From an optimization exercise on the open Yosys and OpenROAD flow, aimed at small area; shortcuts taken in it are not production practice. Where RTL was checked, it was by simulation tests only, not by an equivalence proof against the original. The series may have gaps, and a smaller design here may also do less where the tests do not look. Only the layout flow was run in runs 3, 4 and 8; the RTL was not checked for function there. Treat power and IR drop as tool artefacts here; the default activity estimate runs too high for this design.

$ cat run.sh
#!/bin/bash
# synth_recipe.tcl (not shown) runs the flow's synth.tcl, then flattens the netlist and writes it again
# the make line also repeats each setting of config.mk as NAME=value (left out here)
make -C /OpenROAD-flow-scripts/flow DESIGN_CONFIG=/design/flow/config.mk WORK_HOME=/design/flow/orfs CLKGATE_MAP_FILE= SYNTH_SCRIPT=/design/flow/synth_recipe.tcl finish
$ cat constraint.sdc
create_clock -name core_clock -period 10.0 [get_ports {clk}]
set_input_delay 2.0000 -clock core_clock [delete_from_list [all_inputs] [get_ports {clk}]]
set_output_delay 2.0000 -clock core_clock [all_outputs]
set_load 0.01 [all_outputs]
$ cat config.mk
export PLATFORM = sky130hd
export DESIGN_NAME = top
export DESIGN_NICKNAME = top
export VERILOG_FILES = /design/flow/design.v
export SDC_FILE = /design/flow/constraint.sdc
export NUM_CORES = 4
export LEC_CHECK = 0
export CAP_MARGIN = 20
export CORE_MARGIN = 2
export CORE_UTILIZATION = 40
export SLEW_MARGIN = 20
$ cat design.v
module i2c
	(	
		i_clk,
		i_rst,
		i_RW,
		i_start,
		i_opcode,
		i_sda,
		o_sda,
		o_sda_oe,
		o_scl,
		o_data,
		o_tick_done,
		o_busy
	);
	input					i_clk;
	input					i_rst;
	input					i_RW;
	input					i_start;
	input		[7:0]		i_opcode;
	input					i_sda;
	output				o_sda;
	output				o_sda_oe;
	output				o_scl;
	output	[15:0]	o_data;
	output				o_tick_done;
	output				o_busy;
	parameter			s_ready				= 0;
	parameter 			s_start 				= 1;
	parameter			s_address			= 2;
	parameter			s_slave_ack1		= 3;
	parameter			s_opcode				= 4;
	parameter			s_slave_ack2		= 5;
	parameter			s_master_ack		= 6;
	parameter			s_master_nack		= 7;
	parameter			s_read_h_byte		= 8;
	parameter			s_read_l_byte		= 9;
	parameter			s_stop				= 10;
	parameter			s_idle				= 11;
	parameter			p_devider			= 500;
	parameter			p_ADDRESS			= 7'b010_0011;
	parameter			p_WRITE				= 1'b0;
	parameter			p_READ				= 1'b1;
	reg	[3:0]			r_state;
	reg 	[8:0]			r_clk_count;
	reg					r_sda;
	reg					r_scl;
	reg					r_sda_en;
	reg					r_scl_en;
	reg					r_tick_done;
	reg 					r_RW;
	reg	[2:0]			r_bit_index;
	reg 	[7:0]			r_address_buf;
	reg	[7:0]			r_opcode_buf;
	reg	[15:0]		r_data_buf;
	reg					r_ack_flag;
	reg					r_start;
	reg					r_busy;
	assign o_sda = r_sda;
	assign o_sda_oe = r_sda_en;			 
	assign o_scl = r_scl_en ? r_scl : 1'b1;
	assign o_data = r_data_buf;
	assign o_tick_done = r_tick_done;
	assign o_busy = r_busy;
	always @(posedge i_clk)
		begin
			if(i_rst == 0)
				begin
					r_tick_done <= 0;
					r_clk_count	<= 0;
					r_address_buf <= 0;
					r_opcode_buf <= 0;
					r_data_buf <= 0;
					r_start <= 0;
					r_busy <= 0;
					r_state <= s_idle;
					r_sda <= 1;
					r_scl <= 1;
					r_sda_en <= 1;
					r_scl_en <= 1;
					r_RW <= 0;
					r_bit_index <= 7;
					r_ack_flag <= 0;
				end
			else
				begin
					case(r_state)
						s_ready:
							begin
								r_clk_count <= 0;
								r_tick_done <= 0;
								r_RW <= i_RW;
								r_scl	<= 1;
								r_sda <= 1;
								r_sda_en <= 1;
								r_scl_en <= 1;
								r_state <= s_start;
								r_busy <= 1;
								if(i_RW)
									r_address_buf <= {p_ADDRESS, p_READ};
								else
									begin
										r_address_buf <= {p_ADDRESS, p_WRITE};
										r_opcode_buf <= i_opcode;
									end
							end
						s_start:
							begin
								r_clk_count <= r_clk_count + 1;
								if(r_clk_count == 0)
									r_sda <= 0;
								else if(r_clk_count == p_devider/4 - 1)
									r_scl <= 0;
								else if(r_clk_count == p_devider/2 - 1)
									begin
										r_clk_count <= 0;
										r_state <= s_address;
									end
							end
						s_address:
							begin
								r_clk_count <= r_clk_count + 1;
								if(r_clk_count == 0)
									r_sda <= r_address_buf[r_bit_index];
								else if(r_clk_count == p_devider/4 - 1)
									r_scl <= 1;
								else if(r_clk_count == p_devider*3/4 - 1)
									r_scl <= 0;
								else if(r_clk_count == p_devider*4/5 - 1)
									r_sda <= 0;
								else if(r_clk_count == p_devider - 1)
									begin
										r_clk_count <= 0;
										if(r_bit_index > 0)
											begin
												r_bit_index <= r_bit_index - 1;
												r_state <= s_address;
											end
										else
											begin
												r_bit_index <= 7;
												r_sda_en <= 0;
												r_state <= s_slave_ack1;
											end
									end
							end
						s_slave_ack1:
							begin
								r_clk_count <= r_clk_count + 1;
								if(r_clk_count == p_devider/4 - 1)
									r_scl <= 1;
								else if(r_clk_count == p_devider*3/4 - 1)
									r_scl <= 0;
								else if(r_clk_count == p_devider - 1)
									begin
										if(r_ack_flag)
											begin
												r_ack_flag <= 0;
												r_clk_count <= 0;
												if(r_address_buf[0] == 0)
													begin
														r_state <= s_opcode;
														r_sda_en <= 1;
													end
												else
													begin
														r_state <= s_read_h_byte;
														r_sda_en <= 0;
													end
											end
										else
											begin
												r_clk_count <= p_devider*3/4;
												r_state <= s_slave_ack1;
											end
									end
								else if(r_clk_count > p_devider/4 - 1)
									begin
										if(i_sda == 0)
											r_ack_flag <= 1;
										else
											r_ack_flag <= r_ack_flag;
									end							
							end
						s_opcode:
							begin
								r_clk_count <= r_clk_count + 1;
								if(r_clk_count == 0)
									r_sda <= r_opcode_buf[r_bit_index];
								else if(r_clk_count == p_devider/4 - 1)
									r_scl <= 1;
								else if(r_clk_count == p_devider*3/4 - 1)
									r_scl <= 0;
								else if(r_clk_count == p_devider*4/5 - 1)
									r_sda <= 0;
								else if(r_clk_count == p_devider - 1)
									begin
										r_clk_count <= 0;
										if(r_bit_index > 0)
											begin
												r_bit_index <= r_bit_index - 1;
												r_state <= s_opcode;
											end
										else
											begin
												r_bit_index <= 7;
												r_sda_en <= 0;
												r_state <= s_slave_ack2;
											end
									end
							end
						s_slave_ack2:
							begin
								r_clk_count <= r_clk_count + 1;
								if(r_clk_count == p_devider/4 - 1)
									r_scl <= 1;
								else if(r_clk_count == p_devider*3/4 - 1)
									r_scl <= 0;
								else if(r_clk_count == p_devider - 1)
									begin
										if(r_ack_flag)
											begin
												r_ack_flag <= 0;
												r_clk_count <= 0;
												r_sda_en <= 1;
												r_state <= s_stop;
											end
										else
											begin
												r_clk_count <= p_devider*3/4;
												r_state <= s_slave_ack2;
											end
									end
								else if(r_clk_count > p_devider/4 - 1)
									begin
										if(i_sda == 0)
											r_ack_flag <= 1;
										else
											r_ack_flag <= r_ack_flag;
									end							
							end
						s_read_h_byte:
							begin
								r_clk_count <= r_clk_count + 1;
								if(r_clk_count == p_devider/4 - 1)
									r_scl <= 1;
								else if(r_clk_count == p_devider/2 - 1)
									r_data_buf[r_bit_index + 8] <= i_sda;
								else if(r_clk_count == p_devider*3/4 - 1)
									r_scl <= 0;
								else if(r_clk_count == p_devider - 1)
									begin
										r_clk_count <= 0;
										if(r_bit_index > 0)
											begin
												r_bit_index <= r_bit_index - 1;
												r_state <= s_read_h_byte;
											end
										else
											begin
												r_bit_index <= 7;
												r_sda_en <= 1;
												r_state <= s_master_ack;
											end
									end
							end
						s_master_ack:
							begin	
								r_clk_count <= r_clk_count + 1;
								if(r_clk_count == 0)
									r_sda <= 0;
								else if(r_clk_count == p_devider/4 - 1)
									r_scl <= 1;
								else if(r_clk_count == p_devider*3/4 - 1)
									r_scl <= 0;
								else if(r_clk_count == p_devider - 1)
									begin
										r_clk_count <= 0;
										r_sda_en <= 0;
										r_state <= s_read_l_byte;
									end
							end
						s_read_l_byte:
							begin
								r_clk_count <= r_clk_count + 1;
								if(r_clk_count == p_devider/4 - 1)
									r_scl <= 1;
								else if(r_clk_count == p_devider/2 - 1)
									r_data_buf[r_bit_index] <= i_sda;
								else if(r_clk_count == p_devider*3/4 - 1)
									r_scl <= 0;
								else if(r_clk_count == p_devider - 1)
									begin
										r_clk_count <= 0;
										if(r_bit_index > 0)
											begin
												r_bit_index <= r_bit_index - 1;
												r_state <= s_read_l_byte;
											end
										else
											begin
												r_bit_index <= 7;
												r_sda_en <= 1;
												r_state <= s_master_nack;
											end
									end
							end
						s_master_nack:
							begin
								r_clk_count <= r_clk_count + 1;
								if(r_clk_count == 0)
									r_sda <= 1;
								else if(r_clk_count == p_devider/4 - 1)
									r_scl <= 1;
								else if(r_clk_count == p_devider*3/4 - 1)
									r_scl <= 0;
								else if(r_clk_count == p_devider - 1)
									begin
										r_clk_count <= 0;
										r_sda_en <= 1;
										r_state <= s_stop;
									end
							end
						s_stop:
							begin
								r_clk_count <= r_clk_count + 1;
								if(r_clk_count == 0)
									r_sda <= 0;
								if(r_clk_count == p_devider/4 - 1)
									r_scl <= 1;
								if(r_clk_count == p_devider/2 - 1)
									begin
										r_sda <= 1;
										r_tick_done <= 1;
										r_clk_count <= 0;
										r_state <= s_idle;
									end
							end
						s_idle:
							begin
								r_tick_done <= 0;
								r_busy <= 0;
								r_start <= i_start;
								r_clk_count <= r_clk_count + 1;
								if(r_clk_count < p_devider - 1)
									r_state <= s_idle;
								else
									begin
										if(r_start)
											r_state <= s_ready;
										else
											r_state <= s_idle;
									end	
							end
					endcase
				end
		end
endmodule
module bh1750_i2c(
	i_clk,
	i_rst,
	i_sda,
	o_sda,
	o_sda_oe,
	o_scl,
	o_data,
	o_tick_done
);
	input 			i_clk;
	input			i_rst;
	input 			i_sda;
	output			o_sda;
	output			o_sda_oe;
	output			o_scl;
	output	[15:0] 	o_data;
	output			o_tick_done;
	parameter			s_power_down		= 0;
	parameter			s_power_on			= 1;
	parameter			s_reg_reset			= 2;
	parameter			s_command			= 3;
	parameter			s_measure			= 4;
	parameter			s_read_data			= 5;
	parameter			s_idle				= 6;
	parameter			p_POWER_DOWN		= 8'b0000_0000;
	parameter			p_POWER_ON			= 8'b0000_0001;
	parameter			p_RESET				= 8'b0000_0111;
	parameter			p_ONE_TIME_H		= 8'b0010_0000;
	parameter			t_200ms		= 50_000;
	parameter			t_1s		= 250_000;
	reg	[2:0]			r_state;
	reg	[31:0]		    r_clk_count;
	reg	[7:0]			r_opcode;
	reg					r_RW;
	reg					r_start;
	reg					r_tick_done;
	wire				w_busy;
	wire				w_tick_done;
	wire	[15:0]		w_data;
	i2c U0(
		.i_clk(i_clk),
		.i_rst(i_rst),
		.i_RW(r_RW),
		.i_start(r_start),
		.i_opcode(r_opcode),
		.i_sda(i_sda),
		.o_sda(o_sda),
		.o_sda_oe(o_sda_oe),
		.o_scl(o_scl),
		.o_data(w_data),
		.o_tick_done(w_tick_done),
		.o_busy(w_busy)
	);
	assign o_data = w_data;
	assign o_tick_done = r_tick_done;
	always @(posedge i_clk)
		begin
			if(i_rst == 0)
				begin
					r_state <= s_power_down;
					r_opcode <= p_POWER_DOWN;
					r_clk_count <= 0;
					r_tick_done <= 0;
					r_RW <= 0;
					r_start <= 0;
				end
			else
				begin
					case(r_state)
						s_power_down:
							begin
								r_opcode <= p_POWER_DOWN;
								r_RW <= 0;
								if(w_busy == 0)
									r_start <= 1;
								else if(w_busy == 1)
									r_start <= 0;	
								if(w_tick_done == 1)
									r_state <= s_power_on;
								else
									r_state <= s_power_down;
							end
						s_power_on:
							begin
								r_opcode <= p_POWER_ON;
								r_RW <= 0;
								if(w_busy == 0)
									r_start <= 1;
								else if(w_busy == 1)
									r_start <= 0;	
								if(w_tick_done == 1)
									r_state <= s_reg_reset;
								else
									r_state <= s_power_on;
							end
						s_reg_reset:
							begin
								r_opcode <= p_RESET;
								r_RW <= 0;
								if(w_busy == 0)
									r_start <= 1;
								else if(w_busy == 1)
									r_start <= 0;	
								if(w_tick_done == 1)
									r_state <= s_command;
								else
									r_state <= s_reg_reset;
							end
						s_command:
							begin
								r_opcode <= p_ONE_TIME_H;
								r_RW <= 0;
								if(w_busy == 0)
									r_start <= 1;
								else if(w_busy == 1)
									r_start <= 0;	
								if(w_tick_done == 1)
									r_state <= s_measure;
								else
									r_state <= s_command;
							end
						s_measure:
							begin
								r_clk_count <= r_clk_count + 1;
								if(r_clk_count == t_200ms - 1)
									begin
										r_state <= s_read_data;
										r_clk_count <= 0;
									end
								else
									r_state <= s_measure;
							end
						s_read_data:
							begin
								r_RW <= 1;
								if(w_busy == 0)
									r_start <= 1;
								else if(w_busy == 1)
									r_start <= 0;	
								if(w_tick_done == 1)
									begin
										r_state <= s_idle;
										r_tick_done <= 1;
									end
								else
									r_state <= s_read_data;
							end
						s_idle:
							begin
								r_clk_count <= r_clk_count + 1;
								r_start <= 0;
								if(r_clk_count == t_1s - 1)
									begin
										r_tick_done <= 0;
										r_state <= s_power_down;
										r_clk_count <= 0;
									end
								else
									r_state <= s_idle;
							end
					endcase
				end
		end
endmodule
module i2c_control #(
    parameter CLK_FREQ = 25_000_000
) (
    input  logic clk,
    input  logic rst_n,
    input  logic [7:0] sda_i,
    output logic [7:0] sda_o,
    output logic [7:0] sda_oe,
    output logic [7:0] scl,
    output logic [127:0] data_o
);
    parameter TWO_SECONDS = 2 * CLK_FREQ;  
    logic [15:0] bh1750_data [8];
    logic [7:0]  bh1750_tick_done;
    genvar i;
    generate
        for (i = 0; i < 8; i = i + 1) begin : g_bh1750
            bh1750_i2c U (
                .i_clk       (clk),
                .i_rst       (rst_n),
                .i_sda       (sda_i[i]),
                .o_sda       (sda_o[i]),
                .o_sda_oe    (sda_oe[i]),
                .o_scl       (scl[i]),
                .o_data      (bh1750_data[i]),
                .o_tick_done (bh1750_tick_done[i])
            );
        end
    endgenerate
    logic [127:0] data_buffer_reg;
    always_ff @(posedge clk) begin
        if (!rst_n) begin
            data_buffer_reg <= 128'h0;
        end else begin
            if (bh1750_tick_done[0]) data_buffer_reg[15:0]   <= bh1750_data[0];
            if (bh1750_tick_done[1]) data_buffer_reg[31:16]  <= bh1750_data[1];
            if (bh1750_tick_done[2]) data_buffer_reg[47:32]  <= bh1750_data[2];
            if (bh1750_tick_done[3]) data_buffer_reg[63:48]  <= bh1750_data[3];
            if (bh1750_tick_done[4]) data_buffer_reg[79:64]  <= bh1750_data[4];
            if (bh1750_tick_done[5]) data_buffer_reg[95:80]  <= bh1750_data[5];
            if (bh1750_tick_done[6]) data_buffer_reg[111:96] <= bh1750_data[6];
            if (bh1750_tick_done[7]) data_buffer_reg[127:112]<= bh1750_data[7];
        end
    end
    assign data_o = data_buffer_reg;
endmodule
module top (
    input  logic clk,
    input  logic rst,
    output logic builtin_led,
    input  logic [7:0] sda_i,
    output logic [7:0] sda_o,
    output logic [7:0] sda_oe,
    output logic [7:0] scl,
    output logic [127:0] lux_data
);
    localparam SECOND       = 250_000;
    logic [31:0] counter;
    logic rst_n;
    assign rst_n = ~rst;
    always_ff @(posedge clk) begin
        if (rst) begin
            counter     <= 0;
            builtin_led <= 0;
        end else if(counter < SECOND) begin
            counter <= counter + 1;
        end else begin
            builtin_led <= ~builtin_led;
            counter     <= 0;
        end
    end
    i2c_control #(
        .CLK_FREQ             (25_000_000)
    ) u_i2c_control (
        .clk                  (clk),
        .rst_n                (rst_n),
        .sda_i                (sda_i),
        .sda_o                (sda_o),
        .sda_oe               (sda_oe),
        .scl                  (scl),
        .data_o               (lux_data)
    );
endmodule
Figure 1. Clock nets (run 1).
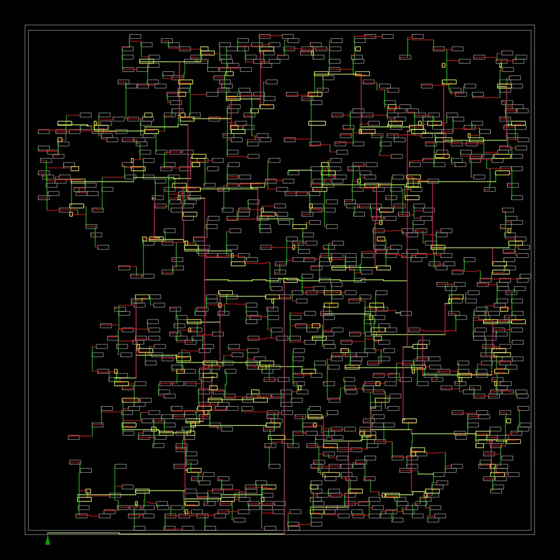
clock tree sinks: 841
Clock Latency Late Sink: 0.66 ns

Figure 2. Port wiring (run 1).
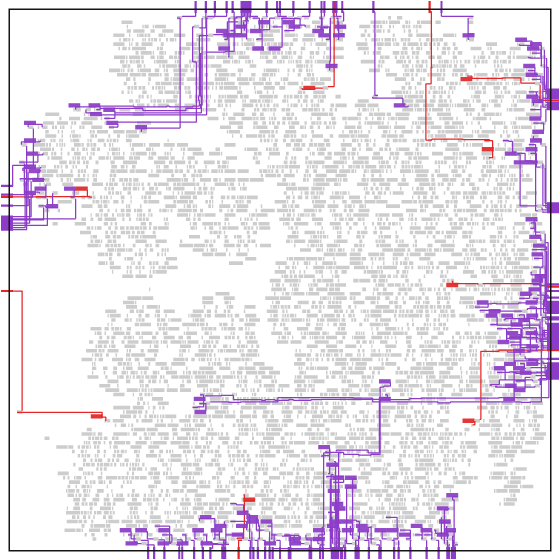
Key: red = sda_oe [bits 8, direction output, end cells 8, buffers 8, wire 670 microns]; purple = lux_data [bits 128, direction output, end cells 128, buffers 128, wire 5600 microns]
PortBufs: 162
I/O pins: 163

==> impl_metrics.csv, run 1 <==
group,metric,value,unit
clock_tree,h-tree-depth,3,
critical_path,r2r_start,"u_i2c_control.g_bh1750[4].U.U0.r_bit_index[0]$_SDFFE_PP1P_",
synthesis,syn_avg_cell_area,8.00,sq um
sta,worstMarginPinSlew,1.09,ns
drt,viasPerCell,5.56,
sta,grt_setup_unrepaired,"false",
clock_tree,clk_pin_slew,0.06,ns
drt,drtIter0Drc,2893,
synthesis,ys_seq_elements,841,
synthesis,ys.flop_type,"dfxtp_1",
synthesis,syn_inst,5490,
sta,slew_headroom,0.272,
final_layout,multiInputGateArea,25100,sq um
min_path,holdCritPathClass,"flop to flop",
critical_path,rr_worst_depth,9,
sta,fmax,233,MHz
drt,ant_nets,0,
placement,place_area,46000,sq um
sta,setup_viol,0,
final_layout,seq_area,16800,sq um
drt,avgRoutedWirePerCell,15.6,microns
clock_tree,cts_hold_buf,0,
synthesis,yosys_warnings,5,
clock_tree,cts.repair.resized,0,
final_layout,areaGrowthSynthToFinish,12.5,%
sta,fin_setup_tns,0,ns
synthesis,yosys.cell_types.count,107,
critical_path,start_kind,"primary input",
synthesis,synth_edf_count,0,
critical_path,crit_start,"rst",
final_layout,layout-drive-gt1-share,0.0531,
critical_path,path_buf_inv,3,
clock_tree,root_buffer,"clkbuf_16",
critical_path,required,10.56,ns
critical_path,worst_r2r_endpoint,"u_i2c_control.g_bh1750[4].U.U0.r_data_buf[2]$_SDFFE_PP0P_",
final_layout,finalCoreUtilization,0.454,
global_routing,antenna_found_initial,0,
job,maxCapViolations,0,
placement,place_ws,5.01,ns
synthesis,synth_area,43900,sq um
sta,period_minus_slack,4.29,ns
global_routing,grt_pass1_vias,35300,
sta,timing.final.ws_setup,5.71,ns
final_layout,nFillCells,10700,
outcome,status,"no timing/DRC/antenna violations",
critical_path,end_kind,"flop",
floorplanning,placementRows,121,
synthesis,synth.yosys.seq_area_share,0.383,
global_routing,grt_max_degree,162,
critical_path,path_depth,5,
clock_tree,cts_tree,"done",
sta,min_period_over_period,0.429,
final_layout,largest_register_ffs,256,
global_routing,grt_pass1_wl,180000,microns
synthesis,netlist.area_leader.share,0.383,
final_layout,diodes,0,
final_layout,fin_area,49400,sq um
min_path,whs_path_depth,2,
floorplanning,die_h,335,microns
final_layout,nNetsFinal,5534,
drt,drc,0,
floorplanning,start_util,0.403,
clock_tree,cts_setup_buffers,0,
global_routing,grt-ovfl-total,0,
min_path,worstHoldStart,"u_i2c_control.g_bh1750[0].U.r_opcode[5]$_SDFFE_PP0P_",
critical_path,cp_max_fo,98,
clock_tree,cts_buffers,97,
Figure 3. Metal 4 (run 1).
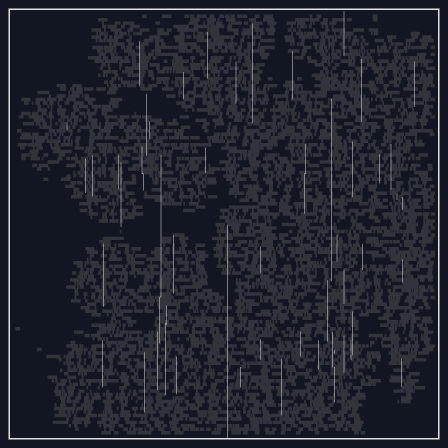
The longest straight run is 167 microns. The layer holds 1.8% of the routed length.
via count: 38500
Post-Route WL: 108000 microns

[run 1: logic make-up after synthesis]
family / synth area share
other: 0.0000854
adders and majority gates: 0.0264
muxes: 0.0445
buffers and inverters: 0.0466
and+or+nand+nor: 0.279
DFF: 0.383
AOI/OAI and AO/OA: 0.163
xor gates and xnor gates: 0.0576
[run 1: cells in the mapped netlist (44+ instances only)]
master,n
nor3_1,153
nor2b_1,55
and3_1,80
a22oi_1,72
inv_1,130
mux2i_1,185
nand2b_1,62
nand3_1,245
a21oi_1,316
nor4_1,98
and2_1,44
xnor2_1,113
nand2_1,504
o211ai_1,44
a31oi_1,81
nand4_1,113
clkbuf_1,250
or3_1,44
xor2_1,176
o21ai_0,219
nor2_1,859
ha_1,92
dfxtp_1,841
[run 1: per-stage QoR]
step | hold slack (ns)
after floorplan | 0.426
after CTS | 0.458
final | 0.451
after global routing | 0.474
after detailed placement | 0.449
after global placement | 0.441
[run 1: placed cells by master (no fill, tap or decap), types with 16 or more instances in the layout]
cell,instances
inv_1,129
dfxtp_1,841
nand4_1,113
nor3b_1,30
and4_1,38
clkbuf_16,101
a21oi_1,316
a21o_1,18
clkbuf_1,16
a22oi_1,72
a311oi_1,20
a41oi_1,16
and2_1,44
xor2_1,176
or4_1,23
or3_1,44
nand3_1,245
nand2b_1,62
a211oi_1,39
buf_4,23
nand3b_1,20
nor2b_1,55
or2_2,22
xnor2_1,113
clkbuf_8,22
a31oi_1,81
nor2_1,859
o31ai_1,34
o211ai_1,44
o21ai_0,219
and3_1,80
o22ai_1,25
mux2i_1,185
ha_1,92
nor4_1,98
nor3_1,152
clkinv_2,20
nand2_1,504
clkdlybuf4s50_1,161
[run 1: per-layer routing]
layer  up-vias  global-route usage  wire (microns)
li1      19500                   -               -
met1     18100               0.263           53300
met3       134              0.0239            4720
met5         -                   0               0
met2       853               0.293           48200
met4         0              0.0506            1990
[run 1: area by class of cell]
type,instances,share of cell area
Multi-Input combinational cell,4172,0.508
Sequential cell,841,0.341
Clock buffer,139,0.0585
Timing Repair Buffer,186,0.0368
Tap cell,1414,0.0358
Inverter,134,0.0102
Clock inverter,42,0.00965
[run 1: tightest hold or removal path, delay by kind of cell, from the launching register on]
family          cells  cell delay (ns)
compound gates      1             0.05
flops               1             0.31
simple gates        1             0.05
==> run 2: a larger rewrite; changed files in full <==
==> design.v <==
module i2c (
    input  wire        clk,
    input  wire        rst,
    input  wire        sda_i,
    output wire        sda_o,
    output wire        sda_oe,
    output wire        scl,
    output reg  [15:0] lux
);
    localparam [6:0] S0 = 7'd0;
    localparam [6:0] S24 = 7'd87;
    localparam [6:0] S38 = 7'd116;
    localparam [6:0] S105 = 7'd81;
    localparam [6:0] S124 = 7'd80;
    localparam [8:0] WSEEDL = 9'd0;
    localparam [8:0] WSEEDM = 9'd336;
    localparam [8:0] WEND = 9'd67;
    localparam [3:0] P_IDLE   = 4'b0000;   
    localparam [3:0] P_IDLEM  = 4'b0001;   
    localparam [3:0] P_IDLEL0 = 4'b0010;   
    localparam [3:0] P_IDLEL1 = 4'b0011;   
    localparam [3:0] P_IDLEL  = 4'b0100;   
    localparam [3:0] P_READY  = 4'b0101;
    localparam [3:0] P_START  = 4'b0110;
    localparam [3:0] P_STOP   = 4'b0111;
    localparam [3:0] P_ADDR   = 4'b1000;
    localparam [3:0] P_OPC    = 4'b1001;
    localparam [3:0] P_MACK   = 4'b1010;
    localparam [3:0] P_MNACK  = 4'b1011;
    localparam [3:0] P_ACK1   = 4'b1100;
    localparam [3:0] P_ACK2   = 4'b1101;
    localparam [3:0] P_RDH    = 4'b1110;
    localparam [3:0] P_RDL    = 4'b1111;
    reg [6:0]  s;
    reg [1:0]  q;
    reg [3:0]  ph;
    reg [2:0]  txn;      
    reg [2:0]  bi;
    reg        ack;
    reg        sda_r;
    reg [15:0] sh;
    wire tick    = (s == S124);
    wire at0     = (s == S0);
    wire slot    = ph[3];
    wire en_low  = ph[3] & ph[2];
    wire in_ack  = (ph == P_ACK1) | (ph == P_ACK2);
    wire byte_ph = ph[3] & ~(ph[2] ^ ph[1]);
    wire idle_l  = ~ph[3] & ~(ph[2] & ph[1]);
    wire slot_end = tick & (q == 2'd3);
    wire is_rd   = txn[2];
    wire wend    = (sh[8:0] == WEND);
    reg  [7:0] byte_v;
    always @* begin
        if (ph == P_ADDR) byte_v = {7'b0100011, is_rd};
        else case (txn[1:0])
            2'd0: byte_v = 8'h00;
            2'd1: byte_v = 8'h01;
            2'd2: byte_v = 8'h07;
            default: byte_v = 8'h20;
        endcase
    end
    wire bit_v = byte_v[bi];
    assign sda_o  = sda_r;
    assign sda_oe = ~en_low;
    assign scl    = idle_l | (q == 2'd1) | (q == 2'd2);
    reg [3:0] ph_n;
    reg [2:0] txn_n;
    always @* begin
        ph_n = ph;
        txn_n = txn;
        case (ph)
            P_IDLE:   if (q == 2'd1 && tick) ph_n = P_READY;
            P_IDLEM:  if (wend && q == 2'd3 && s == S38) ph_n = P_READY;
            P_IDLEL0: ph_n = P_IDLEL1;
            P_IDLEL1: ph_n = P_IDLEL;
            P_IDLEL:  if (wend && q == 2'd0 && s == S105) ph_n = P_READY;
            P_READY:  ph_n = P_START;
            P_START:  if (q == 2'd3 && tick) ph_n = P_ADDR;
            P_ADDR:   if (slot_end && bi == 3'd0) ph_n = P_ACK1;
            P_ACK1:   if (slot_end && ack) ph_n = is_rd ? P_RDH : P_OPC;
            P_OPC:    if (slot_end && bi == 3'd0) ph_n = P_ACK2;
            P_ACK2:   if (slot_end && ack) ph_n = P_STOP;
            P_RDH:    if (slot_end && bi == 3'd0) ph_n = P_MACK;
            P_MACK:   if (slot_end) ph_n = P_RDL;
            P_RDL:    if (slot_end && bi == 3'd0) ph_n = P_MNACK;
            P_MNACK:  if (slot_end) ph_n = P_STOP;
            P_STOP:   if (q == 2'd1 && tick) begin
                          ph_n  = is_rd ? P_IDLEL0 : (txn[1:0] == 2'd3) ? P_IDLEM : P_IDLE;
                          txn_n = is_rd ? 3'd0 : txn + 3'd1;
                      end
            default:  ph_n = ph;
        endcase
    end
    always @(posedge clk) begin
        if (rst) begin
            ph  <= P_IDLE;
            txn <= 3'd0;
        end else begin
            ph  <= ph_n;
            txn <= txn_n;
        end
    end
    always @(posedge clk) begin
        if (rst || tick || ph == P_READY)
            s <= S0;
        else
            s <= {s[5:0], ~(s[6] ^ s[5])};
    end
    always @(posedge clk) begin
        if (rst || ph == P_READY)
            q <= 2'd2;
        else if (tick && !(in_ack && q == 2'd3 && !ack))
            q <= q + 2'd1;
    end
    always @(posedge clk) begin
        if (rst)
            bi <= 3'd7;
        else if (slot_end && byte_ph)
            bi <= bi - 3'd1;
    end
    always @(posedge clk) begin
        if (!in_ack || slot_end)
            ack <= 1'b0;
        else if (!sda_i && (q == 2'd1 || !tick) && q != 2'd0)
            ack <= 1'b1;
    end
    always @(posedge clk) begin
        if (rst)
            sda_r <= 1'b1;
        else if (at0 && q == 2'd0 && (ph == P_ADDR || ph == P_OPC))
            sda_r <= bit_v;
        else if (s == S24 && q == 2'd3 && (ph == P_ADDR || ph == P_OPC))
            sda_r <= 1'b0;
        else if (at0 && q == 2'd0 && ph == P_MNACK)
            sda_r <= 1'b1;
        else if (at0 && q == 2'd0 && ph == P_STOP)
            sda_r <= 1'b0;
        else if (at0 && q == 2'd2 && ph == P_START)
            sda_r <= 1'b0;
        else if (tick && q == 2'd1 && ph == P_STOP)
            sda_r <= 1'b1;
    end
    wire sh_step = tick && q == 2'd1 &&
                   (ph == P_RDH || ph == P_RDL || ph == P_IDLEM || ph == P_IDLEL);
    wire sh_in   = en_low ? sda_i : ~(sh[8] ^ sh[4]);
    always @(posedge clk) begin
        if (ph == P_STOP && tick && q == 2'd1 && txn == 3'd3)
            sh[8:0] <= WSEEDM;
        else if (ph == P_IDLEL1)
            sh[8:0] <= WSEEDL;
        else if (sh_step)
            sh[8:0] <= {sh[7:0], sh_in};
        if (sh_step)
            sh[15:9] <= sh[14:8];
    end
    always @(posedge clk) begin
        if (rst)
            lux <= 16'h0;
        else if (ph == P_IDLEL1)
            lux <= sh;
    end
endmodule
module i2c_control (
    input  logic clk,
    input  logic rst,
    input  logic [7:0] sda_i,
    output logic [7:0] sda_o,
    output logic [7:0] sda_oe,
    output logic [7:0] scl,
    output logic [127:0] data_o
);
    genvar i;
    generate
        for (i = 0; i < 8; i = i + 1) begin : g_ch
            i2c U (
                .clk    (clk),
                .rst    (rst),
                .sda_i  (sda_i[i]),
                .sda_o  (sda_o[i]),
                .sda_oe (sda_oe[i]),
                .scl    (scl[i]),
                .lux    (data_o[16*i +: 16])
            );
        end
    endgenerate
endmodule
module top (
    input  logic clk,
    input  logic rst,
    output logic builtin_led,
    input  logic [7:0] sda_i,
    output logic [7:0] sda_o,
    output logic [7:0] sda_oe,
    output logic [7:0] scl,
    output logic [127:0] lux_data
);
    localparam [17:0] LEND = 18'd56963;
    logic [17:0] lc;
    logic        lend;
    assign lend = (lc == LEND);
    always_ff @(posedge clk) begin
        if (rst || lend)
            lc <= 18'd0;
        else
            lc <= {lc[16:0], ~(lc[17] ^ lc[10])};
    end
    always_ff @(posedge clk) begin
        if (rst)
            builtin_led <= 1'b0;
        else if (lend)
            builtin_led <= ~builtin_led;
    end
    i2c_control u_i2c_control (
        .clk    (clk),
        .rst    (rst),
        .sda_i  (sda_i),
        .sda_o  (sda_o),
        .sda_oe (sda_oe),
        .scl    (scl),
        .data_o (lux_data)
    );
endmodule
==> run 2 against run 1 <==
Against the previous run:
- via count down 57%
- count of clock-buffer cells in the layout down 72
- global-route usage down 0.91 points
- hold slack worse by 0.014 ns
- clock skew down 0.0035 ns
- cell count down 55%
- still clean on timing, DRC and antenna
==> impl_metrics.csv, run 2 <==
group,metric,value,unit
outcome,status,"no timing/DRC/antenna violations",
drt,viasPerCell,5.34,
drt,finalWirelength,47100,microns
critical_path,path_depth,3,
synthesis,ys.flop_type,"dfxtp_1",
floorplanning,start_util,0.405,
critical_path,worst_r2r_endpoint,"u_i2c_control.g_ch[3].U.ph[0]$_SDFFE_PP0P_",
critical_path,worstPathCellList,"ha_1 -> o21ai_0 -> clkdlybuf4s50_1",
final_layout,layout-drive-gt1-share,0.0484,
synthesis,yosys.area_share.simple,0.229,
synthesis,ys_seq_elements,443,
sta,slew_headroom,0.333,
final_layout,nFillCells,4717,
clock_tree,cts_buffers,49,
synthesis,synthAdderAreaFrac,0.0443,
clock_tree,cts_setup_buffers,0,
min_path,holdCritPathClass,"flop to flop",
synthesis,synth_xor_area_frac,0.0215,
floorplanning,placementRows,82,
clock_tree,clock_path_buffers,3,
clock_tree,clk_pin_slew,0.06,ns
critical_path,cp_max_fo,17,
floorplanning,die_h,229,microns
synthesis,synth_area,20300,sq um
synthesis,netlist.area_leader.share,0.381,
global_routing,grt_pass1_wl,78800,microns
drt,drtIter0Drc,1141,
critical_path,path_buf_inv,1,
min_path,whs_path_depth,0,
sta,timing.final.ws_setup,5.52,ns
synthesis,synth_mux_area_frac,0.0485,
critical_path,rr_worst_depth,6,
final_layout,nNetsFinal,2480,
min_path,hold_end,"u_i2c_control.g_ch[3].U.sh[10]$_DFFE_PN_",
critical_path,start_kind,"flop",
placement,io_buffers,162,
drt,avgRoutedWirePerCell,15.1,microns
clock_tree,numClockSinks,443,
sta,min_period_over_period,0.448,
final_layout,final_cell_mix,"dfxtp_1, nand2_1, a21oi_1",
final_layout,diodes,0,
synthesis,synth_compound_gate_area_share,0.147,
sta,fin_setup_tns,0,ns
drt,ant_nets,0,
clock_tree,cts_tree,"done",
synthesis,synth_top_family_by_area,"simple AND/OR/NAND/NOR gates",
critical_path,required,8.00,ns
clock_tree,cts.repair.resized,0,
placement,place_ws,5.68,ns
global_routing,antenna_found_initial,1,
sta,grt_setup_unrepaired,"false",
global_routing,grt_max_degree,79,
clock_tree,insertion_delay,0.59,ns
synthesis,syn_inst,2313,
sta,period_minus_slack,4.48,ns
clock_tree,h-tree-depth,2,
critical_path,end_kind,"output port",
critical_path,r2r_start,"u_i2c_control.g_ch[3].U.sh[3]$_SDFFE_PP0N_",
drt,drc,0,
job,maxCapViolations,0,
final_layout,areaGrowthSynthToFinish,18.1,%
synthesis,synth.yosys.seq_area_share,0.464,
synthesis,synth_edf_count,56,
floorplanning,ioPinCount,163,
sta,worstMarginPinSlew,0.998,ns
sta,fmax,223,MHz
min_path,worstHoldStart,"u_i2c_control.g_ch[3].U.sh[9]$_DFFE_PN_",
synthesis,syn_avg_cell_area,8.79,sq um
[run 2: worst register-to-register path, delay by kind of cell (launching register included)]
| kind | cells | cell delay [ns] |
|---|---|---|
| DFF | 1 | 0.34 |
| AOI/OAI and AO/OA | 3 | 0.78 |
| and+or+nand+nor | 3 | 1.56 |
[run 2: kinds of logic (layout without fill, tap and decap cells)]
group                      Yosys count  count (layout)
muxes                               98              98
DFF                                443             443
adders and majority gates           72              72
and+or+nand+nor                    946             946
AOI/OAI and AO/OA                  479             479
xor gates and xnor gates            50              50
buffers and inverters              225             351
[run 2: metrics by stage]
step	utilization	hold WS, ns	std cells	cell area (sq um)
final	0.479	0.436	3111	24000
after global routing	0.479	0.457	3111	24000
after CTS	0.478	0.445	3111	24000
after detailed placement	0.444	0.431	3019	22300
after global placement	0.444	0.431	3019	22300
after floorplan	-	0.426	2313	20300
[run 2: layout make-up]
cell class | count | area, sq um | share of cell area
clock inverter | 25 | 312 | 0.0130
clock buffer | 67 | 1410 | 0.0586
tap | 672 | 841 | 0.0350
sequential | 443 | 9430 | 0.393
multi-input combinational | 1645 | 9990 | 0.416
inverter | 87 | 327 | 0.0136
timing repair buffer | 172 | 1700 | 0.0707
[run 2: per-layer routing]
layer,part of all wire,vias to the layer above,GRT usage
met5,0.00028,-,0
met4,0.022,2,0.0507
met3,0.043,88,0.0317
met2,0.46,335,0.286
met1,0.48,7889,0.238
li1,-,8288,-
[run 2: worst max-delay path by stage]
stage / slack (ns) / endpoint / from
6_report: 5.52 / scl[0] / u_i2c_control.g_ch[0].U.ph[1]$_SDFFE_PP0P_
5_1_grt: 5.33 / scl[0] / u_i2c_control.g_ch[0].U.ph[1]$_SDFFE_PP0P_
4_1_cts: 5.40 / scl[0] / u_i2c_control.g_ch[0].U.ph[1]$_SDFFE_PP0P_
3_5_place_dp: 5.68 / u_i2c_control.g_ch[5].U.ph[1]$_SDFFE_PP0P_ / rst
3_3_place_gp: 5.77 / u_i2c_control.g_ch[2].U.ph[1]$_SDFFE_PP0P_ / rst
2_1_floorplan: 6.83 / scl[1] / u_i2c_control.g_ch[1].U.ph[3]$_SDFFE_PP0P_
Figure 4. Port wiring (run 2).
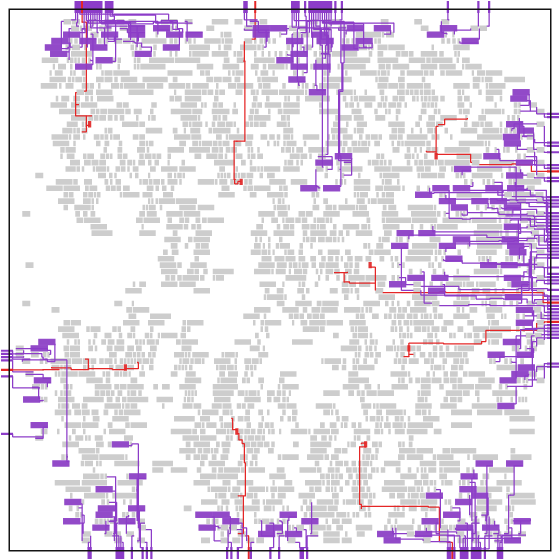
Key: red = sda_oe [bits 8, direction output, end cells 8, buffers 8, wire 637 microns]; purple = lux_data [bits 128, direction output, end cells 128, buffers 128, wire 4080 microns]

Figure 5. IR drop map (run 2).
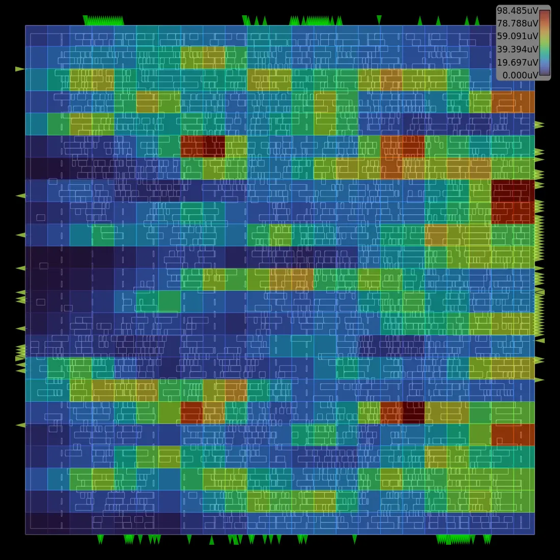

--- run 3 (changed files replaced; the others as in run 2) ---
removed: run.sh
==> design.v <==
module i2c (
    input  wire        clk,
    input  wire        rst,
    input  wire        sda_i,
    output wire        sda_o,
    output wire        sda_oe,
    output wire        scl,
    output reg  [15:0] lux
);
    localparam [6:0] S0   = 7'd0;
    localparam [6:0] S24  = 7'd87;
    localparam [6:0] S38  = 7'd116;
    localparam [6:0] S105 = 7'd81;
    localparam [6:0] S124 = 7'd80;
    localparam [8:0] WSEED = 9'd141;    
    localparam [8:0] W0    = 9'd133;    
    localparam [8:0] WM    = 9'd229;    
    localparam [1:0] Q0 = 2'b00, Q1 = 2'b01, Q2 = 2'b11, Q3 = 2'b10;
    localparam [3:0] P_IDLE   = 4'b0000;   
    localparam [3:0] P_IDLEM  = 4'b0001;   
    localparam [3:0] P_IDLEL1 = 4'b0010;   
    localparam [3:0] P_IDLEL  = 4'b0011;   
    localparam [3:0] P_READY  = 4'b0100;
    localparam [3:0] P_START  = 4'b0110;
    localparam [3:0] P_STOP   = 4'b0111;
    localparam [3:0] P_ADDR   = 4'b1000;
    localparam [3:0] P_OPC    = 4'b1001;
    localparam [3:0] P_MACK   = 4'b1010;
    localparam [3:0] P_MNACK  = 4'b1011;
    localparam [3:0] P_ACK1   = 4'b1100;
    localparam [3:0] P_ACK2   = 4'b1101;
    localparam [3:0] P_RDH    = 4'b1110;
    localparam [3:0] P_RDL    = 4'b1111;
    reg [6:0]  s;
    reg [1:0]  q;
    reg [3:0]  ph;
    reg        rd;       
    reg [2:0]  bi;
    reg        ack;
    reg        sda_r;
    reg [15:0] sh;
    wire tick     = (s == S124);
    wire at0      = (s == S0);
    wire en_low   = ph[3] & ph[2];
    wire in_ack   = (ph == P_ACK1) | (ph == P_ACK2);
    wire byte_ph  = ph[3] & ~(ph[2] ^ ph[1]);
    wire idle_l   = ~ph[3] & ~(ph[2] & ph[1]);
    wire slot_end = tick & (q == Q3);
    wire q1_end   = tick & (q == Q1);
    reg  bit_v;
    always @* begin
        if (ph == P_ADDR)
            bit_v = (bi == 3'd6) | (bi == 3'd2) | (bi == 3'd1) | ((bi == 3'd0) & rd);
        else case (sh[1:0])
            2'd3:    bit_v = (bi == 3'd0);                  
            2'd2:    bit_v = (bi == 3'd0) | (bi == 3'd1) | (bi == 3'd2);  
            2'd0:    bit_v = (bi == 3'd5);                  
            default: bit_v = 1'b0;                          
        endcase
    end
    assign sda_o  = sda_r;
    assign sda_oe = ~en_low;
    assign scl    = idle_l | q[0];
    reg [3:0] ph_n;
    always @* begin
        ph_n = ph;
        case (ph)
            P_IDLE:   if (q1_end) ph_n = P_READY;
            P_IDLEM:  if (sh[8:0] == WM && q == Q3 && s == S38) ph_n = P_READY;
            P_IDLEL1: ph_n = P_IDLEL;
            P_IDLEL:  if (sh[8:0] == W0 && q == Q0 && s == S105) ph_n = P_READY;
            P_READY:  ph_n = P_START;
            P_START:  if (slot_end) ph_n = P_ADDR;
            P_ADDR:   if (slot_end && bi == 3'd0) ph_n = P_ACK1;
            P_ACK1:   if (slot_end && ack) ph_n = rd ? P_RDH : P_OPC;
            P_OPC:    if (slot_end && bi == 3'd0) ph_n = P_ACK2;
            P_ACK2:   if (slot_end && ack) ph_n = P_STOP;
            P_RDH:    if (slot_end && bi == 3'd0) ph_n = P_MACK;
            P_MACK:   if (slot_end) ph_n = P_RDL;
            P_RDL:    if (slot_end && bi == 3'd0) ph_n = P_MNACK;
            P_MNACK:  if (slot_end) ph_n = P_STOP;
            P_STOP:   if (q == Q2 && at0)
                          ph_n = rd ? P_IDLEL1 : rd_next ? P_IDLEM : P_IDLE;
            default:  ph_n = ph;
        endcase
    end
    wire rd_next = (sh[1:0] == 2'd1);   
    always @(posedge clk) begin
        if (rst) begin
            ph <= P_IDLE;
            rd <= 1'b0;
        end else begin
            ph <= ph_n;
            if (ph == P_STOP && q == Q2 && at0)
                rd <= ~rd & rd_next;
        end
    end
    always @(posedge clk) begin
        if (rst || tick || ph == P_READY)
            s <= S0;
        else
            s <= {s[5:0], ~(s[6] ^ s[5])};
    end
    always @(posedge clk) begin
        if (rst || ph == P_READY)
            q <= Q2;
        else if (tick && !(in_ack && q == Q3 && !ack))
            q <= {q[0], ~q[1]};
    end
    always @(posedge clk) begin
        if (rst)
            bi <= 3'd7;
        else if (slot_end && byte_ph)
            bi <= {bi[2] ^ ~(bi[1] | bi[0]), bi[1] ^ ~bi[0], ~bi[0]};
    end
    always @(posedge clk) begin
        if (!in_ack || slot_end)
            ack <= 1'b0;
        else if (!sda_i && (q == Q1 || (!tick && q != Q0)))
            ack <= 1'b1;
    end
    always @(posedge clk) begin
        if (rst)
            sda_r <= 1'b1;
        else if (at0 && q == Q0 && (ph == P_ADDR || ph == P_OPC))
            sda_r <= bit_v;
        else if (s == S24 && q == Q3 && (ph == P_ADDR || ph == P_OPC))
            sda_r <= 1'b0;
        else if (at0 && q == Q0 && ph == P_MNACK)
            sda_r <= 1'b1;
        else if (at0 && q == Q0 && ph == P_STOP)
            sda_r <= 1'b0;
        else if (at0 && q == Q2 && ph == P_START)
            sda_r <= 1'b0;
        else if (q1_end && ph == P_STOP)
            sda_r <= 1'b1;
    end
    wire sh_step = q1_end &&
                   (ph == P_RDH || ph == P_RDL || ph == P_IDLEM || ph == P_IDLEL ||
                    (ph == P_STOP && !rd));
    wire sh_in   = en_low ? sda_i : ~(sh[8] ^ sh[4]);
    always @(posedge clk) begin
        if (rst)
            sh[8:0] <= W0;
        else if (ph == P_IDLEL1)
            sh[8:0] <= WSEED;
        else if (sh_step)
            sh[8:0] <= {sh[7:0], sh_in};
        if (sh_step)
            sh[15:9] <= sh[14:8];
    end
    always @(posedge clk) begin
        if (rst)
            lux <= 16'h0;
        else if (ph == P_IDLEL1)
            lux <= sh;
    end
endmodule
module i2c_control (
    input  logic clk,
    input  logic rst,
    input  logic [7:0] sda_i,
    output logic [7:0] sda_o,
    output logic [7:0] sda_oe,
    output logic [7:0] scl,
    output logic [127:0] data_o
);
    genvar i;
    generate
        for (i = 0; i < 8; i = i + 1) begin : g_ch
            i2c U (
                .clk    (clk),
                .rst    (rst),
                .sda_i  (sda_i[i]),
                .sda_o  (sda_o[i]),
                .sda_oe (sda_oe[i]),
                .scl    (scl[i]),
                .lux    (data_o[16*i +: 16])
            );
        end
    endgenerate
endmodule
module top (
    input  logic clk,
    input  logic rst,
    output logic builtin_led,
    input  logic [7:0] sda_i,
    output logic [7:0] sda_o,
    output logic [7:0] sda_oe,
    output logic [7:0] scl,
    output logic [127:0] lux_data
);
    localparam [17:0] LEND = 18'd56963;
    logic [17:0] lc;
    logic        lend;
    assign lend = (lc == LEND);
    always_ff @(posedge clk) begin
        if (rst || lend)
            lc <= 18'd0;
        else
            lc <= {lc[16:0], ~(lc[17] ^ lc[10])};
    end
    always_ff @(posedge clk) begin
        if (rst)
            builtin_led <= 1'b0;
        else if (lend)
            builtin_led <= ~builtin_led;
    end
    i2c_control u_i2c_control (
        .clk    (clk),
        .rst    (rst),
        .sda_i  (sda_i),
        .sda_o  (sda_o),
        .sda_oe (sda_oe),
        .scl    (scl),
        .data_o (lux_data)
    );
endmodule
==> flow/run.sh <==
#!/bin/bash
# Standard ORFS layout with port buffers made of the smallest buffer cell.
set -euo pipefail
bash standard.sh "BUFFER_PORTS_ARGS=-buffer_cell sky130_fd_sc_hd__buf_1" finish > make_finish.log 2>&1
==> standard.sh <==
#!/bin/bash
# synth_recipe.tcl (not shown) runs the flow's synth.tcl, then flattens the netlist and writes it again
# the make line also repeats each setting of config.mk as NAME=value (left out here)
make -C /OpenROAD-flow-scripts/flow DESIGN_CONFIG=/design/flow/config.mk WORK_HOME=/design/flow/orfs CLKGATE_MAP_FILE= SYNTH_SCRIPT=/design/flow/synth_recipe.tcl "${@:-finish}"
Figure 6. Metal 4 (run 3).
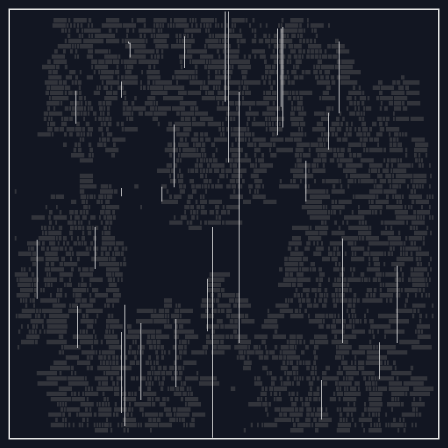
The wires run mostly vertical. The layer holds 2.4% of the routed length.
Post-Route WL: 45900 microns
via count: 16200

==> run 3 against run 2 <==
Against the previous run:
- critical endpoint is now sda_oe[2]
- register-to-register slack lost 0.07 ns
- largest cell class unchanged
- global-route usage up 0.40 points
- highest routed layer unchanged
- count of clock-buffer cells in the layout down 1
- synthesized area down 4.5%
- die area decreased by 4.4%
==> impl_metrics.csv, run 3 <==
group,metric,value,unit
sta,timing.final.ws_setup,6.09,ns
sta,grt_setup_unrepaired,"false",
final_layout,nFillCells,4659,
final_layout,multiInputGateArea,9290,sq um
drt,ant_nets,0,
critical_path,rr_worst_depth,5,
floorplanning,die_h,224,microns
sta,fmax,256,MHz
drt,drtIter0Drc,1398,
sta,period_minus_slack,3.91,ns
critical_path,worst_r2r_endpoint,"u_i2c_control.g_ch[0].U.sh[14]$_DFFE_PP_",
placement,io_buffers,162,
placement,place_ws,5.88,ns
final_layout,nNetsFinal,2386,
synthesis,synth.yosys.seq_area_share,0.469,
synthesis,ys_top_cells_by_count,"nand2_1, dfxtp_1, a21oi_1, nor2_1, clkbuf_1",
min_path,holdCritPathClass,"flop to flop",
clock_tree,cts_buffers,48,
clock_tree,h-tree-depth,2,
job,maxCapViolations,0,
synthesis,ys_seq_elements,427,
clock_tree,cts_hold_buf,0,
clock_tree,clk_pin_slew,0.06,ns
sta,worstMarginPinSlew,1.04,ns
critical_path,start_kind,"flop",
outcome,status,"no timing/DRC/antenna violations",
clock_tree,clock_path_buffers,3,
sta,slew_viol_final,0,
floorplanning,placementRows,80,
final_layout,layout_commonest_cell,"nand2_1",
synthesis,ys.flop_type,"dfxtp_1",
synthesis,synth_area,19400,sq um
final_layout,layout-drive-gt1-share,0.0535,
global_routing,grt_pass1_wl,76800,microns
critical_path,required,8.00,ns
synthesis,ys_async_sr_fraction,0,
final_layout,final_cell_mix,"nand2_1, dfxtp_1, a21oi_1",
critical_path,endpoint,"sda_oe[2]",
clock_tree,cts_setup_buffers,0,
min_path,worstHoldStart,"u_i2c_control.g_ch[6].U.sh[13]$_DFFE_PP_",
drt,viasPerCell,5.41,
floorplanning,start_util,0.406,
critical_path,cp_max_fo,20,
synthesis,syn_avg_cell_area,8.58,sq um
drt,avgRoutedWirePerCell,15.3,microns
critical_path,crit_start,"u_i2c_control.g_ch[2].U.ph[2]$_SDFFE_PP0P_",
floorplanning,die-area,50300,sq um
critical_path,end_kind,"output port",
synthesis,syn_inst,2264,
sta,slew_headroom,0.304,
clock_tree,cts_tree,"done",
final_layout,areaGrowthSynthToFinish,12.4,%
clock_tree,cts.repair.resized,0,
min_path,whs_path_depth,0,
sta,min_period_over_period,0.391,
global_routing,antenna_found_initial,1,
synthesis,netlist.area_leader.share,0.382,
sta,fin_setup_tns,0,ns
synthesis,synth_edf_count,56,
floorplanning,core,47800,sq um
final_layout,diodes,0,
critical_path,r2r_start,"u_i2c_control.g_ch[0].U.s[1]$_SDFF_PP0_",
drt,drc,0,
min_path,hold_end,"u_i2c_control.g_ch[6].U.sh[14]$_DFFE_PP_",
floorplanning,ioPinCount,163,
Figure 7. Clock nets (run 3).
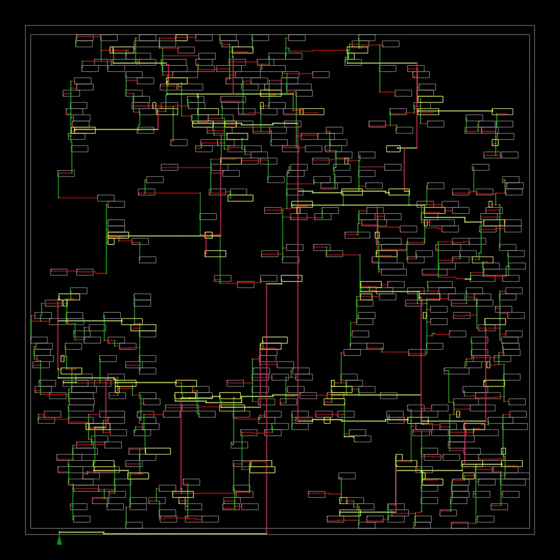
Clock Latency Late Sink: 0.58 ns
worst clock skew: 0.0133 ns
clock tree sinks: 427

-- run 3: cell count changes after synthesis, moves of 18 or more --
cell | previous run | this run
nand2_1 | 376 | 443
ha_1 | 72 | 40
nand3_1 | 30 | 60
mux2i_1 | 94 | 70
and2_1 | 70 | 50
inv_1 | 87 | 68
a211oi_1 | 26 | 8
-- run 3: area by class of cell --
cell class / instances / share of cell area
flip-flops and latches: 427 / 0.417
clock buffers: 66 / 0.0619
inverters: 69 / 0.0119
clock inverters: 24 / 0.0148
well taps: 615 / 0.0352
multi-input cells: 1612 / 0.425
repair buffers: 178 / 0.0335
-- run 3: cell families (layout without fill, tap and decap cells) --
kind of cell,Yosys count,after routing,share of synthesized area
buffers and inverters,225,337,0.0539
DFF,427,427,0.469
muxes,72,72,0.0372
AOI/OAI and AO/OA,469,469,0.149
xor gates and xnor gates,33,33,0.0149
and+or+nand+nor,998,998,0.250
adders and majority gates,40,40,0.0258
-- run 3: metrics by stage --
stage | hold slack (ns) | instance area (sq um) | std cells | util
after floorplan | 0.426 | 19400 | 2264 | -
after global placement | 0.427 | 20200 | 2900 | 0.421
after detailed placement | 0.432 | 20200 | 2901 | 0.421
after CTS | 0.448 | 21800 | 2991 | 0.456
after global routing | 0.452 | 21800 | 2991 | 0.456
final | 0.445 | 21800 | 2991 | 0.456
-- run 3: routing by layer --
| layer | share of wire | track usage | up-vias |
|---|---|---|---|
| met5 | 0.00028 | 0 | - |
| met4 | 0.024 | 0.0607 | 2 |
| met3 | 0.044 | 0.0312 | 67 |
| met2 | 0.46 | 0.287 | 357 |
| met1 | 0.47 | 0.247 | 7657 |
| li1 | - | - | 8105 |
-- run 3: worst max-delay path, stage by stage (launching register included) --
cell     delay, ns
dfxtp_1       0.77
nand2_1       0.34
buf_1         0.22
Figure 8. Layout detail (run 3).
Region (102, 102) to (122, 122) microns. Cells in gray, sequential cells in the stronger gray; small squares are vias.
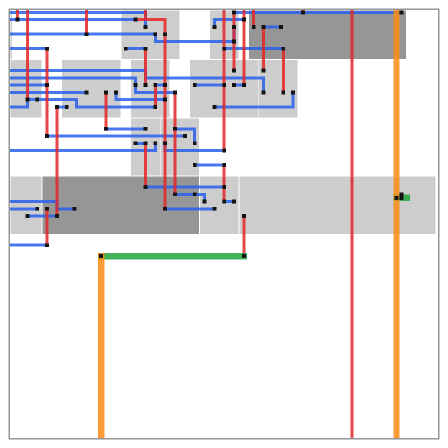

==> run 3 -> run 4 <==
==> flow/run.sh (replaced) <==
#!/bin/bash
# Standard ORFS layout with port buffers made of the smallest buffer cell
# and a clock tree with larger sink clusters and no dummy loads.
set -euo pipefail
bash standard.sh "BUFFER_PORTS_ARGS=-buffer_cell sky130_fd_sc_hd__buf_1" \
  "CTS_ARGS=-sink_clustering_enable -repair_clock_nets -dont_use_dummy_load -sink_clustering_size 30 -sink_clustering_max_diameter 100" \
  finish > make_finish.log 2>&1
Figure 9. Layout detail (run 4).
Region (102, 102) to (122, 122) microns. Cells in gray, sequential cells in the stronger gray; small squares are vias.
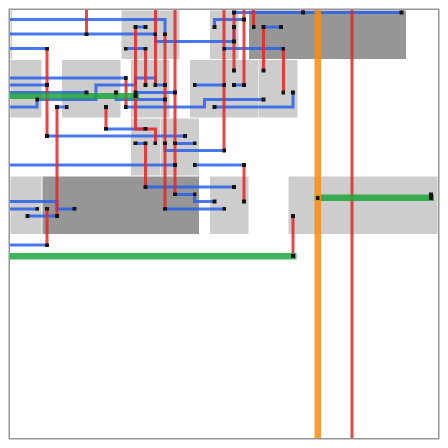
Key: green = met3; orange = met4; blue = met1; red = met2
Sequential cells in the window: 2. 13 logic cells have their middle in the window. Netlist names of flops here include u_i2c_control.g_ch.U.ph (1), u_i2c_control.g_ch.U.rd (1).

Figure 10. IR drop map (run 4).
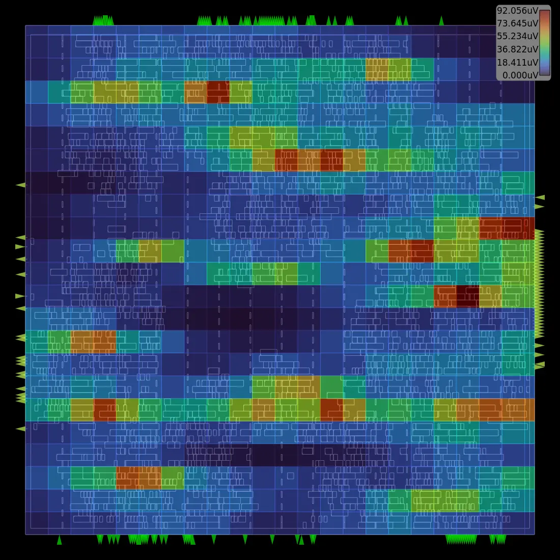

==> run 4 against run 3 <==
Against the previous run:
- routed wire length down 2.0%
- register-to-register slack about the same
- utilization decreased by 2.5 points
- non-clock buffer count did not move
- synthesized cell count is the same
- first-iteration DRC count is essentially flat
- synthesized area is the same
- still clean on timing, DRC and antenna
- global-route usage down 0.56 points
==> impl_metrics.csv, run 4 <==
group,metric,value,unit
outcome,status,"no timing/DRC/antenna violations",
drt,finalWirelength,45000,microns
critical_path,end_kind,"output port",
final_layout,areaGrowthSynthToFinish,6.26,%
sta,timing.final.ws_setup,6.11,ns
sta,slew_headroom,0.307,
drt,drc,0,
sta,worstMarginPinSlew,1.04,ns
final_layout,nFillCells,4764,
floorplanning,ioPinCount,163,
clock_tree,cts_tree,"done",
final_layout,multiInputGateArea,9290,sq um
drt,viasPerCell,5.44,
sta,grt_setup_unrepaired,"false",
placement,place_area,20200,sq um
critical_path,r2r_start,"u_i2c_control.g_ch[0].U.s[1]$_SDFF_PP0_",
synthesis,ys_async_sr_fraction,0,
synthesis,synth_edf_count,56,
floorplanning,die-area,50300,sq um
placement,dpl.cell_count,2901,
final_layout,final_cell_mix,"nand2_1, dfxtp_1, a21oi_1",
job,maxCapViolations,0,
sta,fin_setup_tns,0,ns
clock_tree,h-tree-depth,1,
drt,drtIter0Drc,1399,
clock_tree,insertion_delay,0.54,ns
synthesis,ys_top_cells_by_count,"nand2_1, dfxtp_1, a21oi_1, nor2_1, clkbuf_1",
min_path,holdCritPathClass,"flop to flop",
final_layout,finalCoreUtilization,0.431,
drt,dr_total_vias,15900,
synthesis,ys_seq_elements,427,
clock_tree,clk_pin_slew,0.11,ns
sta,fmax,257,MHz
global_routing,grt_pass1_wl,75300,microns
floorplanning,placementRows,80,
## run 4: cell counts after synthesis
No cell type changed its count.
## run 4: final timing paths
path / end / slack, ns / cells past startpoint
worst max-delay path: scl[3] / 6.11 / 3
worst max register to register: u_i2c_control.g_ch[0].U.sh[14]$_DFFE_PP_ / 7.15 / 5
worst min-delay path: u_i2c_control.g_ch[5].U.sh[13]$_DFFE_PP_ / 0.45 / 0
worst min register to register: u_i2c_control.g_ch[5].U.sh[13]$_DFFE_PP_ / 0.45 / 0
## run 4: worst max-delay path, stage by stage, from the launching register on
cell	delay (ns)
dfxtp_1	0.83
ha_1	0.27
o21bai_1	0.09
buf_1	0.16
## run 4: cells by family (layout without fill, tap and decap cells)
| kind of cell | Yosys count | in the layout | share of synthesized area |
|---|---|---|---|
| multiplexers | 72 | 72 | 0.0372 |
| AO/OA/AOI/OAI | 469 | 469 | 0.149 |
| adder cells (fa/ha/maj) | 40 | 40 | 0.0258 |
| XOR/XNOR | 33 | 33 | 0.0149 |
| AND/OR/NAND/NOR | 998 | 998 | 0.250 |
| buffers and inverters | 225 | 266 | 0.0539 |
| flip-flops | 427 | 427 | 0.469 |
## run 4: layout make-up
| type | count | share of cell area |
|---|---|---|
| tap | 615 | 0.0373 |
| sequential | 427 | 0.441 |
| multi-input combinational | 1612 | 0.450 |
| timing repair buffer | 178 | 0.0355 |
| clock buffer | 19 | 0.0230 |
| inverter | 69 | 0.0126 |
## run 4: metal layers
layer  vias up  wire length (microns)  global-route usage
met5         -                     13                   0
met1      7514                  21700               0.245
met2       303                  20900               0.285
met4         2                    950              0.0487
met3        57                   1530              0.0171
li1       7997                      -                   -
--- run 5 (changed files replaced; the others as in run 4) ---
==> design.v <==
module i2c (
    input  wire        clk,
    input  wire        rst,
    input  wire        sda_i,
    output wire        sda_o,
    output wire        sda_oe,
    output wire        scl,
    output reg  [15:0] lux
);
    localparam [6:0] S24  = 7'd87;
    localparam [6:0] S39  = 7'd105;
    localparam [6:0] S106 = 7'd34;
    localparam [6:0] S124 = 7'd80;
    localparam [8:0] WSEED = 9'd89;     
    localparam [8:0] W0    = 9'd121;    
    localparam [8:0] WM    = 9'd309;    
    localparam [1:0] Q0 = 2'b00, Q1 = 2'b01, Q2 = 2'b11, Q3 = 2'b10;
    localparam [3:0] P_IDLE   = 4'b0000;   
    localparam [3:0] P_IDLEM  = 4'b0001;   
    localparam [3:0] P_IDLEL  = 4'b0011;   
    localparam [3:0] P_STOPR  = 4'b0010;   
    localparam [3:0] P_START  = 4'b0110;
    localparam [3:0] P_STOP   = 4'b0111;
    localparam [3:0] P_ADDR   = 4'b1000;
    localparam [3:0] P_OPC    = 4'b1001;
    localparam [3:0] P_MACK   = 4'b1010;
    localparam [3:0] P_MNACK  = 4'b1011;
    localparam [3:0] P_ACK1   = 4'b1100;
    localparam [3:0] P_ACK2   = 4'b1101;
    localparam [3:0] P_RDH    = 4'b1110;
    localparam [3:0] P_RDL    = 4'b1111;
    reg [6:0]  s;
    reg [1:0]  q;
    reg [3:0]  ph;
    reg [3:0]  bi;       
    reg        ack;
    reg        sda_r;
    reg [15:0] sh;
    wire hi0      = (s[6:1] == 6'd0);
    wire at0      = hi0 & ~s[0];
    wire at1      = hi0 & s[0];
    wire tick     = (s == S124);
    wire en_low   = ph[3] & ph[2];
    wire idle     = (ph == P_IDLE) | (ph == P_IDLEM) | (ph == P_IDLEL);
    wire in_ack   = (ph == P_ACK1) | (ph == P_ACK2);
    wire byte_ph  = (ph == P_ADDR) | (ph == P_OPC) | (ph == P_RDH) | (ph == P_RDL);
    wire tx_ph    = (ph == P_ADDR) | (ph == P_OPC);
    wire stop_ph  = (ph == P_STOP) | (ph == P_STOPR);
    wire slot_end = tick & (q == Q3);
    wire q1_end   = tick & (q == Q1);
    wire last_bit = bi[3] & ~bi[2];
    wire rd       = ~sh[6];              
    wire idle_end = ((ph == P_IDLE)  & (q == Q2) & at0) |
                    ((ph == P_IDLEM) & (q == Q3) & (s == S39) &
                     (sh[7] == WM[7]) & (sh[6] == WM[6]) & (sh[4] == WM[4]) &
                     (sh[2] == WM[2]) & (sh[1] == WM[1])) |
                    ((ph == P_IDLEL) & (q == Q0) & (s == S106) & (sh[8:0] == W0));
    reg  bit_v;
    always @* begin
        if (ph == P_ADDR)                
            bit_v = (bi[0] & ~bi[1]) | (bi[2] & ~bi[0]) | (last_bit & rd);
        else case (sh[4:3])
            2'd2:    bit_v = last_bit;                
            2'd0:    bit_v = bi[3] & ~bi[0];          
            2'd1:    bit_v = bi[1] & ~bi[2];          
            default: bit_v = 1'b0;                    
        endcase
    end
    assign sda_o  = sda_r;
    assign sda_oe = ~en_low;
    assign scl    = idle | q[0] | (stop_ph & q[1]);
    reg [3:0] ph_n;
    always @* begin
        ph_n = ph;
        case (ph)
            P_IDLE, P_IDLEM, P_IDLEL:
                      if (idle_end) ph_n = P_START;
            P_START:  if (slot_end) ph_n = P_ADDR;
            P_ADDR:   if (slot_end && last_bit) ph_n = P_ACK1;
            P_ACK1:   if (slot_end && ack) ph_n = rd ? P_RDH : P_OPC;
            P_OPC:    if (slot_end && last_bit) ph_n = P_ACK2;
            P_ACK2:   if (slot_end && ack) ph_n = P_STOP;
            P_RDH:    if (slot_end && last_bit) ph_n = P_MACK;
            P_MACK:   if (slot_end) ph_n = P_RDL;
            P_RDL:    if (slot_end && last_bit) ph_n = P_MNACK;
            P_MNACK:  if (slot_end) ph_n = P_STOPR;
            P_STOP:   if (slot_end) ph_n = sh[6] ? P_IDLE : P_IDLEM;
            P_STOPR:  if (slot_end) ph_n = P_IDLEL;
            default:  ph_n = ph;
        endcase
    end
    always @(posedge clk) begin
        if (rst)
            ph <= P_STOP;    
        else
            ph <= ph_n;
    end
    always @(posedge clk) begin
        if (rst || tick || idle_end)
            s <= 7'd0;
        else
            s <= {s[5:0], ~(s[6] ^ s[5])};
    end
    always @(posedge clk) begin
        if (rst || idle_end)
            q <= Q2;
        else if (tick && !(in_ack && q == Q3 && !ack))
            q <= {q[0], ~q[1]};
    end
    always @(posedge clk) begin
        if (rst)
            bi <= 4'b0000;
        else if (slot_end && byte_ph)
            bi <= {bi[2:0], ~bi[3]};
    end
    always @(posedge clk) begin
        if (!in_ack || slot_end)
            ack <= 1'b0;
        else if (!sda_i && (q == Q1 || (!tick && q != Q0)))
            ack <= 1'b1;
    end
    always @(posedge clk) begin
        if (rst)
            sda_r <= 1'b1;
        else if (at0 && q == Q0)
            sda_r <= tx_ph ? bit_v : (idle || ph == P_MNACK);
        else if (at0 && q == Q2 && ph == P_START)
            sda_r <= 1'b0;
        else if (s == S24 && q == Q3 && tx_ph)
            sda_r <= 1'b0;
        else if (q1_end && stop_ph)
            sda_r <= 1'b1;
    end
    wire sh_step = q1_end &&
                   (ph == P_RDH || ph == P_RDL || ph == P_IDLEM || ph == P_IDLEL ||
                    ph == P_STOP);
    wire sh_in   = en_low ? sda_i : ~(sh[8] ^ sh[4]);
    always @(posedge clk) begin
        if (rst)
            sh[8:0] <= W0;
        else if (ph == P_STOPR && slot_end)
            sh[8:0] <= WSEED;
        else if (sh_step)
            sh[8:0] <= {sh[7:0], sh_in};
        if (sh_step)
            sh[15:9] <= sh[14:8];
    end
    always @(posedge clk) begin
        if (rst)
            lux <= 16'h0;
        else if (ph == P_STOPR && q == Q2 && at1)
            lux <= sh;
    end
endmodule
module i2c_control (
    input  logic clk,
    input  logic rst,
    input  logic [7:0] sda_i,
    output logic [7:0] sda_o,
    output logic [7:0] sda_oe,
    output logic [7:0] scl,
    output logic [127:0] data_o
);
    genvar i;
    generate
        for (i = 0; i < 8; i = i + 1) begin : g_ch
            i2c U (
                .clk    (clk),
                .rst    (rst),
                .sda_i  (sda_i[i]),
                .sda_o  (sda_o[i]),
                .sda_oe (sda_oe[i]),
                .scl    (scl[i]),
                .lux    (data_o[16*i +: 16])
            );
        end
    endgenerate
endmodule
module top (
    input  logic clk,
    input  logic rst,
    output logic builtin_led,
    input  logic [7:0] sda_i,
    output logic [7:0] sda_o,
    output logic [7:0] sda_oe,
    output logic [7:0] scl,
    output logic [127:0] lux_data
);
    localparam [17:0] LEND = 18'd56963;
    logic [17:0] lc;
    logic        lend;
    assign lend = (lc == LEND);
    always_ff @(posedge clk) begin
        if (rst || lend)
            lc <= 18'd0;
        else
            lc <= {lc[16:0], ~(lc[17] ^ lc[10])};
    end
    always_ff @(posedge clk) begin
        if (rst)
            builtin_led <= 1'b0;
        else if (lend)
            builtin_led <= ~builtin_led;
    end
    i2c_control u_i2c_control (
        .clk    (clk),
        .rst    (rst),
        .sda_i  (sda_i),
        .sda_o  (sda_o),
        .sda_oe (sda_oe),
        .scl    (scl),
        .data_o (lux_data)
    );
endmodule
==> config.mk <==
export PLATFORM = sky130hd
export DESIGN_NAME = top
export DESIGN_NICKNAME = top
export VERILOG_FILES = /design/flow/design.v
export SDC_FILE = /design/flow/constraint.sdc
export NUM_CORES = 4
export LEC_CHECK = 0
export CAP_MARGIN = 20
export CORE_MARGIN = 2
export CORE_UTILIZATION = 65
export SLEW_MARGIN = 20
Figure 11. Layout detail (run 5).
Region (78, 78) to (98, 98) microns. Cells in gray, sequential cells in the stronger gray; small squares are vias.
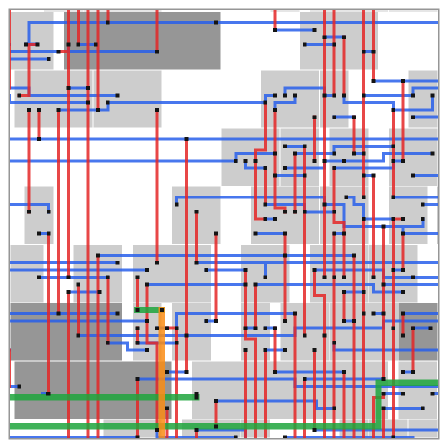
Key: blue = met1; red = met2; green = met3; orange = met4
Sequential cells in the window: 3. 31 logic cells have their middle in the window. Netlist names of flops here include u_i2c_control.g_ch.U.sh (3).

==> run 5 against run 4 <==
Against the previous run:
- count of clock-buffer cells in the layout is 1 lower
- utilization grew 26 points
- register-to-register slack better by 0.19 ns
- routed wire length down 6.7%
- still clean
- non-clock buffer count shrank 10
- die area shrank 38%
- critical path depth grew 3
==> impl_metrics.csv, run 5 <==
group,metric,value,unit
outcome,status,"no timing/DRC/antenna violations",
critical_path,worst_r2r_endpoint,"u_i2c_control.g_ch[2].U.ph[3]$_SDFFE_PP0P_",
synthesis,synth_edf_count,56,
floorplanning,placementRows,62,
synthesis,ys_seq_elements,427,
sta,setup_viol,0,
clock_tree,cts_tree,"done",
final_layout,nFillCells,2414,
drt,drc,0,
clock_tree,cts_buffers,18,
sta,finalClockSkew,0.0351,ns
synthesis,syn_avg_cell_area,8.88,sq um
job,maxCapViolations,0,
critical_path,r2r_start,"u_i2c_control.g_ch[2].U.ph[1]$_SDFFE_PP1P_",
clock_tree,numClockSinks,427,
min_path,worstHoldStart,"u_i2c_control.g_ch[1].U.lux[3]$_SDFFE_PP0P_",
final_layout,diodes,0,
synthesis,synth_area_leaders,"dfxtp_1, edfxtp_1, mux2i_1, nand2_1, nor2_1",
floorplanning,die-area,31000,sq um
clock_tree,h-tree-depth,1,
global_routing,grt.total_usage,0.265,
sta,slew_viol_final,0,
critical_path,worstPathCellList,"inv_1 -> nor2_1 -> nor2_1 -> a21oi_1 -> o21bai_1 -> buf_1",
sta,period_minus_slack,4.15,ns
global_routing,grt-ovfl-total,0,
synthesis,netlist.area_leader.share,0.386,
synthesis,ys.flop_type,"dfxtp_1",
critical_path,cp_max_fo,14,
drt,drtIter0Drc,1488,
global_routing,grt_max_degree,160,
clock_tree,cts_setup_buffers,0,
synthesis,ys_async_sr_fraction,0,
critical_path,path_class,"flop to output port",
sta,slew_headroom,0.394,
drt,avgRoutedWirePerCell,16.3,microns
clock_tree,cts.repair.resized,0,
synthesis,synth.yosys.seq_area_share,0.474,
clock_tree,clock_path_buffers,3,
critical_path,start_kind,"flop",
floorplanning,fp.dieW,176,microns
synthesis,yosys.cell_types.count,91,
synthesis,synth_area,19200,sq um
floorplanning,ioPinCount,163,
sta,hold_violations,0,
final_layout,nNetsFinal,2206,
critical_path,required,8.00,ns
final_layout,layout_commonest_cell,"dfxtp_1",
min_path,holdCritPathClass,"flop to flop",
min_path,hold_end,"u_i2c_control.g_ch[1].U.lux[3]$_SDFFE_PP0P_",
final_layout,layout-drive-gt1-share,0.0284,
sta,fmax,241,MHz
critical_path,crit_slowest_cell,"dfxtp_1",
synthesis,synth_most_common_cell,"dfxtp_1",
placement,place.gp.congestion,0.908,
synthesis,yosys_warnings,2,
critical_path,slowest_delay,0.67,ns
min_path,whs_path_depth,2,
synthesis,ys_top_cells_by_count,"dfxtp_1, nand2_1, nor2_1, mux2i_1, clkbuf_1",
clock_tree,insertion_delay,0.53,ns
placement,io_buffers,162,
critical_path,critPathArrivalTime,2.15,ns
critical_path,path_delay_family,"flip-flops",
synthesis,yosys.area.top_type,"dfxtp_1",
final_layout,areaGrowthSynthToFinish,4.55,%
global_routing,grt_pass1_vias,14100,
sta,min_period_over_period,0.415,
global_routing,grt_pass1_wl,69800,microns
global_routing,antenna_found_initial,0,
critical_path,rr_worst_depth,6,
floorplanning,core,28900,sq um
critical_path,path_buf_inv,2,
sta,worstMarginPinSlew,0.903,ns
sta,fin_setup_tns,0,ns
drt,ant_nets,0,
clock_tree,root_buffer,"clkbuf_16",
drt,viasPerCell,5.95,
critical_path,end_kind,"output port",
sta,grt_setup_unrepaired,"false",
floorplanning,start_util,0.665,
final_layout,final_cell_mix,"dfxtp_1, nand2_1, nor2_1",
critical_path,path_common_cell,"nor2_1",
drt,drt-pass1-iter-count,5,
synthesis,syn_inst,2165,
critical_path,r2r_slack,7.34,ns
clock_tree,cts_hold_buf,0,
placement,dp_hpwl,28600,microns
clock_tree,clk_pin_slew,0.11,ns
floorplanning,die_h,176,microns
Figure 12. Metal 4 (run 5).
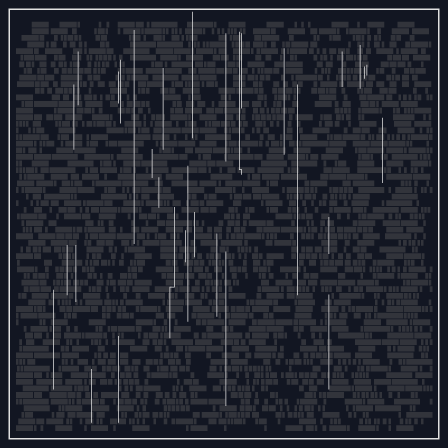
The layer holds 2.5% of the routed length. The wires run mostly vertical. 25 nets have wire on it. The longest straight run is 87.7 microns.
via count: 15300
Post-Route WL: 42000 microns

==> run 5: cell types whose count changed in the layout (fill, tap and decap cells not counted), sizes merged, moves of 32 or more <==
cell	before	now
a21oi	201	119
ha	40	8
mux2i	70	162
nand2	443	298
nor2	158	253
==> run 5: layout make-up <==
class	instances	area, sq um	share of cell area
tap	384	480	0.0239
multi-input combinational	1518	9190	0.457
clock buffer	18	450	0.0224
sequential	427	9110	0.453
inverter	55	206	0.0103
timing repair buffer	168	669	0.0333
==> run 5: through the flow <==
stage | area [sq um] | util | std cells | setup slack, ns | hold WS (ns)
CTS | 20100 | 0.695 | 2570 | 5.83 | 0.456
finish | 20100 | 0.695 | 2570 | 5.85 | 0.453
global placement | 19700 | 0.679 | 2552 | 5.87 | 0.430
global route | 20100 | 0.695 | 2570 | 5.67 | 0.470
detailed placement | 19700 | 0.679 | 2552 | 5.81 | 0.436
floorplan | 19200 | - | 2165 | 6.56 | 0.426
==> run 5: worst reg2reg max path: stages, from the launching register on <==
cell	delay (ns)
dfxtp_1	0.56
or3b_1	0.49
or3_1	0.43
a2111oi_4	0.44
o211a_2	0.32
mux2i_1	0.22
a21oi_1	0.08
==> run 5: layer usage <==
metal / wire length [microns] / track usage / vias to the layer above
li1: - / - / 7625
met1: 19800 / 0.376 / 7205
met2: 18900 / 0.424 / 401
met3: 2290 / 0.0413 / 71
met4: 1070 / 0.0692 / 0
met5: 0 / 0 / -
==> run 5: logic make-up after synthesis <==
| logic type | Yosys count | synth area share |
|---|---|---|
| fa+ha+maj | 8 | 0.00520 |
| compound gates | 365 | 0.120 |
| buf+inv | 220 | 0.0488 |
| flops | 427 | 0.474 |
| simple gates | 961 | 0.258 |
| mux | 165 | 0.0861 |
| xor+xnor | 19 | 0.00865 |
==> run 5: how the worst max path moves through the flow <==
stage | endpoint | start | depth (start not counted)
floorplan | scl[3] | u_i2c_control.g_ch[3].U.ph[2]$_SDFFE_PP1P_ | 7
global placement | u_i2c_control.g_ch[0].U.s[3]$_SDFF_PP0_ | rst | 6
detailed placement | u_i2c_control.g_ch[0].U.s[5]$_SDFF_PP0_ | rst | 6
CTS | scl[5] | u_i2c_control.g_ch[5].U.ph[1]$_SDFFE_PP1P_ | 6
global route | scl[5] | u_i2c_control.g_ch[5].U.ph[1]$_SDFFE_PP1P_ | 6
finish | scl[5] | u_i2c_control.g_ch[5].U.ph[1]$_SDFFE_PP1P_ | 6
==> run 5 -> run 6 <==
--- a/config.mk
+++ b/config.mk
@@ -8,4 +8,4 @@
 export CAP_MARGIN = 20
 export CORE_MARGIN = 2
-export CORE_UTILIZATION = 65
+export CORE_UTILIZATION = 40
 export SLEW_MARGIN = 20
==> run 6 against run 5 <==
Against the previous run:
- largest cell class unchanged
- setup slack better by 0.019 ns
- critical path type unchanged
- synthesized cell count stayed put
- first-iteration DRC count is 22% lower
==> impl_metrics.csv, run 6 <==
group,metric,value,unit
floorplanning,start_util,0.404,
clock_tree,root_buffer,"clkbuf_16",
clock_tree,clk_pin_slew,0.11,ns
floorplanning,die-area,49900,sq um
global_routing,use_met2,0.275,
synthesis,synth_top_family_by_area,"simple AND/OR/NAND/NOR gates",
sta,fin_setup_tns,0,ns
global_routing,grt-ovfl-total,0,
clock_tree,cts_setup_buffers,0,
sta,slew_viol_final,0,
final_layout,layout_commonest_cell,"dfxtp_1",
drt,drt-pass1-iter-count,6,
synthesis,synth_area_leaders,"dfxtp_1, edfxtp_1, mux2i_1, nand2_1, nor2_1",
critical_path,worstPathCellList,"inv_1 -> nor2_1 -> nor2_1 -> a21oi_1 -> o21bai_1 -> buf_1",
sta,hold_violations,0,
synthesis,yosys.area_share.simple,0.258,
drt,finalWirelength,44100,microns
min_path,holdCritPathClass,"flop to flop",
synthesis,synth_edf_count,56,
global_routing,grt_pass1_vias,14400,
outcome,status,"no timing/DRC/antenna violations",
synthesis,synth_compound_gate_area_share,0.120,
synthesis,synth_most_common_cell,"dfxtp_1",
placement,place_area,20000,sq um
final_layout,final_cell_mix,"dfxtp_1, nand2_1, nor2_1",
clock_tree,numClockSinks,427,
drt,highest_layer,"met5",
synthesis,synth_area,19200,sq um
placement,dp_hpwl,30400,microns
clock_tree,clock_path_buffers,3,
global_routing,grt_max_degree,73,
critical_path,cp_max_fo,14,
global_routing,grt.total_usage,0.173,
drt,ant_nets,0,
critical_path,start_kind,"flop",
drt,drtIter0Drc,1164,
synthesis,synthAdderAreaFrac,0.00520,
## run 6: critical path: cells and delay by family (launching register included)
| kind | cells | cell delay [ns] |
|---|---|---|
| AOI/OAI and AO/OA | 2 | 0.23 |
| DFF | 1 | 0.66 |
| buffers and inverters | 2 | 0.38 |
| and+or+nand+nor | 2 | 0.34 |
## run 6: stage by stage
stage	utilization	std cells	hold WS (ns)	worst slack, ns
2_1_floorplan	-	2165	0.426	6.56
3_3_place_gp	0.419	2785	0.429	5.48
3_5_place_dp	0.419	2785	0.433	5.44
4_1_cts	0.428	2803	0.458	5.83
5_1_grt	0.428	2803	0.471	5.63
6_report	0.428	2803	0.455	5.87
## run 6: layout make-up
type                    instances  area [sq um]  area share
repair buffers                170           672      0.0329
well taps                     615           769      0.0377
inverters                      55           206      0.0101
clock buffers                  18           450      0.0221
flip-flops and latches        427          9110       0.446
multi-input cells            1518          9200       0.451
## run 6: path summary, 6_finish.rpt
check / startpoint / to / slack (ns)
min reg2reg: u_i2c_control.g_ch[1].U.lux[6]$_SDFFE_PP0P_ / u_i2c_control.g_ch[1].U.lux[6]$_SDFFE_PP0P_ / 0.45
min: u_i2c_control.g_ch[1].U.lux[6]$_SDFFE_PP0P_ / u_i2c_control.g_ch[1].U.lux[6]$_SDFFE_PP0P_ / 0.45
max: u_i2c_control.g_ch[5].U.ph[1]$_SDFFE_PP1P_ / scl[5] / 5.87
max reg2reg: u_i2c_control.g_ch[4].U.s[0]$_SDFF_PP0_ / u_i2c_control.g_ch[4].U.sh[10]$_DFFE_PP_ / 7.28
## run 6: cells by family after synthesis
logic type	Yosys count
buffers and inverters	220
and+or+nand+nor	961
xor gates and xnor gates	19
AOI/OAI and AO/OA	365
muxes	165
DFF	427
adders and majority gates	8
Figure 13. Cells by drive strength (run 6).
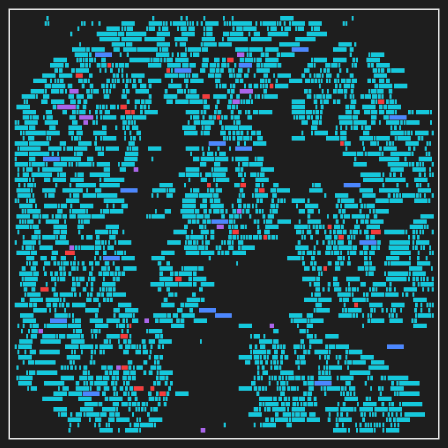
Key: cyan = drive 1 or less [cells 2122]; blue = drive 6 and up [cells 19]; purple = drive 3 to 4 [cells 16]; red = drive 2 [cells 31]
Non-CTS buffers: 170
fin area: 20400 sq um
worst setup margin: 5.87 ns

Figure 14. Layout detail (run 6).
Region (102, 102) to (122, 122) microns. Cells in gray, sequential cells in the stronger gray; small squares are vias.
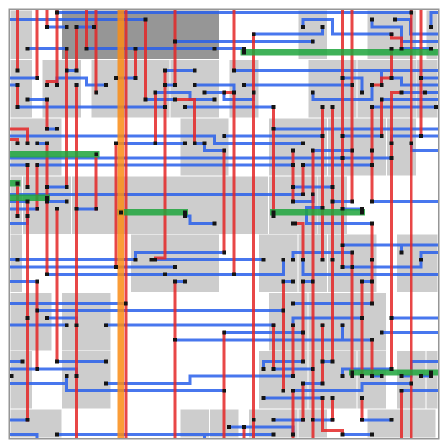
Key: blue = met1; orange = met4; green = met3; red = met2
Sequential cells in the window: 1. 39 logic cells have their middle in the window. Netlist names of flops here include u_i2c_control.g_ch.U.sh (1). Most frequent: nor4_1 (5), nand2_1 (5), nor2_1 (4).

==> run 6 -> run 7 <==
--- a/design.v
+++ b/design.v
@@ -34,6 +34,5 @@
     reg [3:0]  ph;
     reg [3:0]  bi;       
-    reg        ack;
-    reg        sda_r;
+    reg        sda_r;    
     reg [15:0] sh;
     wire hi0      = (s[6:1] == 6'd0);
@@ -51,4 +50,5 @@
     wire last_bit = bi[3] & ~bi[2];
     wire rd       = ~sh[6];              
+    wire ack      = sda_r;               
     wire idle_end = ((ph == P_IDLE)  & (q == Q2) & at0) |
                     ((ph == P_IDLEM) & (q == Q3) & (s == S39) &
@@ -115,12 +115,8 @@
     end
     always @(posedge clk) begin
-        if (!in_ack || slot_end)
-            ack <= 1'b0;
-        else if (!sda_i && (q == Q1 || (!tick && q != Q0)))
-            ack <= 1'b1;
-    end
-    always @(posedge clk) begin
         if (rst)
             sda_r <= 1'b1;
+        else if (in_ack)
+            sda_r <= !slot_end && (sda_r || (!sda_i && (q == Q1 || (!tick && q != Q0))));
         else if (at0 && q == Q0)
             sda_r <= tx_ph ? bit_v : (idle || ph == P_MNACK);
==> run 7 against run 6 <==
Against the previous run:
- still clean on timing, DRC and antenna
- synthesized cell count rose by 1.6%
- non-clock buffer count is 2 higher
- count of clock-buffer cells in the layout up 2
- utilization is 0.22 points higher
- sequential share of layout area fell by 1.0 points
- via count grew 2.8%
- synthesized area rose by 0.33%
- clock skew rose by 0.023 ns
- highest routed layer is now met4
==> impl_metrics.csv, run 7 <==
group,metric,value,unit
min_path,worstHoldStart,"u_i2c_control.g_ch[4].U.sh[12]$_DFFE_PP_",
drt,ant_nets,0,
placement,dp_hpwl,30700,microns
synthesis,synth.yosys.seq_area_share,0.464,
final_layout,layout_commonest_cell,"dfxtp_1",
final_layout,fin_cells,2837,
critical_path,start_kind,"flop",
sta,setup_viol,0,
sta,slew_viol_final,0,
global_routing,grt.total_usage,0.174,
clock_tree,clk_pin_slew,0.11,ns
global_routing,grt_pass1_wl,74600,microns
clock_tree,clock_path_buffers,3,
floorplanning,start_util,0.405,
critical_path,path_class,"flop to output port",
critical_path,required,8.00,ns
outcome,status,"no timing/DRC/antenna violations",
final_layout,diodes,0,
synthesis,synth_area,19300,sq um
min_path,holdCritPathClass,"flop to flop",
critical_path,crit_start,"u_i2c_control.g_ch[1].U.ph[1]$_SDFFE_PP1P_",
synthesis,yosys.cell_types.count,85,
synthesis,ys_top_cells_by_count,"dfxtp_1, nand2_1, nor2_1, mux2i_1, a21oi_1",
synthesis,synth_most_common_cell,"dfxtp_1",
floorplanning,die-area,50000,sq um
sta,worstMarginPinSlew,1.01,ns
clock_tree,cts.repair.resized,0,
job,maxCapViolations,0,
final_layout,final_cell_mix,"dfxtp_1, nand2_1, nor2_1",
sta,hold_violations,0,
floorplanning,die_h,224,microns
clock_tree,cts_setup_buffers,0,
global_routing,grt-ovfl-total,0,
critical_path,end_kind,"output port",
sta,min_period_over_period,0.417,
synthesis,ys_async_sr_fraction,0,
clock_tree,cts_hold_buf,0,
placement,io_buffers,162,
drt,drtIter0Drc,1233,
floorplanning,fp.dieW,224,microns
drt,drc,0,
final_layout,areaGrowthSynthToFinish,6.28,%
final_layout,nFillCells,4721,
synthesis,synth_area_leaders,"dfxtp_1, edfxtp_1, mux2i_1, nand2_1, nor2_1",
critical_path,critPathArrivalTime,2.17,ns
critical_path,r2r_start,"u_i2c_control.g_ch[7].U.s[1]$_SDFF_PP0_",
clock_tree,h-tree-depth,1,
clock_tree,cts_buffers,20,
final_layout,nNetsFinal,2242,
drt,drt-pass1-iter-count,5,
floorplanning,ioPinCount,163,
critical_path,r2r_slack,7.19,ns
clock_tree,root_buffer,"clkbuf_16",
placement,dpl.cell_count,2817,
sta,fin_setup_tns,0,ns
final_layout,seq_area,8950,sq um
global_routing,antenna_found_initial,0,
synthesis,ys_seq_elements,419,
floorplanning,placementRows,80,
placement,place.gp.congestion,0.886,
clock_tree,numClockSinks,419,
critical_path,cp_max_fo,19,
sta,grt_setup_unrepaired,"false",
global_routing,grt_max_degree,84,
sta,hold_ws,0.408,ns
final_layout,layout-drive-gt1-share,0.0293,
clock_tree,insertion_delay,0.55,ns
sta,timing.final.ws_setup,5.83,ns
floorplanning,core,47600,sq um
synthesis,synth_edf_count,56,
synthesis,yosys_warnings,2,
placement,place_ws,5.45,ns
sta,slew_headroom,0.322,
final_layout,multiInputGateArea,9380,sq um
clock_tree,cts_tree,"done",
drt,dr_total_vias,15700,
sta,fmax,240,MHz
drt,finalWirelength,44800,microns
global_routing,grt_pass1_vias,14500,
[run 7: changes by cell type after synthesis, sizes merged, moves of 8 or more]
cell	before	now
dfxtp	371	363
a21oi	119	141
nand4	17	25
nor2	253	221
and2	39	31
buf	41	50
nand2	298	327
[run 7: routing by layer]
| metal | vias up | wire, microns | global-route usage |
|---|---|---|---|
| met2 | 370 | 20400 | 0.279 |
| met1 | 7507 | 21700 | 0.253 |
| li1 | 7798 | - | - |
| met4 | 0 | 813 | 0.0363 |
| met3 | 41 | 1920 | 0.0207 |
| met5 | - | 0 | 0 |
[run 7: cell families after synthesis]
| kind of cell | after synthesis | share of synthesized area |
|---|---|---|
| AOI/OAI and AO/OA | 391 | 0.128 |
| xor gates and xnor gates | 19 | 0.00862 |
| adders and majority gates | 8 | 0.00519 |
| buffers and inverters | 227 | 0.0513 |
| DFF | 419 | 0.464 |
| muxes | 159 | 0.0825 |
| and+or+nand+nor | 976 | 0.261 |
[run 7: path summary, 6_finish.rpt]
path / end / cells after the start
max: scl[1] / 5
min: u_i2c_control.g_ch[4].U.sh[13]$_DFFE_PP_ / 0
max reg2reg: u_i2c_control.g_ch[7].U.sh[10]$_DFFE_PP_ / 5
min reg2reg: u_i2c_control.g_ch[4].U.sh[13]$_DFFE_PP_ / 0
[run 7: per-stage QoR]
stage | instance area [sq um]
CTS | 20500
finish | 20500
detailed placement | 20000
floorplan | 19300
global route | 20500
global placement | 20000
[run 7: layout make-up]
class                   count  share of cell area
flip-flops and latches    419               0.436
clock buffers              20              0.0244
inverters                  58              0.0106
well taps                 615              0.0375
repair buffers            172              0.0339
multi-input cells        1553               0.457
[run 7: critical path: stages (launching register included)]
cell and delay [ns]:
dfxtp_1 0.73, nor2b_1 0.32, nor2_1 0.08, a21oi_1 0.13, o21ai_0 0.16, buf_1 0.19
Figure 15. IR drop map (run 7).
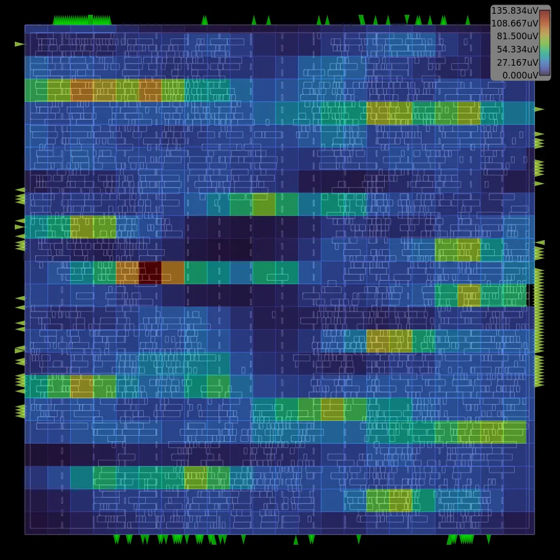

Figure 16. Sequential cells grouped by signal name (run 7).
Other sequential cells in the stronger gray, the rest of the logic in the fainter gray.
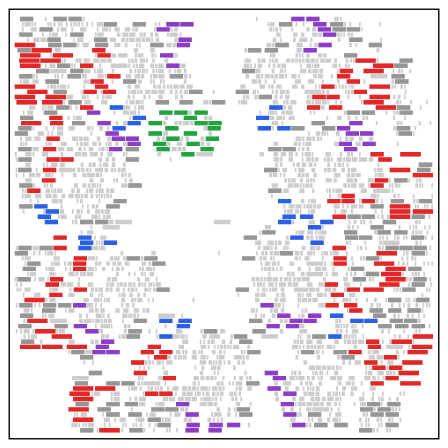
Key: blue = u_i2c_control.g_ch.U.bi [sequential cells 32]; green = lc [sequential cells 18, where north]; red = u_i2c_control.g_ch.U.sh [sequential cells 128, where spread over the die]; purple = u_i2c_control.g_ch.U.s [sequential cells 56]
Another 185 sequential cells are not colored.
Seq area share: 0.436
Final Util: 0.430

Figure 17. Metal 4 (run 7).
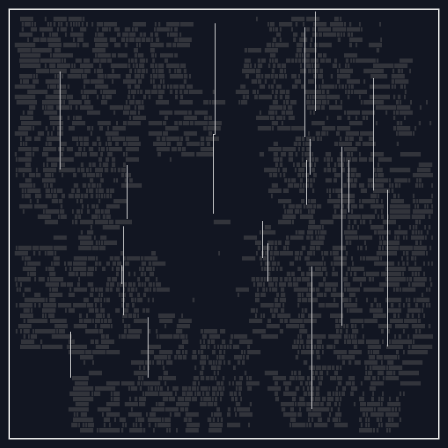

==> run 7 -> run 8 <==
--- a/design.v
+++ b/design.v
@@ -56,15 +56,10 @@
                      (sh[2] == WM[2]) & (sh[1] == WM[1])) |
                     ((ph == P_IDLEL) & (q == Q0) & (s == S106) & (sh[8:0] == W0));
-    reg  bit_v;
-    always @* begin
-        if (ph == P_ADDR)                
-            bit_v = (bi[0] & ~bi[1]) | (bi[2] & ~bi[0]) | (last_bit & rd);
-        else case (sh[4:3])
-            2'd2:    bit_v = last_bit;                
-            2'd0:    bit_v = bi[3] & ~bi[0];          
-            2'd1:    bit_v = bi[1] & ~bi[2];          
-            default: bit_v = 1'b0;                    
-        endcase
-    end
+    wire j0  = bi[3] & ~bi[2];
+    wire j12 = bi[2] & ~bi[0];
+    wire j5  = bi[1] & ~bi[2];
+    wire j6  = bi[0] & ~bi[1];
+    wire bit_v = (ph == P_ADDR) ? (j6 | j12 | (j0 & rd))           
+                                : ((j0 & ~sh[3]) | (j12 & sh[2]) | (j5 & ~sh[5]));
     assign sda_o  = sda_r;
     assign sda_oe = ~en_low;
Figure 18. Metal 4 (run 8).
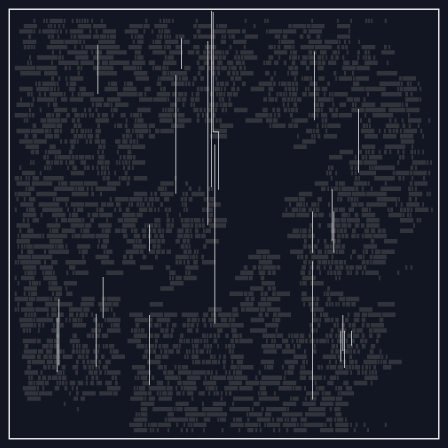
The layer holds 2.0% of the routed length. The wires run mostly vertical. 18 nets have wire on it. The longest straight run is 95.2 microns. The layer carries 904 microns of wire.

==> run 8 against run 7 <==
Against the previous run:
- hold slack improved by 0.029 ns
- setup slack worse by 0.064 ns
- routed wire length fell by 1.4%
- count of clock-buffer cells in the layout shrank 1
==> impl_metrics.csv, run 8 <==
group,metric,value,unit
synthesis,synth_area_leaders,"dfxtp_1, edfxtp_1, mux2i_1, nand2_1, nor2_1",
job,maxCapViolations,0,
global_routing,grt_max_degree,68,
clock_tree,cts_tree,"done",
critical_path,path_common_cell,"nor2_1",
sta,min_period_over_period,0.423,
floorplanning,ioPinCount,163,
drt,ant_nets,0,
floorplanning,start_util,0.407,
critical_path,crit_slowest_cell,"dfxtp_1",
clock_tree,clock_path_buffers,3,
clock_tree,numClockSinks,419,
synthesis,synth.yosys.seq_area_share,0.471,
clock_tree,clk_pin_slew,0.11,ns
placement,place_area,19800,sq um
sta,setup_viol,0,
sta,worstMarginPinSlew,1.04,ns
global_routing,grt-ovfl-total,0,
sta,fmax,236,MHz
synthesis,synth_area,19000,sq um
floorplanning,fp.dieW,222,microns
placement,dp_hpwl,30500,microns
clock_tree,cts_setup_buffers,0,
sta,hold_violations,0,
drt,finalWirelength,44200,microns
synthesis,synth_edf_count,56,
global_routing,grt.total_usage,0.173,
floorplanning,core,46700,sq um
critical_path,slowest_delay,0.69,ns
drt,dr_total_vias,15200,
floorplanning,die-area,49200,sq um
clock_tree,insertion_delay,0.55,ns
final_layout,diodes,0,
global_routing,grt_pass1_vias,14200,
floorplanning,placementRows,79,
critical_path,crit_start,"u_i2c_control.g_ch[7].U.ph[1]$_SDFFE_PP1P_",
critical_path,start_kind,"flop",
critical_path,worstPathCellList,"inv_1 -> nor2_1 -> nor2_1 -> a21oi_1 -> o21bai_1 -> buf_1",
synthesis,ys_seq_elements,419,
final_layout,final_cell_mix,"dfxtp_1, nand2_1, nor2_1",
min_path,holdCritPathClass,"flop to flop",
sta,slew_headroom,0.304,
final_layout,layout_commonest_cell,"dfxtp_1",
critical_path,required,8.00,ns
critical_path,end_kind,"output port",
outcome,status,"no timing/DRC/antenna violations",
clock_tree,cts_buffers,19,
min_path,worstHoldStart,"u_i2c_control.g_ch[4].U.sh[11]$_DFFE_PP_",
critical_path,r2r_start,"u_i2c_control.g_ch[2].U.ph[1]$_SDFFE_PP1P_",
critical_path,r2r_slack,7.13,ns
clock_tree,h-tree-depth,1,
drt,drtIter0Drc,1221,
final_layout,areaGrowthSynthToFinish,6.62,%
floorplanning,die_h,222,microns
synthesis,yosys_warnings,2,
critical_path,critPathArrivalTime,2.23,ns
clock_tree,cts_hold_buf,0,
Figure 19. Port wiring (run 8).
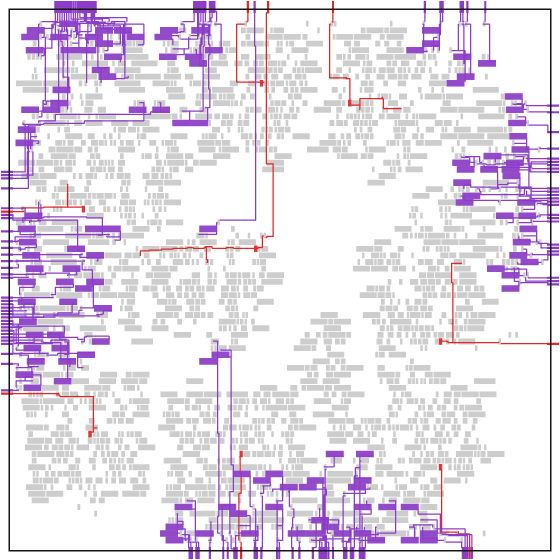
Key: red = sda_oe [bits 8, direction output, end cells 8, buffers 8, wire 549 microns]; purple = lux_data [bits 128, direction output, end cells 128, buffers 128, wire 3970 microns]

run 8: cells by family after synthesis:
family | Yosys count | synth area share
AO/OA/AOI/OAI | 394 | 0.133
flip-flops | 419 | 0.471
buffers and inverters | 235 | 0.0513
multiplexers | 153 | 0.0807
XOR/XNOR | 22 | 0.0101
AND/OR/NAND/NOR | 930 | 0.248
adder cells (fa/ha/maj) | 8 | 0.00527
run 8: layer usage:
layer / GRT usage / up-vias / part of all wire
met4: 0.0442 / 0 / 0.020
met5: 0 / - / 0
li1: - / 7675 / -
met2: 0.275 / 325 / 0.45
met3: 0.0231 / 54 / 0.043
met1: 0.247 / 7188 / 0.49
run 8: cell type report:
cell class	instances	area (sq um)
inverters	79	297
fillers	4674	26400
flip-flops and latches	419	8950
multi-input cells	1507	9070
repair buffers	172	691
clock buffers	19	475
well taps	607	759
run 8: metrics by stage:
stage,utilization,cells,hold WS [ns],setup WS (ns)
2_1_floorplan,-,2161,0.426,6.65
3_3_place_gp,0.423,2783,0.429,6.01
3_5_place_dp,0.424,2784,0.431,5.92
4_1_cts,0.434,2803,0.434,5.77
5_1_grt,0.434,2803,0.442,5.59
6_report,0.434,2803,0.437,5.77
run 8: worst paths after layout:
check | endpoint | cells after the start
min reg2reg | u_i2c_control.g_ch[4].U.sh[12]$_DFFE_PP_ | 0
min | u_i2c_control.g_ch[4].U.sh[12]$_DFFE_PP_ | 0
max reg2reg | u_i2c_control.g_ch[2].U.ph[1]$_SDFFE_PP1P_ | 6
max | scl[7] | 6
==> run 8 -> run 9 <==
--- a/design.v
+++ b/design.v
@@ -35,5 +35,6 @@
     reg [3:0]  bi;       
     reg        sda_r;    
-    reg [15:0] sh;
+    reg [8:0]  sh;
+    reg [6:0]  ring;     
     wire hi0      = (s[6:1] == 6'd0);
     wire at0      = hi0 & ~s[0];
@@ -129,17 +130,17 @@
     always @(posedge clk) begin
         if (rst)
-            sh[8:0] <= W0;
+            sh <= W0;
         else if (ph == P_STOPR && slot_end)
-            sh[8:0] <= WSEED;
+            sh <= WSEED;
         else if (sh_step)
-            sh[8:0] <= {sh[7:0], sh_in};
-        if (sh_step)
-            sh[15:9] <= sh[14:8];
-    end
+            sh <= {sh[7:0], sh_in};
+    end
+    always @(posedge clk)
+        ring <= {ring[5:0], sh_step ? sh[8] : ring[6]};
     always @(posedge clk) begin
         if (rst)
             lux <= 16'h0;
         else if (ph == P_STOPR && q == Q2 && at1)
-            lux <= sh;
+            lux <= {ring[4], ring[1], ring[5], ring[2], ring[6], ring[3], ring[0], sh};
     end
 endmodule
Figure 20. Metal 4 (run 9).
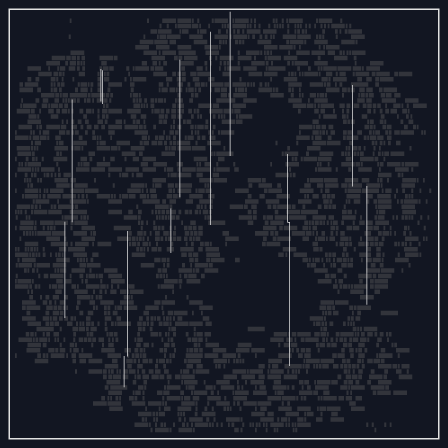
The layer holds 1.6% of the routed length. The longest straight run is 98.6 microns. The wires run mostly vertical. The layer carries 710 microns of wire. 7 nets have wire on it.
via count: 15300
Post-Route WL: 44500 microns

Figure 21. Cells by drive strength (run 9).
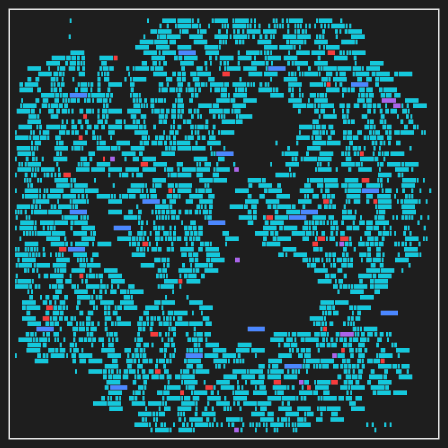
Key: blue = drive 6 and up [cells 19]; red = drive 2 [cells 34]; cyan = drive 1 or less [cells 2162]; purple = drive 3 to 4 [cells 10]

==> run 9 against run 8 <==
Against the previous run:
- utilization decreased by 0.12 points
- cell area decreased by 2.8%
- hold slack got worse by 0.10 ns
- routed wire length increased by 0.76%
- setup slack got worse by 0.015 ns
==> impl_metrics.csv, run 9 <==
group,metric,value,unit
sta,hold_ws,0.334,ns
floorplanning,ioPinCount,163,
final_layout,layout_commonest_cell,"dfxtp_1",
final_layout,diodes,0,
critical_path,critPathArrivalTime,2.24,ns
sta,period_minus_slack,4.24,ns
sta,setup_viol,0,
global_routing,grt_max_degree,65,
sta,slew_headroom,0.312,
final_layout,nFillCells,4642,
clock_tree,numClockSinks,419,
critical_path,required,8.00,ns
critical_path,worst_r2r_endpoint,"u_i2c_control.g_ch[3].U.sda_r$_SDFFE_PP1P_",
placement,dp_hpwl,30800,microns
drt,ant_nets,0,
synthesis,yosys_warnings,2,
placement,place.gp.congestion,0.868,
critical_path,r2r_start,"u_i2c_control.g_ch[3].U.s[1]$_SDFF_PP0_",
drt,met3_length,1780,microns
floorplanning,die_h,219,microns
placement,place_ws,5.35,ns
min_path,whs_path_depth,0,
clock_tree,h-tree-depth,1,
global_routing,grt_pass1_vias,14200,
drt,drt-met1-wl,21300,microns
final_layout,layout-drive-gt1-share,0.0283,
critical_path,rr_worst_depth,6,
critical_path,r2r_slack,7.26,ns
synthesis,synth_area,18500,sq um
sta,timing.final.ws_setup,5.76,ns
min_path,worstHoldStart,"u_i2c_control.g_ch[5].U.ring[0]$_DFF_P_",
synthesis,ys_seq_elements,419,
drt,viasPerCell,5.41,
critical_path,end_kind,"output port",
clock_tree,cts_hold_buf,0,
sta,hold_violations,0,
global_routing,grt-ovfl-total,0,
clock_tree,clk_pin_slew,0.11,ns
final_layout,areaGrowthSynthToFinish,6.39,%
synthesis,synth_edf_count,0,
floorplanning,core,45500,sq um
floorplanning,placementRows,78,
sta,min_period_over_period,0.424,
min_path,holdCritPathClass,"flop to flop",
floorplanning,die-area,48000,sq um
outcome,status,"no timing/DRC/antenna violations",
clock_tree,cts_setup_buffers,0,
final_layout,fin_cells,2825,
placement,dpl.cell_count,2806,
min_path,hold_end,"u_i2c_control.g_ch[5].U.ring[1]$_DFF_P_",
drt,highest_layer,"met4",
floorplanning,start_util,0.407,
clock_tree,cts_tree,"done",
synthesis,ys.flop_type,"dfxtp_1",
job,maxCapViolations,0,
final_layout,final_cell_mix,"dfxtp_1, nand2_1, nor2_1",
clock_tree,clock_path_buffers,3,
drt,drc,0,
sta,fmax,236,MHz
drt,dr_wl_met2,20700,microns
floorplanning,fp.dieW,219,microns
global_routing,grt.total_usage,0.180,
clock_tree,insertion_delay,0.55,ns
clock_tree,cts_buffers,19,
critical_path,start_kind,"flop",
drt,drtIter0Drc,1013,
synthesis,synth_area_leaders,"dfxtp_1, nand2_1, mux2i_1, a21oi_1, nor2_1",
sta,worstMarginPinSlew,1.03,ns
==> run 9: final cells by class <==
type,instances,area (sq um),share of cell area
multi-input cells,1555,9170,0.466
flip-flops and latches,419,8390,0.426
well taps,600,751,0.0381
repair buffers,168,657,0.0334
clock buffers,19,475,0.0242
inverters,64,240,0.0122
==> run 9: how the worst max path moves through the flow <==
stage	startpoint	to	slack (ns)	depth (start not counted)
3_5_place_dp	rst	u_i2c_control.g_ch[5].U.s[0]$_SDFF_PP0_	5.35	6
5_1_grt	u_i2c_control.g_ch[1].U.ph[1]$_SDFFE_PP1P_	scl[1]	5.55	6
2_1_floorplan	u_i2c_control.g_ch[1].U.ph[1]$_SDFFE_PP1P_	scl[1]	6.56	8
6_report	u_i2c_control.g_ch[3].U.ph[1]$_SDFFE_PP1P_	scl[3]	5.76	5
4_1_cts	u_i2c_control.g_ch[3].U.ph[1]$_SDFFE_PP1P_	scl[3]	5.74	5
3_3_place_gp	rst	u_i2c_control.g_ch[5].U.s[0]$_SDFF_PP0_	5.42	6
==> run 9: worst max-delay path, stage by stage (launching register included) <==
cell and delay, ns:
dfxtp_1 0.63, inv_1 0.18, o21ai_0 0.30, a21oi_1 0.12, or2_2 0.30, buf_1 0.16
==> run 9: cell families after synthesis <==
kind of cell,after synthesis,share of synthesized area
mux,126,0.0687
simple gates,969,0.263
flops,419,0.453
compound gates,433,0.149
buf+inv,227,0.0512
fa+ha+maj,8,0.00541
xor+xnor,19,0.00900
==> run 9: metrics by stage <==
step / utilization / area [sq um]
2_1_floorplan: - / 18500
3_3_place_gp: 0.422 / 19200
3_5_place_dp: 0.422 / 19200
4_1_cts: 0.433 / 19700
5_1_grt: 0.433 / 19700
6_report: 0.433 / 19700
==> run 9: per-layer routing <==
metal  global-route usage  up-vias
met5                    0        -
li1                     -     7732
met3               0.0233       31
met1                0.253     7265
met2                0.297      258
met4               0.0327        0
Figure 22. Port wiring (run 9).
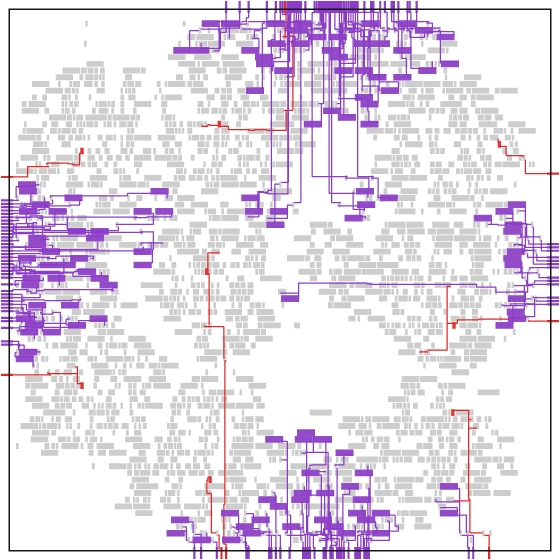

==> run 9 -> run 10 <==
--- a/design.v
+++ b/design.v
@@ -19,5 +19,5 @@
     localparam [3:0] P_IDLEM  = 4'b0001;   
     localparam [3:0] P_IDLEL  = 4'b0011;   
-    localparam [3:0] P_STOPR  = 4'b0010;   
+    localparam [3:0] P_STOPR  = 4'b0101;   
     localparam [3:0] P_START  = 4'b0110;
     localparam [3:0] P_STOP   = 4'b0111;
@@ -42,5 +42,5 @@
     wire tick     = (s == S124);
     wire en_low   = ph[3] & ph[2];
-    wire idle     = (ph == P_IDLE) | (ph == P_IDLEM) | (ph == P_IDLEL);
+    wire idle     = ~ph[3] & ~ph[2];
     wire in_ack   = (ph == P_ACK1) | (ph == P_ACK2);
     wire byte_ph  = (ph == P_ADDR) | (ph == P_OPC) | (ph == P_RDH) | (ph == P_RDL);
Figure 23. Port wiring (run 10).
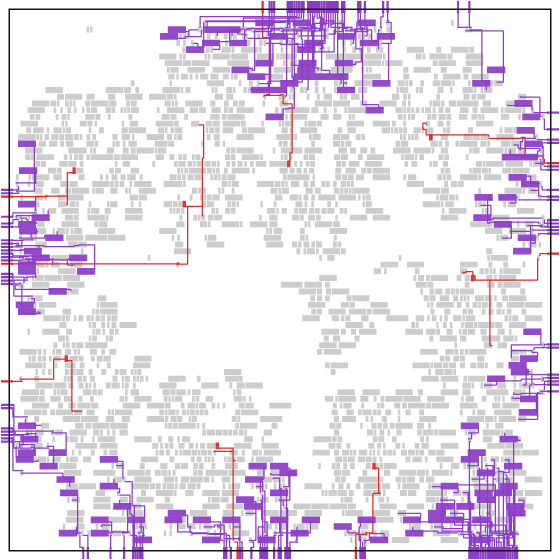
Key: red = sda_oe [bits 8, direction output, end cells 8, buffers 8, wire 567 microns]; purple = lux_data [bits 128, direction output, end cells 128, buffers 128, wire 3850 microns]

Figure 24. Sequential cells grouped by signal name (run 10).
Other sequential cells in the stronger gray, the rest of the logic in the fainter gray.
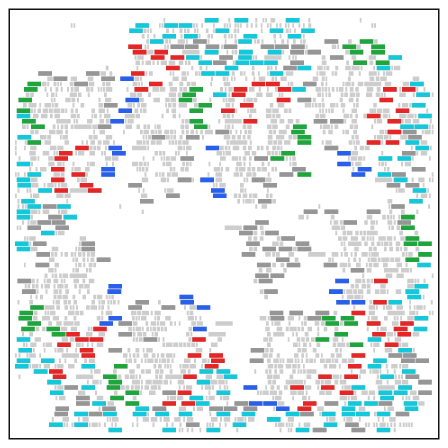
Key: green = u_i2c_control.g_ch.U.s [sequential cells 56, where spread over the die]; blue = u_i2c_control.g_ch.U.bi [sequential cells 32]; cyan = u_i2c_control.g_ch.U.lux [sequential cells 128, where spread over the die]; red = u_i2c_control.g_ch.U.sh [sequential cells 72, where spread over the die]
Reg area: 8390 sq um
Seq area share: 0.426
Final Util: 0.433

==> run 10 against run 9 <==
Against the previous run:
- still clean
- clock skew decreased by 0.0066 ns
- critical path depth decreased by 1
- register-to-register slack improved by 0.05 ns
- setup slack improved by 0.24 ns
- via count decreased by 3.7%
- first-iteration DRC count decreased by 15%
- cell area about the same
- highest routed layer is now met5
- largest cell class unchanged
==> impl_metrics.csv, run 10 <==
group,metric,value,unit
sta,min_period_over_period,0.400,
synthesis,yosys_warnings,2,
sta,finalClockSkew,0.0430,ns
synthesis,syn_inst,2072,
final_layout,final_cell_mix,"dfxtp_1, nor2_1, mux2i_1",
drt,avgRoutedWirePerCell,15.8,microns
drt,ant_nets,0,
placement,dpl.cell_count,2692,
drt,finalWirelength,42800,microns
clock_tree,root_buffer,"clkbuf_16",
placement,dp_hpwl,29900,microns
critical_path,start_kind,"flop",
drt,drt-pass1-iter-count,5,
synthesis,ys_async_sr_fraction,0,
global_routing,grt_max_degree,71,
synthesis,yosys.cell_types.count,88,
clock_tree,clk_pin_slew,0.11,ns
critical_path,cp_max_fo,16,
drt,dr_total_vias,14700,
sta,worstMarginPinSlew,1.04,ns
synthesis,ys_top_cells_by_count,"dfxtp_1, nor2_1, mux2i_1, nand2_1, clkbuf_1",
clock_tree,cts.repair.resized,0,
outcome,status,"no timing/DRC/antenna violations",
floorplanning,start_util,0.406,
final_layout,fin_area,19700,sq um
sta,fin_setup_tns,0,ns
sta,slew_viol_final,0,
final_layout,layout-drive-gt1-share,0.0412,
floorplanning,ioPinCount,163,
drt,drtIter0Drc,866,
global_routing,grt_pass1_vias,14200,
synthesis,synth.yosys.seq_area_share,0.455,
clock_tree,cts_buffers,19,
placement,io_buffers,162,
clock_tree,clock_path_buffers,3,
final_layout,nFillCells,4575,
synthesis,ys.flop_type,"dfxtp_1",
global_routing,grt-ovfl-total,0,
final_layout,layout_commonest_cell,"dfxtp_1",
clock_tree,numClockSinks,419,
critical_path,critPathArrivalTime,2.00,ns
critical_path,rr_worst_depth,6,
sta,setup_viol,0,
placement,place_area,19200,sq um
final_layout,largest_register_ffs,128,
global_routing,grt.total_usage,0.177,
synthesis,syn_avg_cell_area,8.90,sq um
final_layout,top_register,"u_i2c_control.g_ch.U.lux",
critical_path,end_kind,"output port",
floorplanning,fp.dieW,219,microns
global_routing,grt_pass1_wl,71800,microns
drt,viasPerCell,5.43,
min_path,holdCritPathClass,"flop to flop",
synthesis,yosys.area.top_type,"dfxtp_1",
drt,drc,0,
synthesis,synth_most_common_cell,"dfxtp_1",
placement,place.gp.congestion,0.890,
synthesis,synth_edf_count,0,
floorplanning,placementRows,78,
floorplanning,die_h,219,microns
sta,timing.final.ws_setup,6.00,ns
synthesis,synth_area,18400,sq um
synthesis,netlist.area_leader.share,0.455,
sta,slew_headroom,0.303,
clock_tree,h-tree-depth,1,
sta,period_minus_slack,4.00,ns
floorplanning,die-area,47800,sq um
clock_tree,cts_setup_buffers,0,
critical_path,path_class,"flop to output port",
final_layout,diodes,0,
job,maxCapViolations,0,
floorplanning,core,45500,sq um
clock_tree,insertion_delay,0.55,ns
sta,grt_setup_unrepaired,"false",
min_path,whs_path_depth,0,
global_routing,antenna_found_initial,1,
synthesis,ys_seq_elements,419,
clock_tree,cts_hold_buf,0,
synthesis,synth_area_leaders,"dfxtp_1, mux2i_1, nor2_1, nand2_1, a21oi_1",
final_layout,fin_cells,2711,
sta,fmax,250,MHz
final_layout,nNetsFinal,2131,
clock_tree,cts_tree,"done",
final_layout,areaGrowthSynthToFinish,6.73,%
placement,place_ws,5.46,ns
critical_path,required,8.00,ns
sta,hold_violations,0,
## run 10: cell count changes after synthesis, moves of 10 or more
| cell | previous run | this run |
|---|---|---|
| a21oi_1 | 166 | 81 |
| buf_2 | 4 | 16 |
| clkbuf_1 | 128 | 100 |
| mux2i_1 | 118 | 201 |
| nand2_1 | 373 | 200 |
| nand2b_1 | 39 | 29 |
| nor2_1 | 198 | 268 |
| nor4b_1 | 13 | 23 |
## run 10: worst paths after layout
kind / from / slack (ns) / to
hold reg to reg: u_i2c_control.g_ch[1].U.ring[2]$_DFF_P_ / 0.34 / u_i2c_control.g_ch[1].U.ring[3]$_DFF_P_
setup / recovery: u_i2c_control.g_ch[0].U.ph[2]$_SDFFE_PP1P_ / 6.00 / scl[0]
setup reg to reg: u_i2c_control.g_ch[0].U.s[0]$_SDFF_PP0_ / 7.31 / u_i2c_control.g_ch[0].U.ring[0]$_DFF_P_
hold / removal: u_i2c_control.g_ch[1].U.ring[2]$_DFF_P_ / 0.34 / u_i2c_control.g_ch[1].U.ring[3]$_DFF_P_
## run 10: cells by family after synthesis
group / synth area share
simple gates: 0.248
flops: 0.455
compound gates: 0.116
buf+inv: 0.0514
mux: 0.115
xor+xnor: 0.00950
fa+ha+maj: 0.00543
## run 10: through the flow
stage,util,hold WS [ns]
floorplan,-,0.330
global placement,0.422,0.333
detailed placement,0.422,0.336
CTS,0.433,0.332
global route,0.433,0.347
finish,0.433,0.338
## run 10: worst max-delay path: stages, from the launching register on
cell and delay, ns:
dfxtp_1 0.69, inv_1 0.23, a21oi_1 0.16, o21ai_0 0.16, buf_1 0.20
## run 10: final cells by class
cell class	instances	area (sq um)	area share
timing repair buffer	173	698	0.0355
sequential	419	8390	0.426
multi-input combinational	1438	9140	0.464
clock buffer	19	475	0.0242
tap	600	751	0.0381
inverter	62	233	0.0118
## run 10: metal layers
metal	global-route usage	vias to the layer above	routed length, microns
met5	0	-	13
met4	0.0419	2	657
met3	0.0186	44	1490
met2	0.301	285	20400
met1	0.240	7052	20200
li1	-	7333	-
Figure 25. Clock nets (run 10).
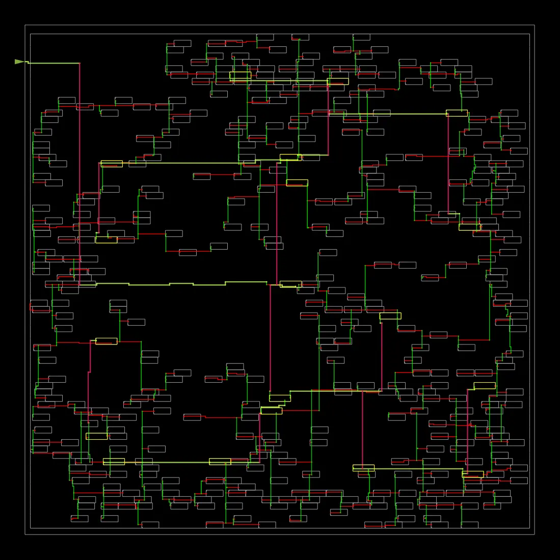

==> run 10 -> run 11 <==
--- a/design.v
+++ b/design.v
@@ -19,5 +19,5 @@
     localparam [3:0] P_IDLEM  = 4'b0001;   
     localparam [3:0] P_IDLEL  = 4'b0011;   
-    localparam [3:0] P_STOPR  = 4'b0101;   
+    localparam [3:0] P_STOPR  = 4'b0010;   
     localparam [3:0] P_START  = 4'b0110;
     localparam [3:0] P_STOP   = 4'b0111;
@@ -42,5 +42,5 @@
     wire tick     = (s == S124);
     wire en_low   = ph[3] & ph[2];
-    wire idle     = ~ph[3] & ~ph[2];
+    wire idle     = (ph == P_IDLE) | (ph == P_IDLEM) | (ph == P_IDLEL);
     wire in_ack   = (ph == P_ACK1) | (ph == P_ACK2);
     wire byte_ph  = (ph == P_ADDR) | (ph == P_OPC) | (ph == P_RDH) | (ph == P_RDL);
==> flow/run.sh (replaced) <==
#!/bin/bash
# Standard ORFS layout with port buffers made of the smallest buffer cell
# and a clock tree with larger sink clusters and no dummy loads.
set -euo pipefail
bash standard.sh "BUFFER_PORTS_ARGS=-buffer_cell sky130_fd_sc_hd__buf_1" \
  "CTS_ARGS=-sink_clustering_enable -repair_clock_nets -dont_use_dummy_load -sink_clustering_size 16 -sink_clustering_max_diameter 60 -buf_list sky130_fd_sc_hd__clkbuf_8 -root_buf sky130_fd_sc_hd__clkbuf_16" \
  finish > make_finish.log 2>&1
Figure 26. Clock nets (run 11).
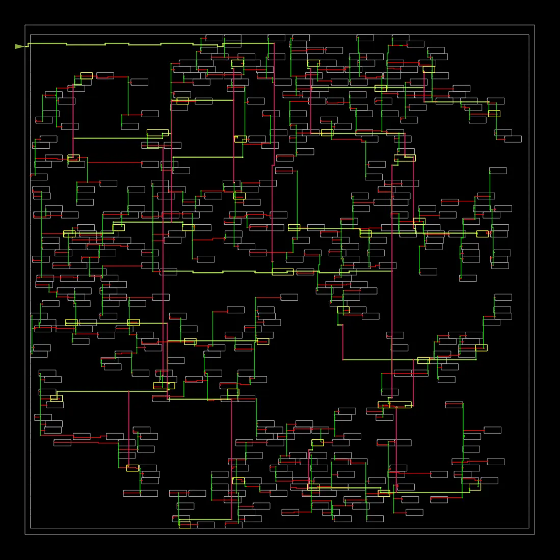
Clock Latency Late Sink: 0.54 ns
FFs & Latches: 419
worst clock skew: 0.0655 ns
clock tree sinks: 419

Figure 27. Cells by drive strength (run 11).
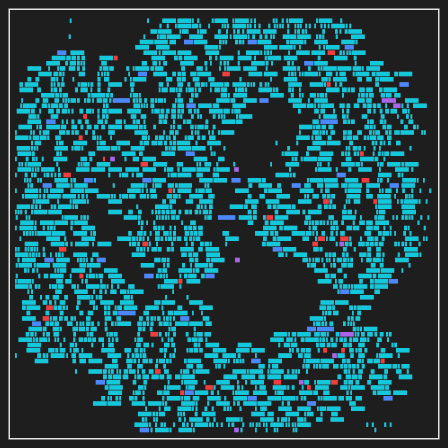
Key: purple = drive 3 to 4 [cells 10]; blue = drive 6 and up [cells 40]; red = drive 2 [cells 34]; cyan = drive 1 or less [cells 2162]
fin area: 19800 sq um
P&R area growth vs syn: 7.10%

==> run 11 against run 10 <==
Against the previous run:
- critical path depth rose by 1
- global-route usage rose by 0.69 points
- routed wire length rose by 4.9%
- synthesized cell count rose by 6.2%
- count of clock-buffer cells in the layout rose by 21
- highest routed layer is now met4
- sequential cell count did not move
- sequential share of layout area fell by 0.27 points
- still clean on timing, DRC and antenna
- via count rose by 4.3%
- hold slack got worse by 0.010 ns
- critical endpoint is now scl[3]
==> impl_metrics.csv, run 11 <==
group,metric,value,unit
outcome,status,"no timing/DRC/antenna violations",
final_layout,top_register,"u_i2c_control.g_ch.U.lux",
synthesis,syn_avg_cell_area,8.40,sq um
global_routing,grt.total_usage,0.184,
clock_tree,h-tree-depth,2,
clock_tree,cts.repair.resized,0,
synthesis,synth_most_common_cell,"dfxtp_1",
clock_tree,cts_tree,"done",
final_layout,seq_area,8390,sq um
floorplanning,die-area,48000,sq um
final_layout,layout_commonest_cell,"dfxtp_1",
sta,slew_headroom,0.305,
synthesis,yosys.cell_types.count,83,
clock_tree,cts_buffers,40,
critical_path,critPathArrivalTime,2.20,ns
drt,drtIter0Drc,981,
global_routing,use_met2,0.297,
synthesis,ys.flop_type,"dfxtp_1",
clock_tree,clk_pin_slew,0.09,ns
final_layout,layout-drive-gt1-share,0.0374,
sta,worstMarginPinSlew,1.04,ns
global_routing,grt_use_met1,0.251,
synthesis,synth_area_leaders,"dfxtp_1, nand2_1, mux2i_1, a21oi_1, nor2_1",
synthesis,yosys.area.top_type,"dfxtp_1",
global_routing,grt.busiest_layer,"met2",
synthesis,ys_async_sr_fraction,0,
critical_path,path_class,"flop to output port",
placement,dp_hpwl,30800,microns
final_layout,fin_cells,2846,
floorplanning,die_h,219,microns
synthesis,ys_seq_elements,419,
drt,ant_nets,0,
drt,drc,0,
clock_tree,cts_setup_buffers,0,
global_routing,grt_pass1_wl,73500,microns
drt,drt-pass1-iter-count,5,
placement,dpl.cell_count,2806,
final_layout,multiInputGateArea,9170,sq um
drt,viasPerCell,5.39,
synthesis,synth_top_family_by_area,"simple AND/OR/NAND/NOR gates",
floorplanning,core,45500,sq um
synthesis,synth.yosys.seq_area_share,0.453,
sta,min_period_over_period,0.420,
synthesis,synth_area,18500,sq um
floorplanning,ioPinCount,163,
placement,io_buffers,162,
placement,place.gp.congestion,0.868,
global_routing,antenna_found_initial,0,
floorplanning,fp.dieW,219,microns
synthesis,synth_mux_area_frac,0.0687,
synthesis,yosys.area_share.simple,0.263,
critical_path,crit_slowest_cell,"dfxtp_1",
placement,place_area,19200,sq um
final_layout,diodes,0,
synthesis,ys_top_cells_by_count,"dfxtp_1, nand2_1, nor2_1, a21oi_1, clkbuf_1",
final_layout,nNetsFinal,2266,
synthesis,netlist.area_leader.share,0.453,
critical_path,cp_max_fo,15,
floorplanning,start_util,0.407,
clock_tree,cts_hold_buf,0,
synthesis,synthAdderAreaFrac,0.00541,
floorplanning,placementRows,78,
clock_tree,root_buffer,"clkbuf_16",
sta,grt_setup_unrepaired,"false",
critical_path,end_kind,"output port",
clock_tree,clock_path_buffers,3,
final_layout,final_cell_mix,"dfxtp_1, nand2_1, nor2_1",
synthesis,synth_xor_area_frac,0.00900,
global_routing,grt-ovfl-total,0,
synthesis,synth_edf_count,0,
==> run 11: changes by cell type in the layout (fill, tap and decap cells not counted), moves of 8 or more <==
cell,delta
a21oi_1,+85
a311oi_1,+8
clkbuf_16,-14
clkbuf_8,+35
mux2i_1,-83
nand2_1,+173
nand2b_1,+10
nor2_1,-70
==> run 11: critical path, delay by kind of cell, from the launching register on <==
family,cells,cell delay [ns]
AO/OA/AOI/OAI,2,0.41
buffers and inverters,2,0.34
flip-flops,1,0.62
AND/OR/NAND/NOR,1,0.30
==> run 11: metrics by stage <==
stage,utilization,setup WS [ns],hold slack [ns]
floorplan,-,6.56,0.330
global placement,0.422,5.42,0.333
detailed placement,0.422,5.35,0.336
CTS,0.436,5.75,0.326
global route,0.436,5.59,0.339
finish,0.436,5.80,0.327
==> run 11: layout make-up <==
class	instances	area share
Tap cell	600	0.0379
Sequential cell	419	0.423
Multi-Input combinational cell	1555	0.463
Inverter	64	0.0121
Clock buffer	40	0.0306
Timing Repair Buffer	168	0.0332
==> run 11: final timing paths <==
check	start	slack (ns)	end	depth (start not counted)
setup / recovery	u_i2c_control.g_ch[3].U.ph[1]$_SDFFE_PP1P_	5.80	scl[3]	5
hold / removal	u_i2c_control.g_ch[3].U.ring[1]$_DFF_P_	0.33	u_i2c_control.g_ch[3].U.ring[2]$_DFF_P_	0
setup reg to reg	u_i2c_control.g_ch[3].U.s[1]$_SDFF_PP0_	7.26	u_i2c_control.g_ch[3].U.sda_r$_SDFFE_PP1P_	6
hold reg to reg	u_i2c_control.g_ch[3].U.ring[1]$_DFF_P_	0.33	u_i2c_control.g_ch[3].U.ring[2]$_DFF_P_	0
==> run 11: logic make-up after synthesis <==
group | after synthesis
compound gates | 433
xor+xnor | 19
fa+ha+maj | 8
buf+inv | 227
flops | 419
mux | 126
simple gates | 969
==> run 11: routing by layer <==
layer	vias up	share of wire	wire length, microns
met4	0	0.020	899
li1	7749	-	-
met1	7225	0.47	21000
met2	319	0.46	20700
met5	-	0	0
met3	55	0.051	2300

==> afterwards: timing with drivers on the ports <==
The flow's constraints put no driver on any port. The routed layouts listed below were extracted and timed again, unchanged, in two steps. Step 1 assumes that a clkbuf_16 drives the clock port and a buf_2 every other input. Step 2 moves the port delays by t, midway between the first and last clock arrival at a register: inputs arrive t later, outputs are due t later. That takes back most of the time a late clock gives input paths. a / b / c = no drivers / after step 1 / after step 2; a / b = the first two.
| run | t (ns) | setup slack, ns | worst setup path at the end | cell pins on the clock port's net |
|---|---|---|---|---|
| run 1 | 0.718 | 5.707 / 5.735 / 5.016 | input to register | 1 |
| run 2 | 0.635 | 5.519 / 5.462 / 5.700 | input to register | 1 |
| run 3 | 0.623 | 6.093 / 6.044 / 5.882 | input to register | 1 |
| run 4 | 0.575 | 6.106 / 6.054 / 5.894 | input to register | 1 |
| run 5 | 0.568 | 5.851 / 5.799 / 5.798 | input to register | 1 |
| run 6 | 0.581 | 5.870 / 5.817 / 5.480 | input to register | 1 |
| run 7 | 0.586 | 5.835 / 5.781 / 5.548 | input to register | 1 |
| run 8 | 0.579 | 5.771 / 5.714 / 5.949 | input to register | 1 |
| run 9 | 0.588 | 5.756 / 5.698 / 5.428 | input to register | 1 |
| run 10 | 0.585 | 6.000 / 5.946 / 5.520 | input to register | 1 |
| run 11 | 0.566 | 5.796 / 5.742 / 5.431 | input to register | 1 |
After both steps every run listed still meets setup and hold. For run 1, which loses most, drivers alone change the setup slack by +0.028 ns; drivers and shift together by -0.691 ns.
